From an optimization exercise on the open Yosys and OpenROAD flow, aimed at small area, a short achievable clock period and few clock cycles; shortcuts taken in it are not production practice.
Where RTL was checked, it was by simulation tests only, not by an equivalence proof against the original.
Not every run is shown, and edits may drop behaviour that the tests do not exercise.
For run 2, only the layout was checked, not whether the RTL still works.
Power and IR drop assume default switching activity.

**Run 1: CTS result over the die**

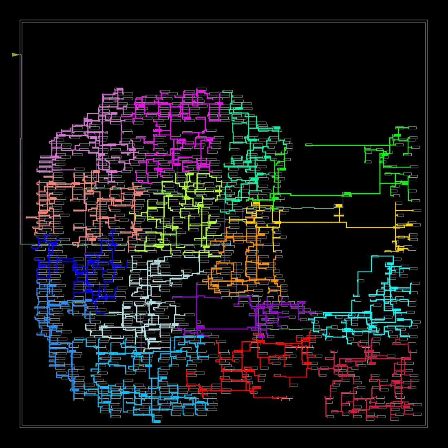
**Run 1: top view of the die**

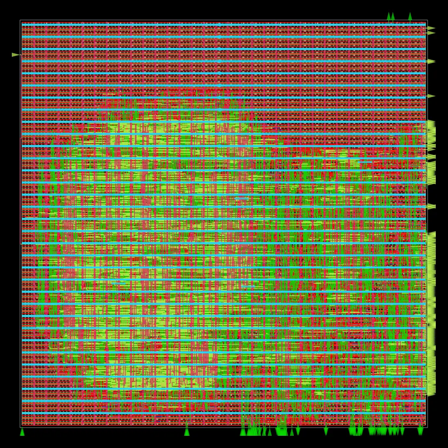
**Run 1: routed metal, one color a layer**

Scale: 1 px per um.
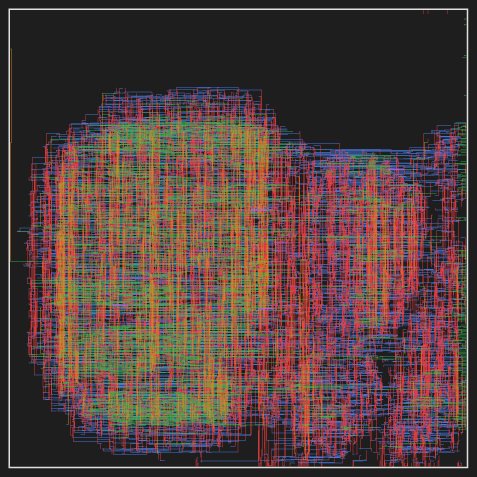
===== flow/run.sh =====
#!/bin/bash
# synth_recipe.tcl (not shown) runs the flow's synth.tcl, then flattens the netlist and writes it again
# the make line also repeats each setting of config.mk as NAME=value (left out here)
make -C /OpenROAD-flow-scripts/flow DESIGN_CONFIG=/design/flow/config.mk WORK_HOME=/design/flow/orfs CLKGATE_MAP_FILE= SYNTH_SCRIPT=/design/flow/synth_recipe.tcl finish

===== flow/config.mk =====
export PLATFORM = sky130hd
export DESIGN_NAME = singleCycle
export DESIGN_NICKNAME = singleCycle
export VERILOG_FILES = /design/flow/design.v
export SDC_FILE = /design/flow/constraint.sdc
export NUM_CORES = 4
export LEC_CHECK = 0
export CAP_MARGIN = 20
export CORE_MARGIN = 2
export CORE_UTILIZATION = 30
export PLACE_DENSITY = 0.5
export SLEW_MARGIN = 20

===== flow/constraint.sdc =====
create_clock -name core_clock -period 7.0 [get_ports {clk_i}]
set_input_delay 1.4000 -clock core_clock [delete_from_list [all_inputs] [get_ports {clk_i}]]
set_output_delay 1.4000 -clock core_clock [all_outputs]
set_load 0.01 [all_outputs]

===== flow/design.v =====
module singleCycle
(
	input 			clk_i ,
	input 			rst_ni,
	input  [16:0]	io_sw_i  ,
	output [31:0]	imem_addr_o,
	input  [31:0]	imem_data_i,
	output [8:0]	dmem_addr_o,
	output 			dmem_we_o,
	output [31:0]	dmem_wdata_o,
	input  [31:0]	dmem_rdata_i,
	output [31:0]	io_lcd_o ,
	output [7:0]	io_ledg_o,
	output [16:0]	io_ledr_o,
	output [6:0]  	io_hex7_o, io_hex6_o, io_hex5_o, io_hex4_o, io_hex3_o, io_hex2_o, io_hex1_o, io_hex0_o
);
logic [12:2] pc;                  
logic [31:0] e_a, e_b;
logic [11:0] e_imm;               
logic [12:2] e_alt;               
logic [4:0]  e_rd;
logic        e_wen, e_load, e_store, e_br, e_jalr;
logic        e_pred, e_beq, e_bltu;
logic        e_sub, e_s_sum, e_s_slt, e_s_sltu, e_s_xor, e_s_or, e_s_and;
logic        e_s_sll, e_s_srl, e_s_sra, e_s_b, e_m8, e_m16;
logic [2:0]  e_f3;
logic [31:0] m_res;
logic [10:2] m_addr;
logic [4:0]  m_rd;
logic        m_wen, m_load, m_we, m_iost;
logic        m_ld_mem, m_ld_sw, m_ld_io;
logic [2:0]  m_f3;
logic [31:0] rf [1:31];
logic [31:0] r_lcd;
logic [16:0] r_ledr;
logic [7:0]  r_ledg;
logic [6:0]  r_hex0, r_hex1, r_hex2, r_hex3, r_hex4, r_hex5, r_hex6, r_hex7;
wire [31:0] ir = imem_data_i;
assign imem_addr_o = {19'd0, pc, 2'b00};
wire [4:0] op  = ir[6:2];
wire [2:0] f3  = ir[14:12];
wire       b30 = ir[30];
wire [4:0] rs1 = ir[19:15];
wire [4:0] rs2 = ir[24:20];
wire [4:0] rd  = ir[11:7];
wire op_r     = (op == 5'b01100);
wire op_i     = (op == 5'b00100);
wire op_load  = (op == 5'b00000);
wire op_store = (op == 5'b01000);
wire op_br    = (op == 5'b11000);
wire op_jalr  = (op == 5'b11001);
wire op_jal   = (op == 5'b11011);
wire op_auipc = (op == 5'b00101);
wire r_ok    = op_r & ((f3 == 3'b000) | (f3 == 3'b101) | ~b30);
wire i_ok    = op_i & ((f3 != 3'b001) | ~b30);
wire ld_ok   = op_load & ((f3 == 3'b000) | (f3 == 3'b001) | (f3 == 3'b010) | (f3 == 3'b100) | (f3 == 3'b101));
wire st_ok   = op_store & ((f3 == 3'b000) | (f3 == 3'b001) | (f3 == 3'b010));
wire br_ok   = op_br & ((f3 == 3'b000) | (f3 == 3'b100) | (f3 == 3'b110));
wire jalr_ok = op_jalr & (f3 == 3'b000);
wire alu_ok  = r_ok | i_ok;
wire writes  = (alu_ok | ld_ok | jalr_ok | op_jal | op_auipc) & (rd != 5'd0);
wire [31:0] rv1 = (rs1 == 5'd0) ? 32'd0 : rf[rs1];
wire [31:0] rv2 = (rs2 == 5'd0) ? 32'd0 : rf[rs2];
wire use1 = ~(op_jal | op_auipc);
wire use2 = op_r | op_store | op_br;
wire haz  = (use1 & ((e_wen & (e_rd == rs1)) | (m_wen & (m_rd == rs1)))) |
            (use2 & ((e_wen & (e_rd == rs2)) | (m_wen & (m_rd == rs2))));
wire [31:0] imm_i = {{20{ir[31]}}, ir[31:20]};
wire [31:0] imm_u = {ir[31:12], 12'd0};
wire [12:2] imm_b = {ir[31], ir[7], ir[30:25], ir[11:9]};
wire [12:2] imm_j = {ir[12], ir[20], ir[30:22]};
wire [12:2] pc_1  = pc + 11'd1;
wire [12:2] pc_4  = pc + 11'd4;
wire [12:2] pc_b  = pc + imm_b;
wire [12:2] pc_j  = pc + imm_j;
wire        pred  = ir[31];       
logic        redirect;
logic [12:2] redirect_pc;
wire         stall = haz & ~redirect;
wire         issue = ~haz & ~redirect;
logic [12:2] pc_nxt;
always_comb begin
	if (redirect)            pc_nxt = redirect_pc;
	else if (haz)            pc_nxt = pc;
	else if (op_jal)         pc_nxt = pc_j;
	else if (br_ok)          pc_nxt = pred ? pc_b : pc_4;
	else                     pc_nxt = pc_1;
end
always_ff @(posedge clk_i, negedge rst_ni) begin
	if (!rst_ni) pc <= 11'd0;
	else         pc <= pc_nxt;
end
wire [31:0] link  = {19'd0, pc_1, 2'b00};
wire [31:0] a_nxt = op_auipc ? {19'd0, pc, 2'b00} : rv1;
logic [31:0] b_nxt;
always_comb begin
	if (op_r | op_store | op_br) b_nxt = rv2;
	else if (op_jal | op_jalr)   b_nxt = link;
	else if (op_auipc)           b_nxt = imm_u;
	else                         b_nxt = imm_i;
end
always_ff @(posedge clk_i, negedge rst_ni) begin
	if (!rst_ni) begin
		e_wen <= 1'b0; e_load <= 1'b0; e_store <= 1'b0; e_br <= 1'b0; e_jalr <= 1'b0;
	end else begin
		e_wen   <= issue & writes;
		e_load  <= issue & ld_ok;
		e_store <= issue & st_ok;
		e_br    <= issue & br_ok;
		e_jalr  <= issue & jalr_ok;
	end
end
always_ff @(posedge clk_i) begin
	e_a    <= a_nxt;
	e_b    <= b_nxt;
	e_imm  <= op_store ? {ir[31:25], ir[11:7]} : ir[31:20];
	e_alt  <= pred ? pc_4 : pc_b;
	e_rd   <= rd;
	e_f3   <= f3;
	e_pred <= pred;
	e_beq  <= ~f3[2];
	e_bltu <= f3[1];
	e_sub    <= (op_r & b30 & (f3 == 3'b000)) | ((op_r | op_i) & (f3[2:1] == 2'b01)) | op_br;
	e_s_sum  <= ((op_r | op_i) & (f3 == 3'b000)) | op_auipc;
	e_s_slt  <= (op_r | op_i) & (f3 == 3'b010);
	e_s_sltu <= (op_r | op_i) & (f3 == 3'b011);
	e_s_xor  <= (op_r | op_i) & (f3 == 3'b100);
	e_s_or   <= (op_r | op_i) & (f3 == 3'b110);
	e_s_and  <= (op_r | op_i) & (f3 == 3'b111);
	e_s_sll  <= (op_r | op_i) & (f3 == 3'b001);
	e_s_srl  <= (op_r | op_i) & (f3 == 3'b101) & ~b30;
	e_s_sra  <= (op_r | op_i) & (f3 == 3'b101) & b30;
	e_s_b    <= op_jal | op_jalr | op_store;
	e_m8     <= op_store & (f3[1:0] == 2'b00);
	e_m16    <= op_store & (f3[1:0] != 2'b10);
end
wire [31:0] bx  = e_b ^ {32{e_sub}};
wire [32:0] sum = {1'b0, e_a} + {1'b0, bx} + {32'd0, e_sub};
wire        lt_u = ~sum[32];
wire        lt_s = (e_a[31] ^ e_b[31]) ? e_a[31] : sum[31];
wire        eq   = (e_a == e_b);
wire [31:0] sll = e_a << e_b[4:0];
wire [31:0] srl = e_a >> e_b[4:0];
wire [31:0] sra = $signed(e_a) >>> e_b[4:0];
wire [31:0] bmask = {{16{~e_m16}}, {8{~e_m8}}, 8'hFF};
wire [31:0] res =
	({32{e_s_sum}}  & sum[31:0]) |
	({32{e_s_slt}}  & {31'd0, lt_s}) |
	({32{e_s_sltu}} & {31'd0, lt_u}) |
	({32{e_s_xor}}  & (e_a ^ e_b)) |
	({32{e_s_or}}   & (e_a | e_b)) |
	({32{e_s_and}}  & (e_a & e_b)) |
	({32{e_s_sll}}  & sll) |
	({32{e_s_srl}}  & srl) |
	({32{e_s_sra}}  & sra) |
	({32{e_s_b}}    & (e_b & bmask));
wire [12:0] ea = e_a[12:0] + {e_imm[11], e_imm};
wire taken = e_beq ? eq : (e_bltu ? lt_u : lt_s);
assign redirect    = e_jalr | (e_br & (taken ^ e_pred));
assign redirect_pc = e_jalr ? ea[12:2] : e_alt;
wire ea_io  = ea[11];
wire io_out = ea[11] & (ea[10:8] == 3'b000) & (ea[3:0] == 4'd0) & (ea[7:4] <= 4'hA);
wire io_sw  = (ea[11:0] == 12'h900);
always_ff @(posedge clk_i, negedge rst_ni) begin
	if (!rst_ni) begin
		m_wen <= 1'b0; m_load <= 1'b0; m_we <= 1'b0; m_iost <= 1'b0;
	end else begin
		m_wen  <= e_wen;
		m_load <= e_load;
		m_we   <= e_store & ~ea_io;
		m_iost <= e_store & io_out;
	end
end
always_ff @(posedge clk_i) begin
	m_res    <= res;
	m_addr   <= ea[10:2];
	m_rd     <= e_rd;
	m_f3     <= e_f3;
	m_ld_mem <= ~ea_io;
	m_ld_sw  <= io_sw;
	m_ld_io  <= io_out;
end
assign dmem_addr_o  = m_addr;
assign dmem_we_o    = m_we;
assign dmem_wdata_o = m_res;
logic [31:0] io_rd;
always_comb begin
	case (m_addr[7:4])
		4'h0: io_rd = {25'd0, r_hex0};
		4'h1: io_rd = {25'd0, r_hex1};
		4'h2: io_rd = {25'd0, r_hex2};
		4'h3: io_rd = {25'd0, r_hex3};
		4'h4: io_rd = {25'd0, r_hex4};
		4'h5: io_rd = {25'd0, r_hex5};
		4'h6: io_rd = {25'd0, r_hex6};
		4'h7: io_rd = {25'd0, r_hex7};
		4'h8: io_rd = {15'd0, r_ledr};
		4'h9: io_rd = {24'd0, r_ledg};
		4'hA: io_rd = r_lcd;
		default: io_rd = 32'd0;
	endcase
end
wire [31:0] ld_raw = ({32{m_ld_mem}} & dmem_rdata_i) |
                     ({32{m_ld_sw}}  & {15'd0, io_sw_i}) |
                     ({32{m_ld_io}}  & io_rd);
logic [31:0] ld_val;
always_comb begin
	case (m_f3)
		3'b000:  ld_val = {{24{ld_raw[7]}},  ld_raw[7:0]};
		3'b001:  ld_val = {{16{ld_raw[15]}}, ld_raw[15:0]};
		3'b100:  ld_val = {24'd0, ld_raw[7:0]};
		3'b101:  ld_val = {16'd0, ld_raw[15:0]};
		default: ld_val = ld_raw;
	endcase
end
wire [31:0] wb = m_load ? ld_val : m_res;
always_ff @(posedge clk_i) begin
	for (int i = 1; i < 32; i++)
		if (m_wen && m_rd == i[4:0]) rf[i] <= wb;
end
always_ff @(posedge clk_i, negedge rst_ni) begin
	if (!rst_ni) begin
		r_lcd  <= 32'd0;
		r_ledr <= 17'd0;
		r_ledg <= 8'd0;
		r_hex0 <= 7'd0; r_hex1 <= 7'd0; r_hex2 <= 7'd0; r_hex3 <= 7'd0;
		r_hex4 <= 7'd0; r_hex5 <= 7'd0; r_hex6 <= 7'd0; r_hex7 <= 7'd0;
	end else if (m_iost) begin
		case (m_addr[7:4])
			4'h8: r_ledr <= m_res[16:0];
			4'h9: r_ledg <= m_res[7:0];
			4'hA: r_lcd  <= m_res;
			4'h0: r_hex0 <= m_res[6:0];
			4'h1: r_hex1 <= m_res[6:0];
			4'h2: r_hex2 <= m_res[6:0];
			4'h3: r_hex3 <= m_res[6:0];
			4'h4: r_hex4 <= m_res[6:0];
			4'h5: r_hex5 <= m_res[6:0];
			4'h6: r_hex6 <= m_res[6:0];
			4'h7: r_hex7 <= m_res[6:0];
			default: ;
		endcase
	end
end
assign io_lcd_o  = r_lcd;
assign io_ledr_o = r_ledr;
assign io_ledg_o = r_ledg;
assign io_hex0_o = r_hex0;
assign io_hex1_o = r_hex1;
assign io_hex2_o = r_hex2;
assign io_hex3_o = r_hex3;
assign io_hex4_o = r_hex4;
assign io_hex5_o = r_hex5;
assign io_hex6_o = r_hex6;
assign io_hex7_o = r_hex7;
endmodule

==> results.txt, run 1 <==
Power and ir drop
The worst-case IR drop observed on VDD is 279 uV. Power spread over the standard cell area amounts to 278 nW/um2. Per report_power, the clock group accounts for between 30% and 40% of the total. The standby leakage power is 25.7 nW. The top power consumer group is sequential cells. The net load switching power is roughly 0.0063 W.

Synth
The synthesized design contains 992 enable-type register cells. In the synthesized netlist the dominant register cell turns out to be edfxtp_1. Among all cell types in the netlist, the one instantiated most often is edfxtp_1. By area the synthesized netlist is led by edfxtp_1, dfrtp_1, dfxtp_1. The total of flip-flops plus latches after synthesis is 1286. The area share of the largest cell type after synthesis is 48.4%. Synthesis handed over a netlist of 5096 instances.

The largest total area in the synthesized netlist belongs to edfxtp_1.

Worst setup path
Walking the worst path, the cells encountered are clkdlybuf4s50_1, buf_4, inv_1, nand2_1, nor2_4, buf_16, buf_4, a222oi_1, nand4_1, nor3_1, o21ai_0. Counting buffers and inverters, the worst setup path is 11 cells deep. The critical path is of the in -> reg type.

The number of buffer and inverter stages on the critical path is 5. The peak per-stage delay on the critical path is 910 ps. The most used cell along the critical path is buf_4.

Among all stages on the critical path, the largest delay is contributed by nor3_1. STA classifies the critical path endpoint as a flip-flop. The worst register-to-register path has a setup slack of 1940 ps.

Floorplan
270 I/O pins were placed. The die is 457 um tall.

STA
The worst path needs 5090 ps of the cycle, external delays included. The worst-margin pin slew is around 1400 ps. The headroom to the max-slew limit is 9.41%. The final-report hold violation count is 0. The max-slew violation total from the final report was 0. The share of the clock period used by the worst path after layout is around 73%. Across all hold checks on the routed design, the worst slack comes to approximately 330 ps.

Finish
The top cell types in the final layout, fill and taps aside, are edfxtp_1, a22oi_1, o21ai_0. The cell area after layout is 73600 um2. The number of flip-flops under the largest register name is 992.

Place
After detailed placement, the total cell area comes to 68700 um2.

Worst hold path
The number of cells traversed by the worst hold path is 0.

Global routing
The via count of the first global-routing pass is 50595. The residual overflow from global routing is 0. For this run, global-route usage on met2 was measured as 43.7%.

Routing
The first detailed-routing pass took 9 iterations. The count of nets left with antenna violations once routing finished came out at 0. After detailed routing, the average wire length per cell comes to 38.8 um.

Clock network
The post-CTS repair timing setup buffer count is 0. The hold buffer count at cts is 0.

Run status
The run finished with no timing, DRC or antenna violations.
Testbench counts for the RTL of run 1, summed over its fixed seeds: cycles 61,608.
About 'CTS result over the die':
CTS Root Buffer Type: clkbuf_16
# H-tree levels: 4
Num Clock Sinks: 1286
total clock buffers created by CTS: 138

About 'top view of the die':
area of the die: 209000 um2
Row Count: 166

About 'routed metal, one color a layer':
Key: green = metal 3 [wire length 46.9 mm]; orange = metal 4 [wire length 18400 um]; blue = metal 1 [wire length 116 mm]; purple = metal 5 [wire length 55.2 um]; red = metal 2 [wire length 135 mm]

==> run 1: logic make-up after synthesis <==
logic type | after synthesis | synth area share, %
AOI/OAI and AO/OA | 1734 | 20.6
DFF | 1286 | 59.1
and+or+nand+nor | 1081 | 8.38
buffers and inverters | 498 | 3.20
muxes | 246 | 4.37
adders and majority gates | 131 | 2.71
xor gates and xnor gates | 119 | 1.69
other | 1 | 0.00610
==> run 1: metrics by stage <==
stage | total power, W | util (%) | instances
2_1_floorplan | 0.0110 | - | 5116
5_1_grt | 0.0210 | 36.0 | 8154
3_5_place_dp | 0.0127 | 33.7 | 7896
6_report | 0.0204 | 36.0 | 8163
4_1_cts | 0.0203 | 36.0 | 8151
3_3_place_gp | 0.0127 | 33.6 | 7893
==> run 1: layout make-up <==
class,count,area (um2),area share [%]
Clock buffer,172,3630,4.93
Multi-Input combinational cell,3332,24200,32.8
Sequential cell,1286,36300,49.4
Clock inverter,83,1110,1.51
Timing Repair Buffer,489,4560,6.19
Antenna cell,10,25.0,0.0340
Inverter,103,387,0.525
Tap cell,2688,3360,4.57
**Run 1: close-up of the layout**

Window x 330 to 355, y 102 to 127 um. Cells in gray, sequential cells in the stronger gray; small squares are vias.
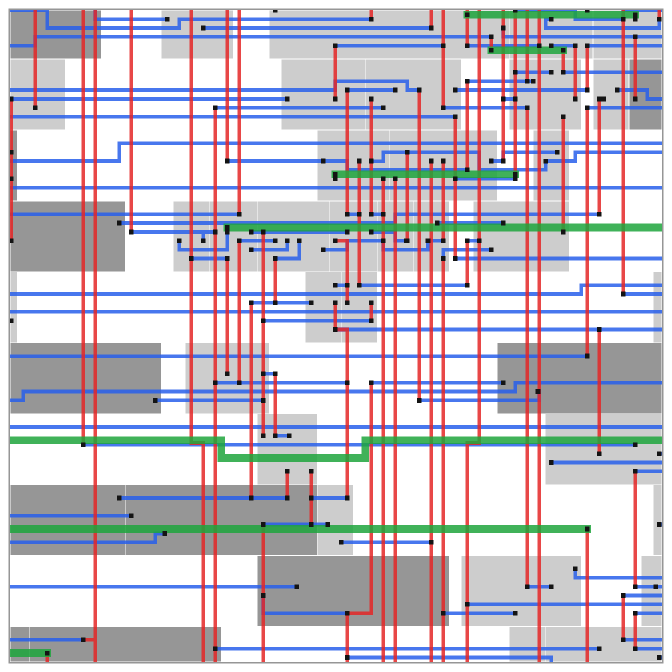

==> run 2, diff against run 1 <==
--- a/flow/design.v
+++ b/flow/design.v
@@ -20,6 +20,7 @@
 logic [12:2] e_alt;               
 logic [4:0]  e_rd;
 logic        e_wen, e_load, e_store, e_br, e_jalr;
+logic        e_kill;              
 logic        e_pred, e_beq, e_bltu;
 logic        e_sub, e_s_sum, e_s_slt, e_s_sltu, e_s_xor, e_s_or, e_s_and;
 logic        e_s_sll, e_s_srl, e_s_sra, e_s_b, e_m8, e_m16;
@@ -63,8 +64,9 @@
 wire [31:0] rv2 = (rs2 == 5'd0) ? 32'd0 : rf[rs2];
 wire use1 = ~(op_jal | op_auipc);
 wire use2 = op_r | op_store | op_br;
-wire haz  = (use1 & ((e_wen & (e_rd == rs1)) | (m_wen & (m_rd == rs1)))) |
-            (use2 & ((e_wen & (e_rd == rs2)) | (m_wen & (m_rd == rs2))));
+wire ew   = e_wen & ~e_kill;
+wire haz  = (use1 & ((ew & (e_rd == rs1)) | (m_wen & (m_rd == rs1)))) |
+            (use2 & ((ew & (e_rd == rs2)) | (m_wen & (m_rd == rs2))));
 wire [31:0] imm_i = {{20{ir[31]}}, ir[31:20]};
 wire [31:0] imm_u = {ir[31:12], 12'd0};
 wire [12:2] imm_b = {ir[31], ir[7], ir[30:25], ir[11:9]};
@@ -73,11 +75,10 @@
 wire [12:2] pc_4  = pc + 11'd4;
 wire [12:2] pc_b  = pc + imm_b;
 wire [12:2] pc_j  = pc + imm_j;
-wire        pred  = ir[31];       
+wire        same  = (rs1 == rs2);
+wire        pred  = same ? ~f3[2] : (ir[31] | ((f3 == 3'b110) & (rs1 == 5'd0)));
 logic        redirect;
 logic [12:2] redirect_pc;
-wire         stall = haz & ~redirect;
-wire         issue = ~haz & ~redirect;
 logic [12:2] pc_nxt;
 always_comb begin
 	if (redirect)            pc_nxt = redirect_pc;
@@ -102,12 +103,14 @@
 always_ff @(posedge clk_i, negedge rst_ni) begin
 	if (!rst_ni) begin
 		e_wen <= 1'b0; e_load <= 1'b0; e_store <= 1'b0; e_br <= 1'b0; e_jalr <= 1'b0;
+		e_kill <= 1'b0;
 	end else begin
-		e_wen   <= issue & writes;
-		e_load  <= issue & ld_ok;
-		e_store <= issue & st_ok;
-		e_br    <= issue & br_ok;
-		e_jalr  <= issue & jalr_ok;
+		e_wen   <= ~haz & writes;
+		e_load  <= ~haz & ld_ok;
+		e_store <= ~haz & st_ok;
+		e_br    <= ~haz & br_ok;
+		e_jalr  <= ~haz & jalr_ok;
+		e_kill  <= redirect;
 	end
 end
 always_ff @(posedge clk_i) begin
@@ -120,7 +123,7 @@
 	e_pred <= pred;
 	e_beq  <= ~f3[2];
 	e_bltu <= f3[1];
-	e_sub    <= (op_r & b30 & (f3 == 3'b000)) | ((op_r | op_i) & (f3[2:1] == 2'b01)) | op_br;
+	e_sub    <= op_r & b30 & (f3 == 3'b000);
 	e_s_sum  <= ((op_r | op_i) & (f3 == 3'b000)) | op_auipc;
 	e_s_slt  <= (op_r | op_i) & (f3 == 3'b010);
 	e_s_sltu <= (op_r | op_i) & (f3 == 3'b011);
@@ -135,9 +138,9 @@
 	e_m16    <= op_store & (f3[1:0] != 2'b10);
 end
 wire [31:0] bx  = e_b ^ {32{e_sub}};
-wire [32:0] sum = {1'b0, e_a} + {1'b0, bx} + {32'd0, e_sub};
-wire        lt_u = ~sum[32];
-wire        lt_s = (e_a[31] ^ e_b[31]) ? e_a[31] : sum[31];
+wire [31:0] sum = e_a + bx + {31'd0, e_sub};
+wire        lt_u = e_a < e_b;
+wire        lt_s = $signed(e_a) < $signed(e_b);
 wire        eq   = (e_a == e_b);
 wire [31:0] sll = e_a << e_b[4:0];
 wire [31:0] srl = e_a >> e_b[4:0];
@@ -156,7 +159,7 @@
 	({32{e_s_b}}    & (e_b & bmask));
 wire [12:0] ea = e_a[12:0] + {e_imm[11], e_imm};
 wire taken = e_beq ? eq : (e_bltu ? lt_u : lt_s);
-assign redirect    = e_jalr | (e_br & (taken ^ e_pred));
+assign redirect    = ~e_kill & (e_jalr | (e_br & (taken ^ e_pred)));
 assign redirect_pc = e_jalr ? ea[12:2] : e_alt;
 wire ea_io  = ea[11];
 wire io_out = ea[11] & (ea[10:8] == 3'b000) & (ea[3:0] == 4'd0) & (ea[7:4] <= 4'hA);
@@ -165,10 +168,10 @@
 	if (!rst_ni) begin
 		m_wen <= 1'b0; m_load <= 1'b0; m_we <= 1'b0; m_iost <= 1'b0;
 	end else begin
-		m_wen  <= e_wen;
+		m_wen  <= ew;
 		m_load <= e_load;
-		m_we   <= e_store & ~ea_io;
-		m_iost <= e_store & io_out;
+		m_we   <= e_store & ~e_kill & ~ea_io;
+		m_iost <= e_store & ~e_kill & io_out;
 	end
 end
 always_ff @(posedge clk_i) begin
--- a/flow/config.mk
+++ b/flow/config.mk
@@ -5,8 +5,10 @@
 export SDC_FILE = /design/flow/constraint.sdc
 export NUM_CORES = 4
 export LEC_CHECK = 0
+export ABC_CLOCK_PERIOD_IN_PS = 3000
 export CAP_MARGIN = 20
 export CORE_MARGIN = 2
-export CORE_UTILIZATION = 30
-export PLACE_DENSITY = 0.5
+export CORE_UTILIZATION = 35
+export PLACE_DENSITY = 0.55
+export SETUP_SLACK_MARGIN = 4.0
 export SLEW_MARGIN = 20
**Run 2: close-up of the layout**

Window x 309 to 334, y 95 to 120 um. Cells in gray, sequential cells in the stronger gray; small squares are vias.
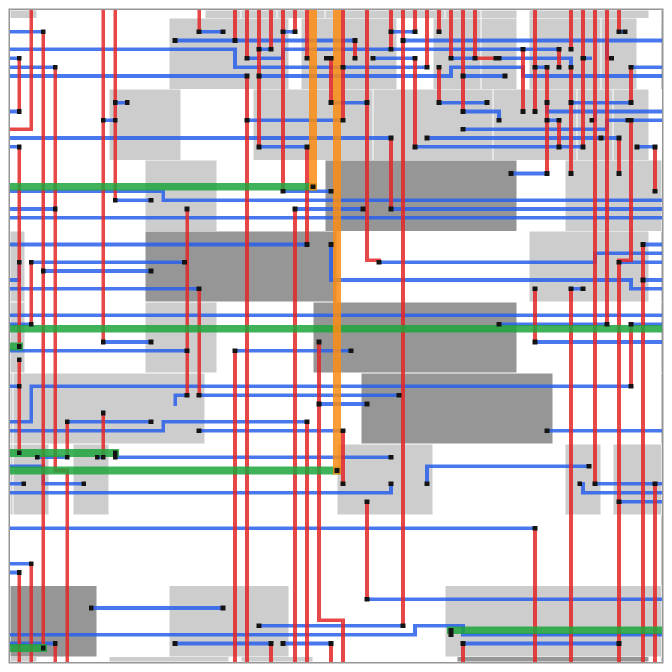
Key: green = metal 3; blue = metal 1; red = metal 2; orange = metal 4
27 logic cells have their middle in the window. Netlist names of flops here include `e_b` (2), `e_imm` (2). Sequential cells in the window: 4. Most frequent: inv_1 (7), ha_1 (6), dfxtp_1 (3).

**Run 2: top view of the die**

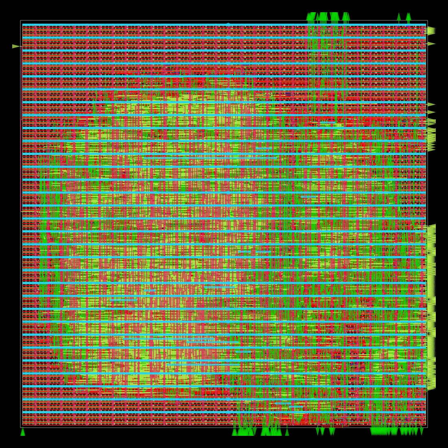
die outline height: 429 um
Final Instance Count excl. Fillers: 8434

==> run 2 against run 1 <==
Net effect:
- synthesized area up 2.7%
- die area shrank 12%
- clock-buffer cell count grew 12
- global-route usage increased by 5.9 points
- clock power decreased by 0.5%
- critical endpoint is now m_res[19]$_DFF_P_
- largest power group unchanged
==> results.txt, run 2 <==
Run status
The run finished with no timing, DRC or antenna violations.

Floorplan
The die covers 184000 um2. During I/O placement, the number of pins put on the boundary was 270. In this run the core area contains 155 standard-cell rows.

Clock network
The number of sinks on the clock net is 1288. Counting the buffers created by CTS gives between 100 and 150. The depth of the CTS H-tree is 4. The tree is rooted in a clkbuf_16. The number of setup buffers added after CTS is 318.

Worst setup path
The capturing element type of the critical path is a flip-flop. The signal on the critical path passes through buf_12, xor2_1, ha_1, a211o_1, or4_4, nor3_4, buf_6, nor4_4, a21boi_2, o21ai_2, xor2_2, a211o_1. The logic depth of the worst setup path including buffers is 12. The setup slack on the worst flop-to-flop path is 3640 ps. Counting both buffers and inverters, the worst setup path holds a total of 2. For this design, the slowest cell found on the critical path is or4_4.

The peak per-stage delay on the critical path is 440 ps.

Synth
The most common cell in the synthesized netlist is edfxtp_1. The synthesized design contains 992 enable-type register cells. Of all cell types, the one taking the most synthesized area is edfxtp_1. For this run, the leading register cell type out of synthesis is edfxtp_1. Summed over its instances, the top area cell type makes up 47.1% of the synthesized netlist area.

Power and ir drop
The standby leakage power is 30.5 nW. The worst-case IR drop observed on VDD is 194 uV. The top power consumer group is sequential cells. The total power divided by cell area is roughly 260 nW/um2. The total power consumption of the routed design is 0.0217 W.

Finish
The number of flip-flops under the largest register name is 992. The cell area after layout is 82200 um2. In the layout the commonest cells are edfxtp_1, a22oi_1, buf_4.

STA
The max-slew violation total from the final report is 0. For the pin with the worst max-slew slack, the measured transition is 1170 ps.

Global routing
The via count of the first global-routing pass is ~55000. The total overflow left after global routing is 0. For met2 alone, demand over resource in global routing was 51.9%.

Worst hold path
The worst hold path passes through 0 cells.
[run 2: cell types whose count changed after synthesis, sizes merged, moves of 37 or more]
| cell | previous run | this run |
|---|---|---|
| a22oi | 410 | 670 |
| a22o | 246 | 125 |
| a221oi | 244 | 125 |
| o21ai | 292 | 187 |
| buf | 82 | 141 |
| clkbuf | 313 | 260 |
| mux4 | 6 | 50 |
| mux2i | 119 | 82 |
[run 2: kinds of logic (layout without fill, tap and decap cells)]
family                     count (synthesis)  in the layout  synth area share, %
and+or+nand+nor                         1183           1186                 9.09
other                                      1             34              0.00594
AOI/OAI and AO/OA                       1694           1699                 19.5
xor gates and xnor gates                 121            121                 1.68
DFF                                     1288           1288                 57.6
buffers and inverters                    512           1323                 3.41
adders and majority gates                159            159                 3.20
muxes                                    269            269                 5.53
[run 2: final cells by class]
| class | count | area (um2) |
|---|---|---|
| clock buffers | 184 | 3930 |
| repair buffers | 952 | 9650 |
| inverters | 111 | 458 |
| diodes | 13 | 32.5 |
| well taps | 2355 | 2950 |
| multi-input cells | 3455 | 27900 |
| clock inverters | 75 | 746 |
| flip-flops and latches | 1288 | 36600 |
| fillers | 15933 | 96800 |
| repair inverters | 1 | 6.26 |
**Run 2: sequential cells colored by netlist name**

Scale: 1.5 px per um. Other sequential cells in the stronger gray, the rest of the logic in the fainter gray.
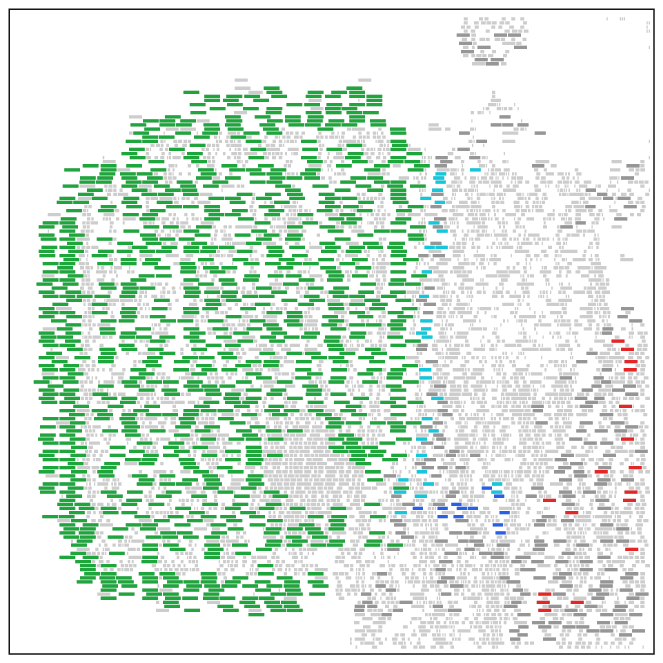

==> run 3, diff against run 2 <==
--- a/flow/design.v
+++ b/flow/design.v
@@ -25,7 +25,8 @@
 logic        e_sub, e_s_sum, e_s_slt, e_s_sltu, e_s_xor, e_s_or, e_s_and;
 logic        e_s_sll, e_s_srl, e_s_sra, e_s_b, e_m8, e_m16;
 logic [2:0]  e_f3;
-logic [31:0] m_res;
+logic [31:0] m_res, m_sum;
+logic        m_is_sum;
 logic [10:2] m_addr;
 logic [4:0]  m_rd;
 logic        m_wen, m_load, m_we, m_iost;
@@ -147,7 +148,6 @@
 wire [31:0] sra = $signed(e_a) >>> e_b[4:0];
 wire [31:0] bmask = {{16{~e_m16}}, {8{~e_m8}}, 8'hFF};
 wire [31:0] res =
-	({32{e_s_sum}}  & sum[31:0]) |
 	({32{e_s_slt}}  & {31'd0, lt_s}) |
 	({32{e_s_sltu}} & {31'd0, lt_u}) |
 	({32{e_s_xor}}  & (e_a ^ e_b)) |
@@ -176,6 +176,8 @@
 end
 always_ff @(posedge clk_i) begin
 	m_res    <= res;
+	m_sum    <= sum;
+	m_is_sum <= e_s_sum;
 	m_addr   <= ea[10:2];
 	m_rd     <= e_rd;
 	m_f3     <= e_f3;
@@ -216,7 +218,7 @@
 		default: ld_val = ld_raw;
 	endcase
 end
-wire [31:0] wb = m_load ? ld_val : m_res;
+wire [31:0] wb = m_load ? ld_val : (m_is_sum ? m_sum : m_res);
 always_ff @(posedge clk_i) begin
 	for (int i = 1; i < 32; i++)
 		if (m_wen && m_rd == i[4:0]) rf[i] <= wb;
--- a/flow/config.mk
+++ b/flow/config.mk
@@ -9,6 +9,9 @@
 export CAP_MARGIN = 20
 export CORE_MARGIN = 2
 export CORE_UTILIZATION = 35
+export CTS_CLUSTER_DIAMETER = 80
+export CTS_CLUSTER_SIZE = 22
 export PLACE_DENSITY = 0.55
 export SETUP_SLACK_MARGIN = 4.0
 export SLEW_MARGIN = 20
+export TNS_END_PERCENT = 20
**Run 3: sequential cells colored by netlist name**

Scale: 1.5 px per um. Other sequential cells in the stronger gray, the rest of the logic in the fainter gray.
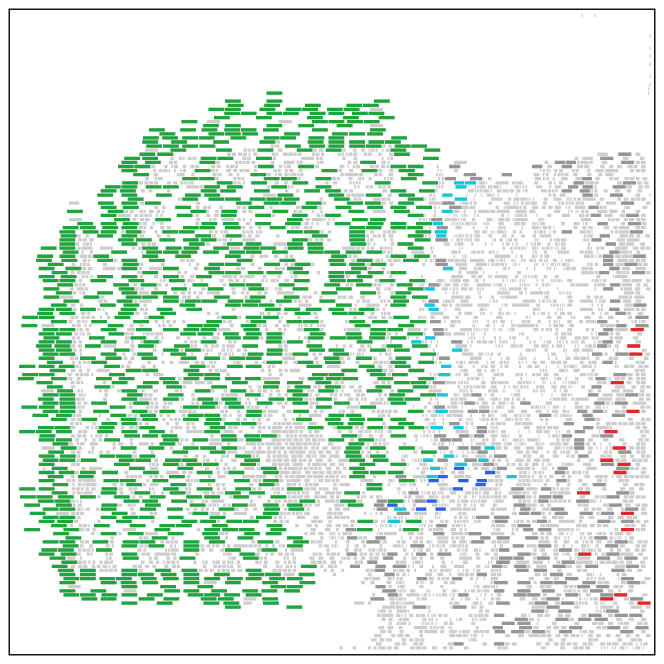
Key: green = `rf` [flops 992]; cyan = `e_b` [flops 32]; blue = `e_imm` [flops 12]; red = `r_ledr` [flops 17]
Another 268 sequential cells are not colored.

==> run 3 against run 2 <==
Net effect:
- still clean on timing, DRC and antenna
- critical path depth grew 3
- hold slack better by 1.9 ps
- wire length shrank 6.2%
- setup slack got worse by 9.5 ps
- via count down 4.0%
- clock power is 32% lower
- sequential cell count up 33
- die area is 0.23% higher
- largest power group unchanged
==> results.txt, run 3 <==
Run status
The run finished with no timing, DRC or antenna violations.

Finish
In the layout the commonest cells are edfxtp_1, buf_4, a22oi_1. The number of flip-flops under the largest register name is about 990. The final design utilization is 43.0%.

The layout has 16638 filler cells. The number of cells in the finished layout apart from fillers is 8093. The cell area after layout is 77500 um2.

Global routing
The via count of the first global-routing pass is 51701. The residual overflow from global routing is 0.

Routing
The pre-antenna-repair detailed-routing pass consisted of 17 iterations. In the final routing, the length of wire on met1 measures 111000 um. The highest layer touched by signal routing is met5. In this run the remaining antenna-violating nets after routing total 0. In the final routed layout, each cell accounts on average for 39.3 um.

Worst setup path
For this design, the slowest cell found on the critical path is or4b_4. The logic depth of the worst setup path including buffers is 15. The peak per-stage delay on the critical path is 570 ps. The classification of the worst setup path is reg -> reg. The number of buffers and inverters on the critical path is 5. The critical path goes through buf_12, clkinvlp_4, ha_4, nor4_4, nand4_1, buf_6, a21oi_4, nor4_4, buf_6, or4b_4, a21o_1, o2111ai_4, buf_6, mux2i_2, a21oi_1. The most used cell along the critical path is buf_6.

Synth
The xor-xnor portion of the synthesized cell area is 1.85%. The most used flip-flop cell after synthesis is edfxtp_1. Of the post-synthesis cell area, the part taken by muxes is under 10%. The count of flip-flops with a built-in enable after synthesis is 992. After synthesis, the largest area contributor takes up 47.0% of total cell area. The combinational family with the most area after synthesis is compound AO/OA/AOI/OAI gates. The cell count after synthesis came out at 5185.

The compound-gate portion of the synthesized area is about a fifth. Counting flops and latches in the post-synthesis netlist gives ~1300. The synthesized netlist devotes 3.19% of its cell area to adder and majority cells. The library cell with the largest summed area after synthesis is edfxtp_1. Yosys attributes the largest share of cell area to edfxtp_1, dfxtp_1, dfrtp_1.

The synthesized netlist devotes under 10% of its cell area to simple gates.

Clock network
The depth of the CTS H-tree is 3. The total CTS buffers is 80. In this run the clock root is driven by a clkbuf_16. Counting every sink on the clock net gives about 1300.

Floorplan
Measured along the x axis, the die boundary spans 429 um. In this run the vertical extent of the chip is 429 um. The number of top-level design ports is 270. The die covers 184000 um2. After floorplanning, the core was divided into 156 placement rows.

STA
Final hold analysis gives a worst-case slack of 330 ps. After layout, the minimum clock period comes to 3370 ps. The final-report hold violation count is 0. The share of the clock period used by the worst path after layout is 48.1%. The worst-margin pin slew is 1230 ps. The max-slew violation total from the final report came to 0.

Headroom to the max-slew limit came out at 18.0%.

Power and ir drop
The total power consumption of the routed design is 0.0189 W. Summed over all cells, the static leakage comes to 27.6 nW. The total power divided by cell area is 244 nW/um2. The worst-case IR drop observed on VDD is 203 uV.

Worst hold path
The number of cells traversed by the worst hold path is 0.

Place
The number of placed instances, taps included, is roughly 7700.
Testbench counts for the RTL of run 3, summed over its fixed seeds: cycles 61,333.
**Run 3: close-up of the layout**

Window x 310 to 335, y 95 to 120 um. Cells in gray, sequential cells in the stronger gray; small squares are vias.
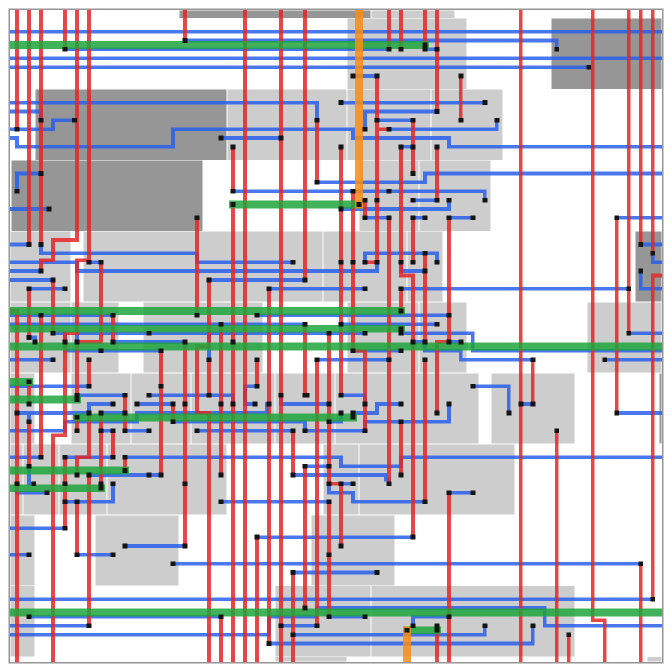

-- run 3: cell types whose count changed after synthesis, sizes merged, moves of 24 or more --
cell    change
a22o      +146
dfxtp      +33
nor4       -35
nor3       +24
a22oi     -289
clkbuf     +41
nand2      -78
a221oi    +143
a211oi     +31
nand3      +27
mux4       -34
o21ai      +65
buf        -41
-- run 3: what timing repair did --
item / CTS / global route
pin swaps: 87 / 38
setup buffers: 207 / 72
resized for setup: 346 / 141
endpoints found under the setup margin: 1251 / 969
gates cloned: 15 / 8
hold buffers: 0 / 0
-- run 3: final cells by class --
cell class	instances	area (um2)	share of cell area, %
clock buffer	92	2070	2.67
tap	2370	2970	3.82
multi-input combinational	3388	26700	34.4
clock inverter	31	440	0.568
inverter	103	398	0.513
sequential	1321	37200	48.0
timing repair buffer	774	7790	10.0
antenna	14	35.0	0.0452
-- run 3: power breakdown --
part	switching (W)	total (W)	internal, W
registers	0.000300	0.00908	0.00878
logic	0.00280	0.00460	0.00180
clock network	0.00292	0.00520	0.00228
total	0.00602	0.0189	0.0129
**Run 3: CTS result over the die**

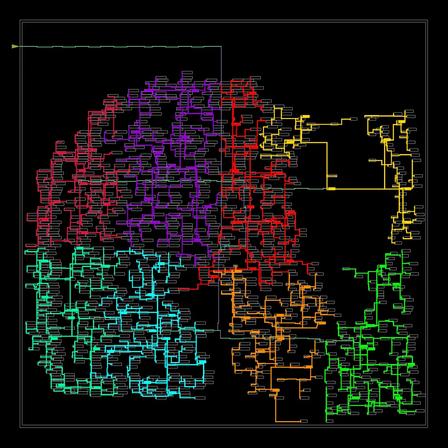

==> run 4, diff against run 3 <==
--- a/flow/design.v
+++ b/flow/design.v
@@ -17,15 +17,18 @@
 logic [12:2] pc;                  
 logic [31:0] e_a, e_b;
 logic [11:0] e_imm;               
+logic [4:0]  e_shl, e_shr;        
 logic [12:2] e_alt;               
 logic [4:0]  e_rd;
 logic        e_wen, e_load, e_store, e_br, e_jalr;
 logic        e_kill;              
-logic        e_pred, e_beq, e_bltu;
-logic        e_sub, e_s_sum, e_s_slt, e_s_sltu, e_s_xor, e_s_or, e_s_and;
-logic        e_s_sll, e_s_srl, e_s_sra, e_s_b, e_m8, e_m16;
+logic        e_pred, e_beq, e_uns;
+logic        e_sub, e_s_sum, e_s_slt, e_s_xor, e_s_or, e_s_and;
+logic        e_s_sll, e_s_sr, e_s_sra, e_s_b, e_m8, e_m16;
 logic [2:0]  e_f3;
-logic [31:0] m_res, m_sum;
+logic [31:0] m_res;
+logic [15:0] m_sum_lo;
+logic        m_c16;
 logic        m_is_sum;
 logic [10:2] m_addr;
 logic [4:0]  m_rd;
@@ -117,48 +120,47 @@
 always_ff @(posedge clk_i) begin
 	e_a    <= a_nxt;
 	e_b    <= b_nxt;
+	e_shl  <= b_nxt[4:0];
+	e_shr  <= b_nxt[4:0];
 	e_imm  <= op_store ? {ir[31:25], ir[11:7]} : ir[31:20];
 	e_alt  <= pred ? pc_4 : pc_b;
 	e_rd   <= rd;
 	e_f3   <= f3;
 	e_pred <= pred;
 	e_beq  <= ~f3[2];
-	e_bltu <= f3[1];
+	e_uns  <= op_br ? f3[1] : f3[0];
 	e_sub    <= op_r & b30 & (f3 == 3'b000);
 	e_s_sum  <= ((op_r | op_i) & (f3 == 3'b000)) | op_auipc;
-	e_s_slt  <= (op_r | op_i) & (f3 == 3'b010);
-	e_s_sltu <= (op_r | op_i) & (f3 == 3'b011);
+	e_s_slt  <= (op_r | op_i) & (f3[2:1] == 2'b01);
 	e_s_xor  <= (op_r | op_i) & (f3 == 3'b100);
 	e_s_or   <= (op_r | op_i) & (f3 == 3'b110);
 	e_s_and  <= (op_r | op_i) & (f3 == 3'b111);
 	e_s_sll  <= (op_r | op_i) & (f3 == 3'b001);
-	e_s_srl  <= (op_r | op_i) & (f3 == 3'b101) & ~b30;
+	e_s_sr   <= (op_r | op_i) & (f3 == 3'b101);
 	e_s_sra  <= (op_r | op_i) & (f3 == 3'b101) & b30;
 	e_s_b    <= op_jal | op_jalr | op_store;
 	e_m8     <= op_store & (f3[1:0] == 2'b00);
 	e_m16    <= op_store & (f3[1:0] != 2'b10);
 end
 wire [31:0] bx  = e_b ^ {32{e_sub}};
-wire [31:0] sum = e_a + bx + {31'd0, e_sub};
-wire        lt_u = e_a < e_b;
-wire        lt_s = $signed(e_a) < $signed(e_b);
+wire [16:0] sum_lo = {1'b0, e_a[15:0]} + {1'b0, bx[15:0]} + {16'd0, e_sub};
+wire        lt   = {e_a[31] ^ ~e_uns, e_a[30:0]} < {e_b[31] ^ ~e_uns, e_b[30:0]};
 wire        eq   = (e_a == e_b);
-wire [31:0] sll = e_a << e_b[4:0];
-wire [31:0] srl = e_a >> e_b[4:0];
-wire [31:0] sra = $signed(e_a) >>> e_b[4:0];
+wire [31:0] sll  = e_a << e_shl;
+wire [32:0] sh_x = {e_s_sra & e_a[31], e_a};
+wire [32:0] sh_r = $signed(sh_x) >>> e_shr;
 wire [31:0] bmask = {{16{~e_m16}}, {8{~e_m8}}, 8'hFF};
 wire [31:0] res =
-	({32{e_s_slt}}  & {31'd0, lt_s}) |
-	({32{e_s_sltu}} & {31'd0, lt_u}) |
+	({32{e_s_sum}}  & {e_a[31:16] ^ bx[31:16], e_a[31:16] & bx[31:16]}) |
+	({32{e_s_slt}}  & {31'd0, lt}) |
 	({32{e_s_xor}}  & (e_a ^ e_b)) |
 	({32{e_s_or}}   & (e_a | e_b)) |
 	({32{e_s_and}}  & (e_a & e_b)) |
 	({32{e_s_sll}}  & sll) |
-	({32{e_s_srl}}  & srl) |
-	({32{e_s_sra}}  & sra) |
+	({32{e_s_sr}}   & sh_r[31:0]) |
 	({32{e_s_b}}    & (e_b & bmask));
 wire [12:0] ea = e_a[12:0] + {e_imm[11], e_imm};
-wire taken = e_beq ? eq : (e_bltu ? lt_u : lt_s);
+wire taken = e_beq ? eq : lt;
 assign redirect    = ~e_kill & (e_jalr | (e_br & (taken ^ e_pred)));
 assign redirect_pc = e_jalr ? ea[12:2] : e_alt;
 wire ea_io  = ea[11];
@@ -176,7 +178,8 @@
 end
 always_ff @(posedge clk_i) begin
 	m_res    <= res;
-	m_sum    <= sum;
+	m_sum_lo <= sum_lo[15:0];
+	m_c16    <= sum_lo[16];
 	m_is_sum <= e_s_sum;
 	m_addr   <= ea[10:2];
 	m_rd     <= e_rd;
@@ -218,7 +221,24 @@
 		default: ld_val = ld_raw;
 	endcase
 end
-wire [31:0] wb = m_load ? ld_val : (m_is_sum ? m_sum : m_res);
+logic [15:0] kg [0:4];
+logic [15:0] kp [0:4];
+always_comb begin
+	kp[0] = m_res[31:16];
+	kg[0] = m_res[15:0];
+	kg[0][0] = m_res[0] | (m_res[16] & m_c16);
+	for (int l = 0; l < 4; l++)
+		for (int i = 0; i < 16; i++)
+			if (i >= (1 << l)) begin
+				kg[l+1][i] = kg[l][i] | (kp[l][i] & kg[l][i - (1 << l)]);
+				kp[l+1][i] = kp[l][i] & kp[l][i - (1 << l)];
+			end else begin
+				kg[l+1][i] = kg[l][i];
+				kp[l+1][i] = kp[l][i];
+			end
+end
+wire [15:0] sum_hi = m_res[31:16] ^ {kg[4][14:0], m_c16};
+wire [31:0] wb = m_load ? ld_val : (m_is_sum ? {sum_hi, m_sum_lo} : m_res);
 always_ff @(posedge clk_i) begin
 	for (int i = 1; i < 32; i++)
 		if (m_wen && m_rd == i[4:0]) rf[i] <= wb;
==> flow/flow/run.sh (new file) <==
#!/bin/bash
# The standard layout (standard.sh) with one change: the buffers that
# global placement puts on every input and output port are
# sky130_fd_sc_hd__buf_2 instead of ORFS's default pick
# (sky130_fd_sc_hd__clkdlybuf4s50_1, a slow delay cell). Synthesis is the
# standard one, unchanged. Each step's full output goes to its own log here.
set -euo pipefail
bash standard.sh synth > synth.log 2>&1
bash standard.sh "BUFFER_PORTS_ARGS=-buffer_cell sky130_fd_sc_hd__buf_2" finish > layout.log 2>&1
==> flow/standard.sh (new file) <==
#!/bin/bash
# synth_recipe.tcl (not shown) runs the flow's synth.tcl, then flattens the netlist and writes it again
# the make line also repeats each setting of config.mk as NAME=value (left out here)
make -C /OpenROAD-flow-scripts/flow DESIGN_CONFIG=/design/flow/config.mk WORK_HOME=/design/flow/orfs CLKGATE_MAP_FILE= SYNTH_SCRIPT=/design/flow/synth_recipe.tcl "${@:-finish}"
--- a/flow/config.mk
+++ b/flow/config.mk
@@ -5,7 +5,6 @@
 export SDC_FILE = /design/flow/constraint.sdc
 export NUM_CORES = 4
 export LEC_CHECK = 0
-export ABC_CLOCK_PERIOD_IN_PS = 3000
 export CAP_MARGIN = 20
 export CORE_MARGIN = 2
 export CORE_UTILIZATION = 35
@@ -14,4 +13,4 @@
 export PLACE_DENSITY = 0.55
 export SETUP_SLACK_MARGIN = 4.0
 export SLEW_MARGIN = 20
-export TNS_END_PERCENT = 20
+export TNS_END_PERCENT = 100
removed: flow/run.sh
**Run 4: CTS result over the die**

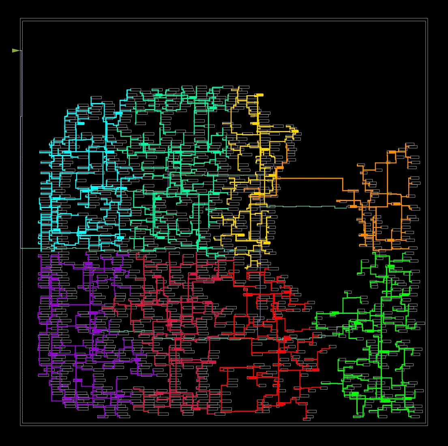
Num Clock Sinks: 1306
# H-tree levels: 3
total clock buffers created by CTS: 78

**Run 4: routed metal, one color a layer**

Scale: 1 px per um.
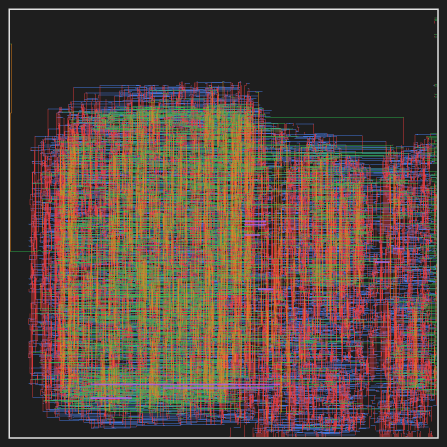
Key: red = metal 2 [wire length 128 mm]; orange = metal 4 [wire length 24.4 mm]; purple = metal 5 [wire length 426 um]; blue = metal 1 [wire length 111 mm]; green = metal 3 [wire length 55.4 mm]
total wire length after detailed routing: 319000 um
Routed wire per std cell: 40.3 um
Global Route Usage Sum: 33.4%
count of vias placed by the detailed router: 55495

==> run 4 against run 3 <==
Net effect:
- clock power fell by 2%
- register-to-register slack barely moved
- global-route usage rose by 0.61 points
- still clean on timing, DRC and antenna
- sequential share of layout area rose by 1.1 points
- synthesized cell count fell by 1.4%
- total power fell by 3.8%
==> results.txt, run 4 <==
Finish
The fraction of final cell area spent on clock buffers and inverters in this run is 3.20%. The number of fill cells in the layout is 16348. There are 1306 flip-flops and latches. Of the total standard cell area in the layout, the multi-input combinational portion is approximately a third.

Multi-input combinational cells in the finished layout were counted as ~3300. The number of antenna diodes in the final layout is 9. With fillers left out, the area of the finished cells amounts to 75300 um2. Across the whole layout, storage elements make up 49.0% of the cell area. The number of flip-flops under the largest register name is roughly 1000. The top cell class by occupied area is registers. In the layout the commonest cells are edfxtp_1, a22oi_1, buf_4. The flip-flop and latch area is 36900 um2.

The inverter count is 102.

Power and ir drop
The internal power of the cells totals 0.0124 W. In this run the static leakage power is approximately 27 nW. Power attributed to combinational cells is about 0.0040 W.

Ranked by power, first place goes to sequential cells. Net switching is around a third of the power. The worst vdd rail ir drop is 155 uV.

The share of total power dissipated in the clock network is 28.1%. The total power consumption of the routed design is 0.0182 W. For this design the ratio of total power to cell area is roughly 240 nW/um2. The sequential share of power is between 40% and 50%.

Synth
The simple-gate area share of the yosys netlist is 8.51%. The most used flip-flop cell after synthesis is edfxtp_1. In the synthesized netlist, the number of instances is between 5000 and 6000. By area, the combinational part of the netlist is dominated by compound AO/OA/AOI/OAI gates. Summed over all instances, the cell type with the most area after synthesis is edfxtp_1. After Yosys synthesis, full adders, half adders and majority gates account for 3.26% of the synthesized area. The xor-xnor portion of the synthesized cell area is 1.77%.

Clock network
The hold buffer count at cts is 0. The cell at the root of the clock tree is clkbuf_16.

Floorplan
The height of the die is 427 um. The die covers ~180000 um2.

Global routing
The via count of the first global-routing pass was 50490.

Worst setup path
Counting buffers and inverters, the worst setup path is 11 cells deep. STA classifies the critical path endpoint as a flip-flop. The worst setup path is of the reg -> reg kind. The worst register-to-register path has a setup slack of 3650 ps.

The critical path contains buffers and inverters numbering 3 combined.

Routing
The top routing layer in use is met5.

Run status
The flow ran to the end and the layout has no timing, DRC or antenna violations.

Place
In this run the cell area measured after placement is 68200 um2.

STA
The max-slew violation total from the final report is 0. The final-report hold violation count is 0.

Worst hold path
The number of cells traversed by the worst hold path is 0.
Testbench counts for the RTL of run 4, summed over its fixed seeds: cycles 61,333.
## run 4: changes by cell type in the layout (fill, tap and decap cells not counted), moves of 22 or more
cell and delta:
a21oi_1 -50, a221oi_1 -126, a22o_1 -147, a22oi_1 +270, buf_2 +236, buf_4 -118
buf_6 +22, clkdlybuf4s50_1 -213, mux4_2 +31, nand2_1 +32, nand3_1 -43
## run 4: timing repair
item                                     CTS  global route
setup buffers                            186            46
pin swaps                                 72            59
endpoints found under the setup margin  1086           692
cloned                                    16             8
gates resized for setup                  317           123
## run 4: layer usage
layer / track usage [%] / vias to the layer above
met5: 0.635 / -
met4: 18.7 / 18
met3: 15.3 / 1442
met2: 47.5 / 5690
met1: 41.6 / 27173
li1: - / 21172
## run 4: cell families after synthesis
logic type | after synthesis
other cells | 1
buf+inv | 507
flops | 1306
simple gates | 1077
mux | 268
fa+ha+maj | 161
compound gates | 1665
xor+xnor | 127
## run 4: per-stage QoR
step	cells	util, %
floorplan	5132	-
global placement	7527	38.2
detailed placement	7529	38.2
CTS	7846	41.6
global route	7905	42.2
finish	7910	42.2
**Run 4: close-up of the layout**

Window x 308 to 333, y 94 to 119 um. Cells in gray, sequential cells in the stronger gray; small squares are vias.
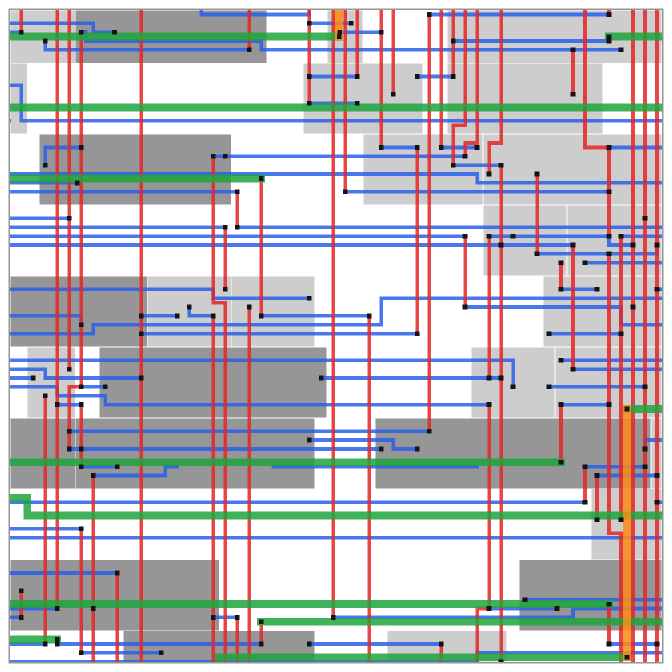

==> run 5, diff against run 4 <==
--- a/flow/design.v
+++ b/flow/design.v
@@ -77,8 +77,29 @@
 wire [12:2] imm_j = {ir[12], ir[20], ir[30:22]};
 wire [12:2] pc_1  = pc + 11'd1;
 wire [12:2] pc_4  = pc + 11'd4;
-wire [12:2] pc_b  = pc + imm_b;
-wire [12:2] pc_j  = pc + imm_j;
+logic [10:0] bg [0:4];
+logic [10:0] bp [0:4];
+logic [10:0] jg [0:4];
+logic [10:0] jp [0:4];
+always_comb begin
+	bg[0] = pc & imm_b;  bp[0] = pc ^ imm_b;
+	jg[0] = pc & imm_j;  jp[0] = pc ^ imm_j;
+	for (int l = 0; l < 4; l++)
+		for (int i = 0; i < 11; i++)
+			if (i >= (1 << l)) begin
+				bg[l+1][i] = bg[l][i] | (bp[l][i] & bg[l][i - (1 << l)]);
+				bp[l+1][i] = bp[l][i] & bp[l][i - (1 << l)];
+				jg[l+1][i] = jg[l][i] | (jp[l][i] & jg[l][i - (1 << l)]);
+				jp[l+1][i] = jp[l][i] & jp[l][i - (1 << l)];
+			end else begin
+				bg[l+1][i] = bg[l][i];
+				bp[l+1][i] = bp[l][i];
+				jg[l+1][i] = jg[l][i];
+				jp[l+1][i] = jp[l][i];
+			end
+end
+wire [12:2] pc_b  = bp[0] ^ {bg[4][9:0], 1'b0};
+wire [12:2] pc_j  = jp[0] ^ {jg[4][9:0], 1'b0};
 wire        same  = (rs1 == rs2);
 wire        pred  = same ? ~f3[2] : (ir[31] | ((f3 == 3'b110) & (rs1 == 5'd0)));
 logic        redirect;
@@ -120,8 +141,8 @@
 always_ff @(posedge clk_i) begin
 	e_a    <= a_nxt;
 	e_b    <= b_nxt;
-	e_shl  <= b_nxt[4:0];
-	e_shr  <= b_nxt[4:0];
+	e_shl  <= b_nxt[4:0] & {5{(op_r | op_i) & (f3 == 3'b001)}};
+	e_shr  <= b_nxt[4:0] & {5{(op_r | op_i) & (f3 == 3'b101)}};
 	e_imm  <= op_store ? {ir[31:25], ir[11:7]} : ir[31:20];
 	e_alt  <= pred ? pc_4 : pc_b;
 	e_rd   <= rd;
@@ -144,8 +165,24 @@
 end
 wire [31:0] bx  = e_b ^ {32{e_sub}};
 wire [16:0] sum_lo = {1'b0, e_a[15:0]} + {1'b0, bx[15:0]} + {16'd0, e_sub};
-wire        lt   = {e_a[31] ^ ~e_uns, e_a[30:0]} < {e_b[31] ^ ~e_uns, e_b[30:0]};
-wire        eq   = (e_a == e_b);
+wire [31:0] ca = {e_a[31] ^ ~e_uns, e_a[30:0]};
+wire [31:0] cb = {e_b[31] ^ ~e_uns, e_b[30:0]};
+logic [31:0] clt [0:5];
+logic [31:0] ceq [0:5];
+always_comb begin
+	clt[0] = ~ca & cb;
+	ceq[0] = ~(ca ^ cb);
+	for (int l = 1; l <= 5; l++) begin
+		clt[l] = 32'd0;
+		ceq[l] = 32'd0;
+		for (int i = 0; i < (32 >> l); i++) begin
+			clt[l][i] = clt[l-1][2*i+1] | (ceq[l-1][2*i+1] & clt[l-1][2*i]);
+			ceq[l][i] = ceq[l-1][2*i+1] & ceq[l-1][2*i];
+		end
+	end
+end
+wire        lt   = clt[5][0];
+wire        eq   = ceq[5][0];
 wire [31:0] sll  = e_a << e_shl;
 wire [32:0] sh_x = {e_s_sra & e_a[31], e_a};
 wire [32:0] sh_r = $signed(sh_x) >>> e_shr;
**Run 5: close-up of the layout**

Window x 310 to 335, y 95 to 120 um. Cells in gray, sequential cells in the stronger gray; small squares are vias.
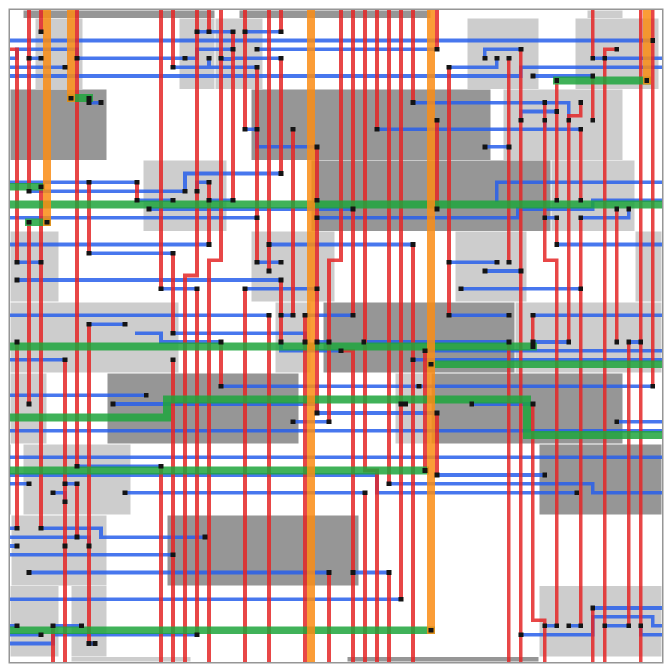
Key: orange = metal 4; green = metal 3; blue = metal 1; red = metal 2
Netlist names of flops here include `e_imm` (3). Most frequent: dfxtp_1 (6). 27 logic cells have their middle in the window. Sequential cells in the window: 8.

**Run 5: routed metal, one color a layer**

Scale: 1 px per um.
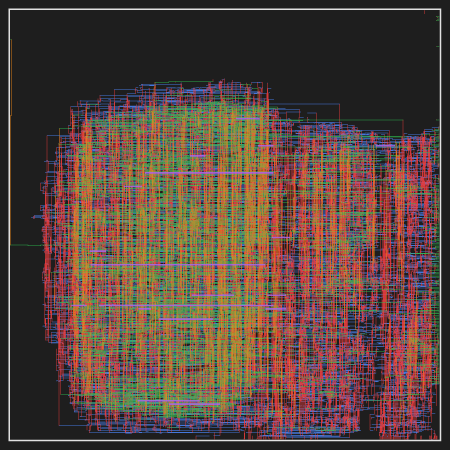
count of vias placed by the detailed router: 57294
Routed wire per std cell: 40.1 um
total wire length after detailed routing: 327000 um
Global Route Usage Sum: 33.6%

==> run 5 against run 4 <==
Net effect:
- total power down 0.89%
- design area up 1.8%
- cell count up 3.1%
- utilization up 0.23 points
- synthesized area up 1.2%
- combinational power down 5.5%
- synthesized cell count up 3.1%
- first-iteration DRC count up 1.1%
- non-clock buffer count up 61
==> results.txt, run 5 <==
Synth
After synthesis, the largest family of logic cells by area is compound AO/OA/AOI/OAI gates. Summing the areas of all fa, ha and maj instances in the mapped netlist gives 3.20% of the synthesized area. Counting flops with an async set or reset pin after synthesis yields a share of 10.2%. After Yosys synthesis, and, or, nand and nor cells account for under 10% of the synthesized area.

The count of flip-flops with a built-in enable after synthesis is around 990. The fraction of synthesized area in multiplexers is 5.50%. The most used flip-flop cell after synthesis is edfxtp_1. The synthesized netlist devotes 1.73% of its cell area to XOR and XNOR gates. Sorting the synthesized cells by area gives the leading types as edfxtp_1, a22oi_1, dfxtp_1.

Summing the areas of all compound-gate instances in the mapped netlist gives 19.0% of the synthesized area. The share of synthesized area in the top cell type comes to a little under half.

Worst setup path
STA puts the critical path data required time at 7560 ps. The cell type of the slowest stage on the worst timing path is buf_6. STA classifies the critical path endpoint as a flip-flop. Across all register-to-register paths, the minimum setup slack is 3960 ps. Walking the worst path, the cells encountered are buf_16, nand3b_4, nor2_4, buf_6, a22oi_1, nand4_1, nor3_4, o21ai_0.

The classification of the worst setup path is in -> reg.

STA
The final-report hold violation count came to 0. Of the available clock period, the critical path in the final layout requires 46.1%. The max-slew violation total from the final report is 0. The post-route minimum period is 3220 ps.

Clock network
The number of clock buffers added by TritonCTS is a little under 80. The hold buffer count at cts is 0. The post-CTS repair timing setup buffer count is 214. In this run the number of H-tree levels came out at 3. The number of sinks on the clock net is 1316.

The cell at the root of the clock tree is clkbuf_16.

Power and ir drop
The sequential share of power is around 50%. The internal portion of the total power is 0.0124 W. Per report_power, the clock group accounts for between 20 and 30% of the total.

The total power divided by cell area is between 200 and 250 nW/um2. The worst-case IR drop observed on VDD is 186 uV. The sequential power is 0.00907 W. Per report_power, the combinational group accounts for a little over a fifth of the total.

The total power consumption of the routed design is ~0.018 W. The standby leakage power is ~28 nW. Power attributed to combinational cells is between 0.003 and 0.004 W. In this run switching power makes up 31.2% of total power.

Floorplan
The area enclosed by the die boundary is 185000 um2. The die is 430 um tall. The overall die width is approximately 430 um. 270 I/O pins were placed.

Routing
In the final routing, the length of wire on met1 measures 110000 um. The first detailed-routing pass ran for 15 iterations. The highest layer touched by signal routing is met5.

Run status
The run finished with no timing, DRC or antenna violations.

Finish
After routing the design area is 76700 um2. In the layout the commonest cells are edfxtp_1, a22oi_1, buf_4. Measured on the finished design, the core utilization comes to ~42%. The number of cells in the finished layout apart from fillers is between 8000 and 9000.

Place
In this run the cell area measured after placement is 68600 um2.
Testbench counts for the RTL of run 5, summed over its fixed seeds: cycles 61,333.
[run 5: changes by cell type in the layout (fill, tap and decap cells not counted), moves of 49 or more]
cell	delta
a22oi_1	+186
a22o_1	-91
buf_4	+53
nor2_1	-52
nand2_1	+116
nor3_1	+49
a221oi_1	-102
[run 5: cell type report]
cell class	instances	area (um2)
inverter	130	503
multi-input combinational	3453	26800
timing repair buffer	749	6770
clock buffer	94	2050
fill	16700	104000
clock inverter	31	413
tap	2370	2970
antenna	14	35.0
sequential	1316	37100
[run 5: per-layer routing]
layer  up-vias  GRT usage [%]
li1      21712              -
met1     27856           40.4
met3      1679           16.4
met5         -           1.72
met4        38           20.1
met2      6009           48.2
[run 5: worst register-to-register path, stage by stage, from the launching register on]
cell and delay, ps:
dfxtp_4 380, ha_4 160, or2_4 230, ha_4 160, o211ai_1 240, a21oi_1 140, o21ai_1 190, a21oi_2 100
o21a_1 190, o21ai_2 280, xor2_2 240, mux2i_4 100, buf_12 210, clkbuf_16 230
[run 5: logic make-up (layout without fill, tap and decap cells)]
kind of cell,count (synthesis),in the layout
flops,1316,1316
compound gates,1710,1719
xor+xnor,125,125
fa+ha+maj,160,160
simple gates,1140,1146
other cells,1,35
buf+inv,540,1004
mux,281,282
**Run 5: top view of the die**

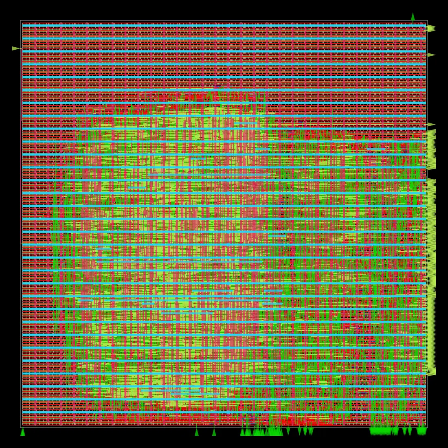

==> run 6, diff against run 5 <==
--- a/flow/config.mk
+++ b/flow/config.mk
@@ -7,10 +7,10 @@
 export LEC_CHECK = 0
 export CAP_MARGIN = 20
 export CORE_MARGIN = 2
-export CORE_UTILIZATION = 35
+export CORE_UTILIZATION = 40
 export CTS_CLUSTER_DIAMETER = 80
 export CTS_CLUSTER_SIZE = 22
-export PLACE_DENSITY = 0.55
+export PLACE_DENSITY = 0.6
 export SETUP_SLACK_MARGIN = 4.0
 export SLEW_MARGIN = 20
 export TNS_END_PERCENT = 100
**Run 6: top view of the die**

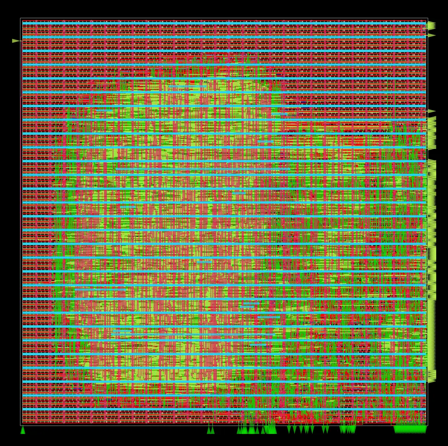
Final Instance Count excl. Fillers: 7847
final design area excluding fillers: 75900 um2
Row Count: 146
area of the die: 162000 um2

==> run 6 against run 5 <==
Net effect:
- global-route usage rose by 3.5 points
- critical endpoint is now e_a[25]$_SDFF_PP0_
- synthesized area did not move
- utilization rose by 5.6 points
- sequential power barely moved
- still clean
- fmax fell by 3.5%
==> results.txt, run 6 <==
Run status
The flow ran to the end and the layout has no timing, DRC or antenna violations.

Synth
Ranked by total cell area, the synthesized netlist is headed by edfxtp_1, a22oi_1, dfxtp_1. The library cell with the largest summed area after synthesis is edfxtp_1. The proportion of synthesized flip-flops having asynchronous set or reset is around 10%. The count of flip-flops with a built-in enable after synthesis is ~990. The gate count after technology mapping is 5273.

Power and ir drop
The sequential power is 0.00908 W. Combinational logic is responsible for 20.3% of the overall power. Summing internal, switching and leakage power gives 0.0178 W. Across the VDD grid, the largest voltage drop is 207 uV. The analysis attributes to cell leakage a power of 27.4 nW. The total power divided by cell area is 235 nW/um2. The largest part of the power goes to sequential cells. The internal power is 0.0123 W.

STA
The worst-case hold slack is 286 ps. The worst path needs 3340 ps of the cycle, external delays included. The max-slew violation total from the final report is 0.

Global routing
In the global route stage, met2 resource usage came out at 52.1%. The residual overflow from global routing is 0.

Routing
The final layout contains routed wiring with a total length of roughly 310000 um. For this block, wires on met1 add up to a little over 100000 um. The total number of vias is 57117.

Clock network
The number of gates given a new drive strength after cts is approximately 340. CTS built an H-tree with a depth of 3. After clock tree synthesis, the setup repair step added 210 buffers. Clock tree synthesis inserted a total of 78 buffers.

Finish
The final-layout clock buffer total is 96. The register fraction of the total cell area is 48.9%. The final design utilization is 48.0%.

The top cell class by occupied area is registers. Multi-input gates account for about a third of the area.

Floorplan
During I/O placement, the number of pins put on the boundary was 270.

Worst setup path
The number of buffers and inverters on the critical path is 2. The slowest stage of the critical path belongs to the cell o21ai_0. For the worst setup path, the data required time is 7540 ps.

The classification of the worst setup path is in -> reg.

Place
The area of placed instances is 68300 um2.
**Run 6: CTS result over the die**

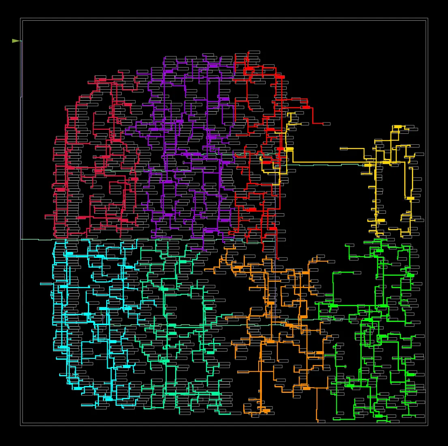
Seq cells: 1316
Num Clock Sinks: 1316

run 6: cell counts after synthesis:
Identical to the previous run, type by type.
run 6: logic make-up (layout without fill, tap and decap cells):
kind of cell / Yosys count / count (layout) / synth area share [%]
AO/OA/AOI/OAI: 1710 / 1720 / 19.0
flip-flops: 1316 / 1316 / 58.2
AND/OR/NAND/NOR: 1140 / 1140 / 8.78
buffers and inverters: 540 / 995 / 3.56
multiplexers: 281 / 283 / 5.50
adder cells (fa/ha/maj): 160 / 160 / 3.20
XOR/XNOR: 125 / 125 / 1.73
other: 1 / 36 / 0.00591
run 6: how the worst max path moves through the flow:
| stage | start | to | slack (ps) | depth (start not counted) |
|---|---|---|---|---|
| after floorplan | imem_data_i[22] | e_shl[0]$_DFF_P_ | 3720 | 10 |
| after global placement | imem_data_i[23] | e_b[10]$_DFF_P_ | 1990 | 9 |
| after detailed placement | imem_data_i[20] | e_shl[4]$_DFF_P_ | 1910 | 10 |
| after CTS | imem_data_i[20] | e_shr[3]$_DFF_P_ | 4000 | 11 |
| after global routing | imem_data_i[18] | e_a[26]$_SDFF_PP0_ | 3920 | 6 |
| final | imem_data_i[18] | e_a[25]$_SDFF_PP0_ | 3660 | 6 |
**Run 6: sequential cells colored by netlist name**

Scale: 1.5 px per um. Other sequential cells in the stronger gray, the rest of the logic in the fainter gray.
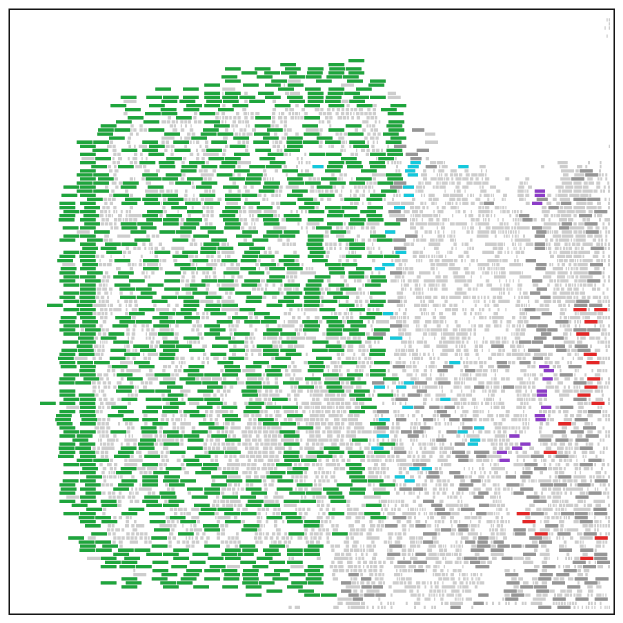

==> run 7, diff against run 6 <==
--- a/flow/design.v
+++ b/flow/design.v
@@ -141,8 +141,8 @@
 always_ff @(posedge clk_i) begin
 	e_a    <= a_nxt;
 	e_b    <= b_nxt;
-	e_shl  <= b_nxt[4:0] & {5{(op_r | op_i) & (f3 == 3'b001)}};
-	e_shr  <= b_nxt[4:0] & {5{(op_r | op_i) & (f3 == 3'b101)}};
+	e_shl  <= op_r ? rv2[4:0] : ir[24:20];
+	e_shr  <= op_r ? rv2[4:0] : (ir[24:20] & {5{op_i}});
 	e_imm  <= op_store ? {ir[31:25], ir[11:7]} : ir[31:20];
 	e_alt  <= pred ? pc_4 : pc_b;
 	e_rd   <= rd;
--- a/flow/config.mk
+++ b/flow/config.mk
@@ -7,10 +7,10 @@
 export LEC_CHECK = 0
 export CAP_MARGIN = 20
 export CORE_MARGIN = 2
-export CORE_UTILIZATION = 40
+export CORE_UTILIZATION = 35
 export CTS_CLUSTER_DIAMETER = 80
 export CTS_CLUSTER_SIZE = 22
-export PLACE_DENSITY = 0.6
+export PLACE_DENSITY = 0.55
 export SETUP_SLACK_MARGIN = 4.0
 export SLEW_MARGIN = 20
 export TNS_END_PERCENT = 100
**Run 7: sequential cells colored by netlist name**

Scale: 1.5 px per um. Other sequential cells in the stronger gray, the rest of the logic in the fainter gray.
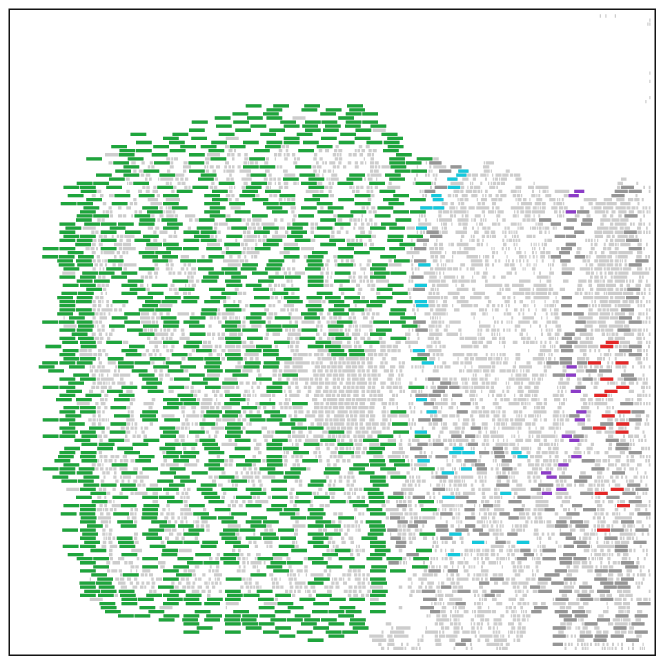
Key: purple = `m_sum_lo` [flops 16]; cyan = `e_b` [flops 32]; green = `rf` [flops 992]; red = `r_ledr` [flops 17]
core occupancy in the finished layout: 43.5%
Storage cell area: 37200 um2
sequential power: 0.00911 W

**Run 7: CTS result over the die**

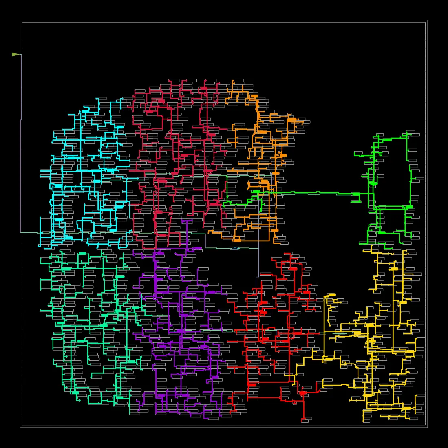

==> run 7 against run 6 <==
Net effect:
- global-route usage decreased by 3.2 points
- wire length increased by 6.4%
- setup slack improved by 230 ps
- sequential share of layout area decreased by 1.4 points
- via count increased by 1.2%
- critical endpoint is now e_b[19]$_DFF_P_
==> results.txt, run 7 <==
Finish
The register with the most flip-flops in the layout has approximately 990 of them. Once layout is done, the placed cells without fillers occupy 78400 um2.

Clock network
The post-CTS repair timing setup buffer count is about 230. In this run, post-CTS repair resized a total of about 410 instances. The depth of the CTS H-tree is 3. For this design, the sink count on the clock tree is ~1300.

Power and ir drop
Cell internal power was estimated by the tool at 0.0127 W. Summing internal, switching and leakage power gives about 0.019 W. The combinational share of power is 24.1%. The top power consumer group is sequential cells.

In this run, flip-flops and latches consume 48.8% of the power. The standby leakage power is 28.5 nW. Summed over all combinational cells, the power is ~0.0045 W. The net load switching power is 0.00596 W. In this run, the clock network consumes a little over a quarter of the power.

Floorplan
The initialized floorplan defines 156 standard-cell rows. The number of top-level design ports is 270. The floorplan step defined a die boundary enclosing between 150000 and 200000 um2.

Global routing
In the global route stage, met3 resource usage came out at 17.4%. For met2 alone, demand over resource in global routing was about half. The via count of the first global-routing pass was 52356.

Routing
The number of iterations in the first detailed-routing pass is 13. The average wire length per cell after detail routing is just over 40 um. The detailed router put a total of 111000 um of wire on met1. In this run the top signal layer used is met5.

Place
Once placement finished, the instance area stood at a little under 70000 um2. After detailed placement, the design holds a cell count of ~7700.

Worst setup path
Data on the critical path is required at its endpoint by around 7600 ps. The critical path launch point is imem_data_i[21].

Synth
Summed over all instances, the cell type with the most area after synthesis is edfxtp_1. In this run, synthesis produced a sequential element count of roughly 1300.

STA
The post-route minimum period is 3110 ps.

Run status
The flow ran to the end and the layout has no timing, DRC or antenna violations.
Testbench counts for the RTL of run 7, summed over its fixed seeds: cycles 61,333.
==> run 7: cell types whose count changed after synthesis, moves of 21 or more <==
cell      delta
a221oi_1    +86
mux2_1      +37
nand4_1     -22
buf_1       -25
nand3_1     +21
o21ai_1     +92
o21ai_0    -100
clkbuf_1    +78
mux2_2      -33
a22oi_1    -181
a22o_1      +89
buf_2       -47
nor3_1      -47
==> run 7: logic make-up (layout without fill, tap and decap cells) <==
| family | Yosys count | count (layout) | synth area share, % |
|---|---|---|---|
| fa+ha+maj | 160 | 160 | 3.20 |
| flops | 1316 | 1316 | 58.3 |
| simple gates | 1118 | 1122 | 8.44 |
| compound gates | 1699 | 1712 | 19.4 |
| mux | 290 | 293 | 5.67 |
| xor+xnor | 127 | 127 | 1.75 |
| other cells | 1 | 33 | 0.00591 |
| buf+inv | 519 | 1064 | 3.25 |
==> run 7: final cells by class <==
cell class | instances | area share, %
Clock inverter | 28 | 0.461
Antenna cell | 12 | 0.0383
Tap cell | 2370 | 3.78
Inverter | 115 | 0.586
Sequential cell | 1316 | 47.5
Multi-Input combinational cell | 3435 | 35.4
Timing Repair Buffer | 832 | 9.66
Clock buffer | 89 | 2.58
**Run 7: close-up of the layout**

Window x 310 to 335, y 95 to 120 um. Cells in gray, sequential cells in the stronger gray; small squares are vias.
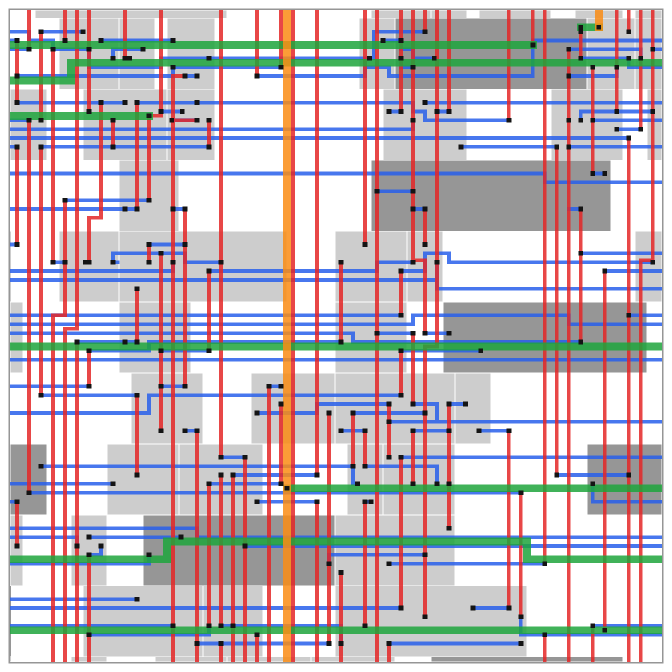

==> run 8, diff against run 7 <==
--- a/flow/design.v
+++ b/flow/design.v
@@ -141,8 +141,8 @@
 always_ff @(posedge clk_i) begin
 	e_a    <= a_nxt;
 	e_b    <= b_nxt;
-	e_shl  <= op_r ? rv2[4:0] : ir[24:20];
-	e_shr  <= op_r ? rv2[4:0] : (ir[24:20] & {5{op_i}});
+	e_shl  <= b_nxt[4:0] & {5{(op_r | op_i) & (f3 == 3'b001)}};
+	e_shr  <= b_nxt[4:0] & {5{(op_r | op_i) & (f3 == 3'b101)}};
 	e_imm  <= op_store ? {ir[31:25], ir[11:7]} : ir[31:20];
 	e_alt  <= pred ? pc_4 : pc_b;
 	e_rd   <= rd;
==> flow/run.sh (new file) <==
#!/bin/bash
# synth_recipe.tcl (not shown) runs the flow's synth.tcl, then flattens the netlist and writes it again
# the make line also repeats each setting of config.mk as NAME=value (left out here)
make -C /OpenROAD-flow-scripts/flow DESIGN_CONFIG=/design/flow/config.mk WORK_HOME=/design/flow/orfs CLKGATE_MAP_FILE= SYNTH_SCRIPT=/design/flow/synth_recipe.tcl finish
removed: flow/flow/run.sh
removed: flow/standard.sh
**Run 8: close-up of the layout**

Window x 310 to 335, y 95 to 120 um. Cells in gray, sequential cells in the stronger gray; small squares are vias.
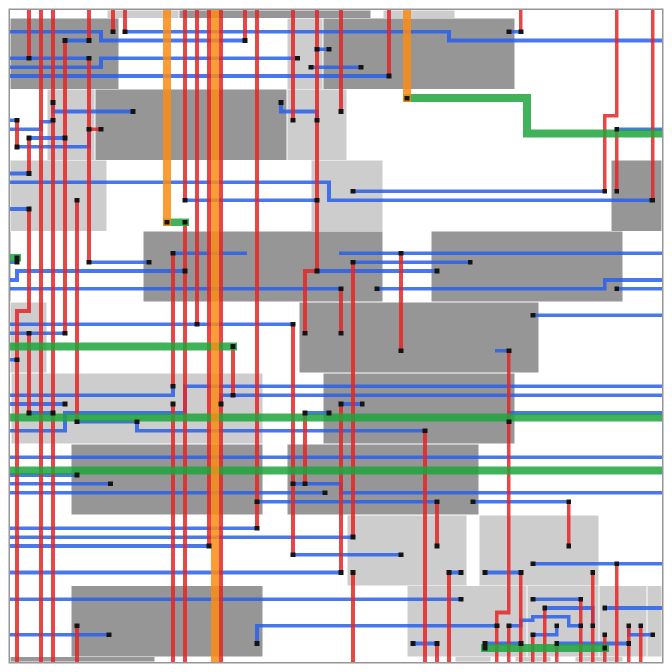
Key: red = metal 2; orange = metal 4; blue = metal 1; green = metal 3
Sequential cells in the window: 10. Netlist names of flops here include `e_imm` (5). Most frequent: dfxtp_1 (8), ha_1 (3), dfrtp_1 (2). 21 logic cells have their middle in the window.

**Run 8: sequential cells colored by netlist name**

Scale: 1.5 px per um. Other sequential cells in the stronger gray, the rest of the logic in the fainter gray.
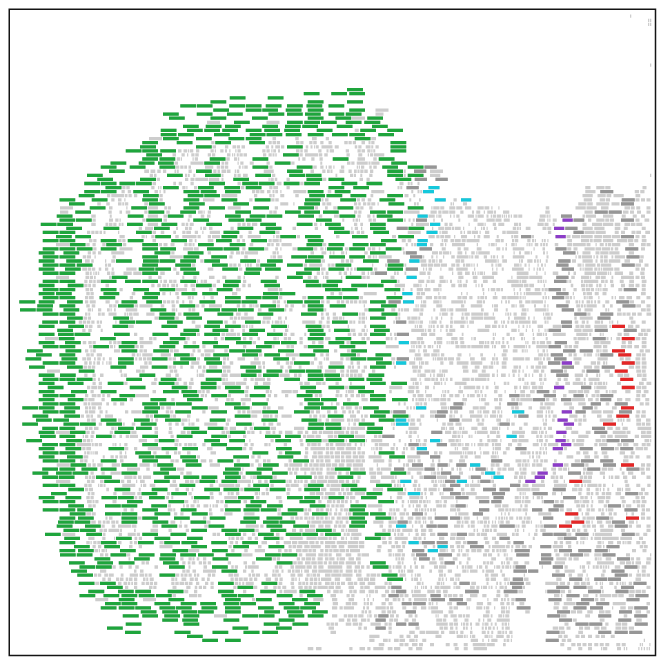
Key: red = `r_ledr` [flops 17]; cyan = `e_b` [flops 32]; green = `rf` [flops 992]; purple = `m_sum_lo` [flops 16]
Another 259 sequential cells are not colored.
Storage cell area: 37200 um2
sequential power: 0.00896 W
sequential share of cell area: 46.7%
core occupancy in the finished layout: 44.1%

==> run 8 against run 7 <==
Net effect:
- still clean on timing, DRC and antenna
- first-iteration DRC count is 0.28% higher
- highest routed layer unchanged
- critical path depth is 2 lower
- clock skew is 21 ps higher
- setup slack worse by 41 ps
- via count is 0.73% higher
- largest cell class unchanged
- clock-buffer cell count is 1 higher
==> results.txt, run 8 <==
Floorplan
The inserted tap cell count is 2370. The overall die width is 430 um. The area enclosed by the die boundary is 185000 um2.

Synth
Ranked by total cell area, the synthesized netlist is headed by edfxtp_1, a22oi_1, dfxtp_1. The most used flip-flop cell after synthesis is edfxtp_1. The most common cell in the synthesized netlist is edfxtp_1. Counting flops and latches in the post-synthesis netlist gives 1316.

Global routing
The total global-route track usage is 34.7%. The busiest layer in global routing is met2. For this run, global-route usage on met2 was measured as 49.7%. The residual overflow from global routing is 0.

Worst setup path
The critical path launch point is imem_data_i[17]. The peak per-stage delay on the critical path is 540 ps. STA classifies the critical path endpoint as a flip-flop.

Walking the worst path, the cells encountered are buf_6, buf_8, nand3b_1, buf_4, nor2_4, buf_6, a22oi_1, nand2_1, nor3_1, a21oi_2. The setup slack on the worst flop-to-flop path is 3940 ps. The critical path ends at e_a[19]$_SDFF_PP0_. The required time at the endpoint of the critical path is ~7600 ps. The most used cell along the critical path is buf_6.

On the critical path, the stage with the largest delay is an instance of buf_6.

Routing
The remaining number of nets flagged by the antenna check after routing is 0. In this run the top signal layer used is met5. Dividing the detail-routed wire length by the instance count gives slightly above 40 um. The post-detailed-routing wire length is between 300000 and 400000 um. Before antenna repair, the detailed router went through 14 iterations.

Finish
The number of sequential storage elements is 1316. In the layout the commonest cells are edfxtp_1, a22oi_1, buf_4. Of the total standard cell area in the layout, the multi-input combinational portion is approximately a third. The repair_antennas step left the layout with diodes totalling 18.

The final-layout clock buffer total is 90. The cell area after layout is around 80000 um2. The biggest slice of the area belongs to registers. The layout has 906 buffers outside the clock class. The layout has 130 inverters outside the clock class.

Power and ir drop
The sequential share of power is between 40 and 50%. Power spread over the standard cell area amounts to about 230 nW/um2. The total power consumption of the routed design is about 0.018 W. VDD sags by at most between 150 and 200 uV.

Net switching is 31.2% of the power. The net load switching power is 0.00570 W.

Worst hold path
The number of cells traversed by the worst hold path is 0.

STA
The headroom to the max-slew limit is 17.5%. The worst-case hold slack is 331 ps. For the pin with the worst max-slew slack, the measured transition is 1240 ps. The max-slew violation total from the final report is 0.

Clock network
The number of sinks on the clock net is between 1000 and 1500. The number of clock buffers added by TritonCTS is between 70 and 80. The cell at the root of the clock tree is clkbuf_16. The depth of the CTS H-tree is 3.

Place
The area of placed instances is 70200 um2.

Run status
The flow ran to the end and the layout has no timing, DRC or antenna violations.
Testbench counts for the RTL of run 8, summed over its fixed seeds: cycles 61,333.
## run 8: power by group through the flow
| stage | clock network [W] | registers, W | logic, W |
|---|---|---|---|
| final | 0.00519 | 0.00896 | 0.00410 |
| after detailed placement | 0 | 0.00923 | 0.00302 |
| after global placement | 0 | 0.00922 | 0.00300 |
| after floorplan | 0 | 0.00903 | 0.00188 |
| after CTS | 0.00519 | 0.00896 | 0.00376 |
| after global routing | 0.00544 | 0.00898 | 0.00426 |
## run 8: what timing repair did
action / in CTS / in global routing
endpoints found under the hold margin: 0 / 0
setup buffers: 350 / 70
gates resized for setup: 704 / 165
pin swaps: 98 / 60
setup endpoints to repair: 1126 / 671
cloned: 25 / 4
## run 8: logic make-up (layout without fill, tap and decap cells)
family / after synthesis / count (layout) / synth area share (%)
buffers and inverters: 540 / 1161 / 3.56
adder cells (fa/ha/maj): 160 / 160 / 3.20
multiplexers: 281 / 283 / 5.50
flip-flops: 1316 / 1316 / 58.2
AND/OR/NAND/NOR: 1140 / 1147 / 8.78
AO/OA/AOI/OAI: 1710 / 1721 / 19.0
XOR/XNOR: 125 / 125 / 1.73
other: 1 / 39 / 0.00591

==> separate check: timing with driven ports <==
Ports are ideal in the flow. The routed layouts listed here were re-timed in OpenROAD. Step 1: set_driving_cell puts a clkbuf_16 on clk_i and a buf_2 on each other input, an assumption about the parent block. Step 2, shift: input delay + t, output delay - t, t = (earliest + latest rising clock arrival at the registers) / 2. This alone moves slack from input paths to output paths. Slacks: ideal ports / drivers / drivers and shift; pairs: ideal ports / drivers.
run | t, ns | setup slack, ns | worst register clock-pin slew, ns
run 1 | 0.905 | 1.910 / 1.938 / 1.064 | 0.08 / 0.08
run 2 | 0.895 | 3.642 / 3.642 / 2.987 | 0.07 / 0.07
run 3 | 0.833 | 3.632 / 3.632 / 2.909 | 0.10 / 0.10
run 4 | 0.835 | 3.647 / 3.645 / 2.810 | 0.10 / 0.10
run 5 | 0.814 | 3.776 / 3.780 / 2.966 | 0.10 / 0.10
run 6 | 0.827 | 3.658 / 3.663 / 2.836 | 0.10 / 0.10
run 7 | 0.826 | 3.886 / 3.816 / 2.990 | 0.10 / 0.10
run 8 | 0.830 | 3.845 / 3.816 / 2.986 | 0.10 / 0.10
After both steps setup and hold are still met in every run listed. For run 7, which loses most, drivers alone change the setup slack by -0.070 ns; drivers and shift together by -0.896 ns.
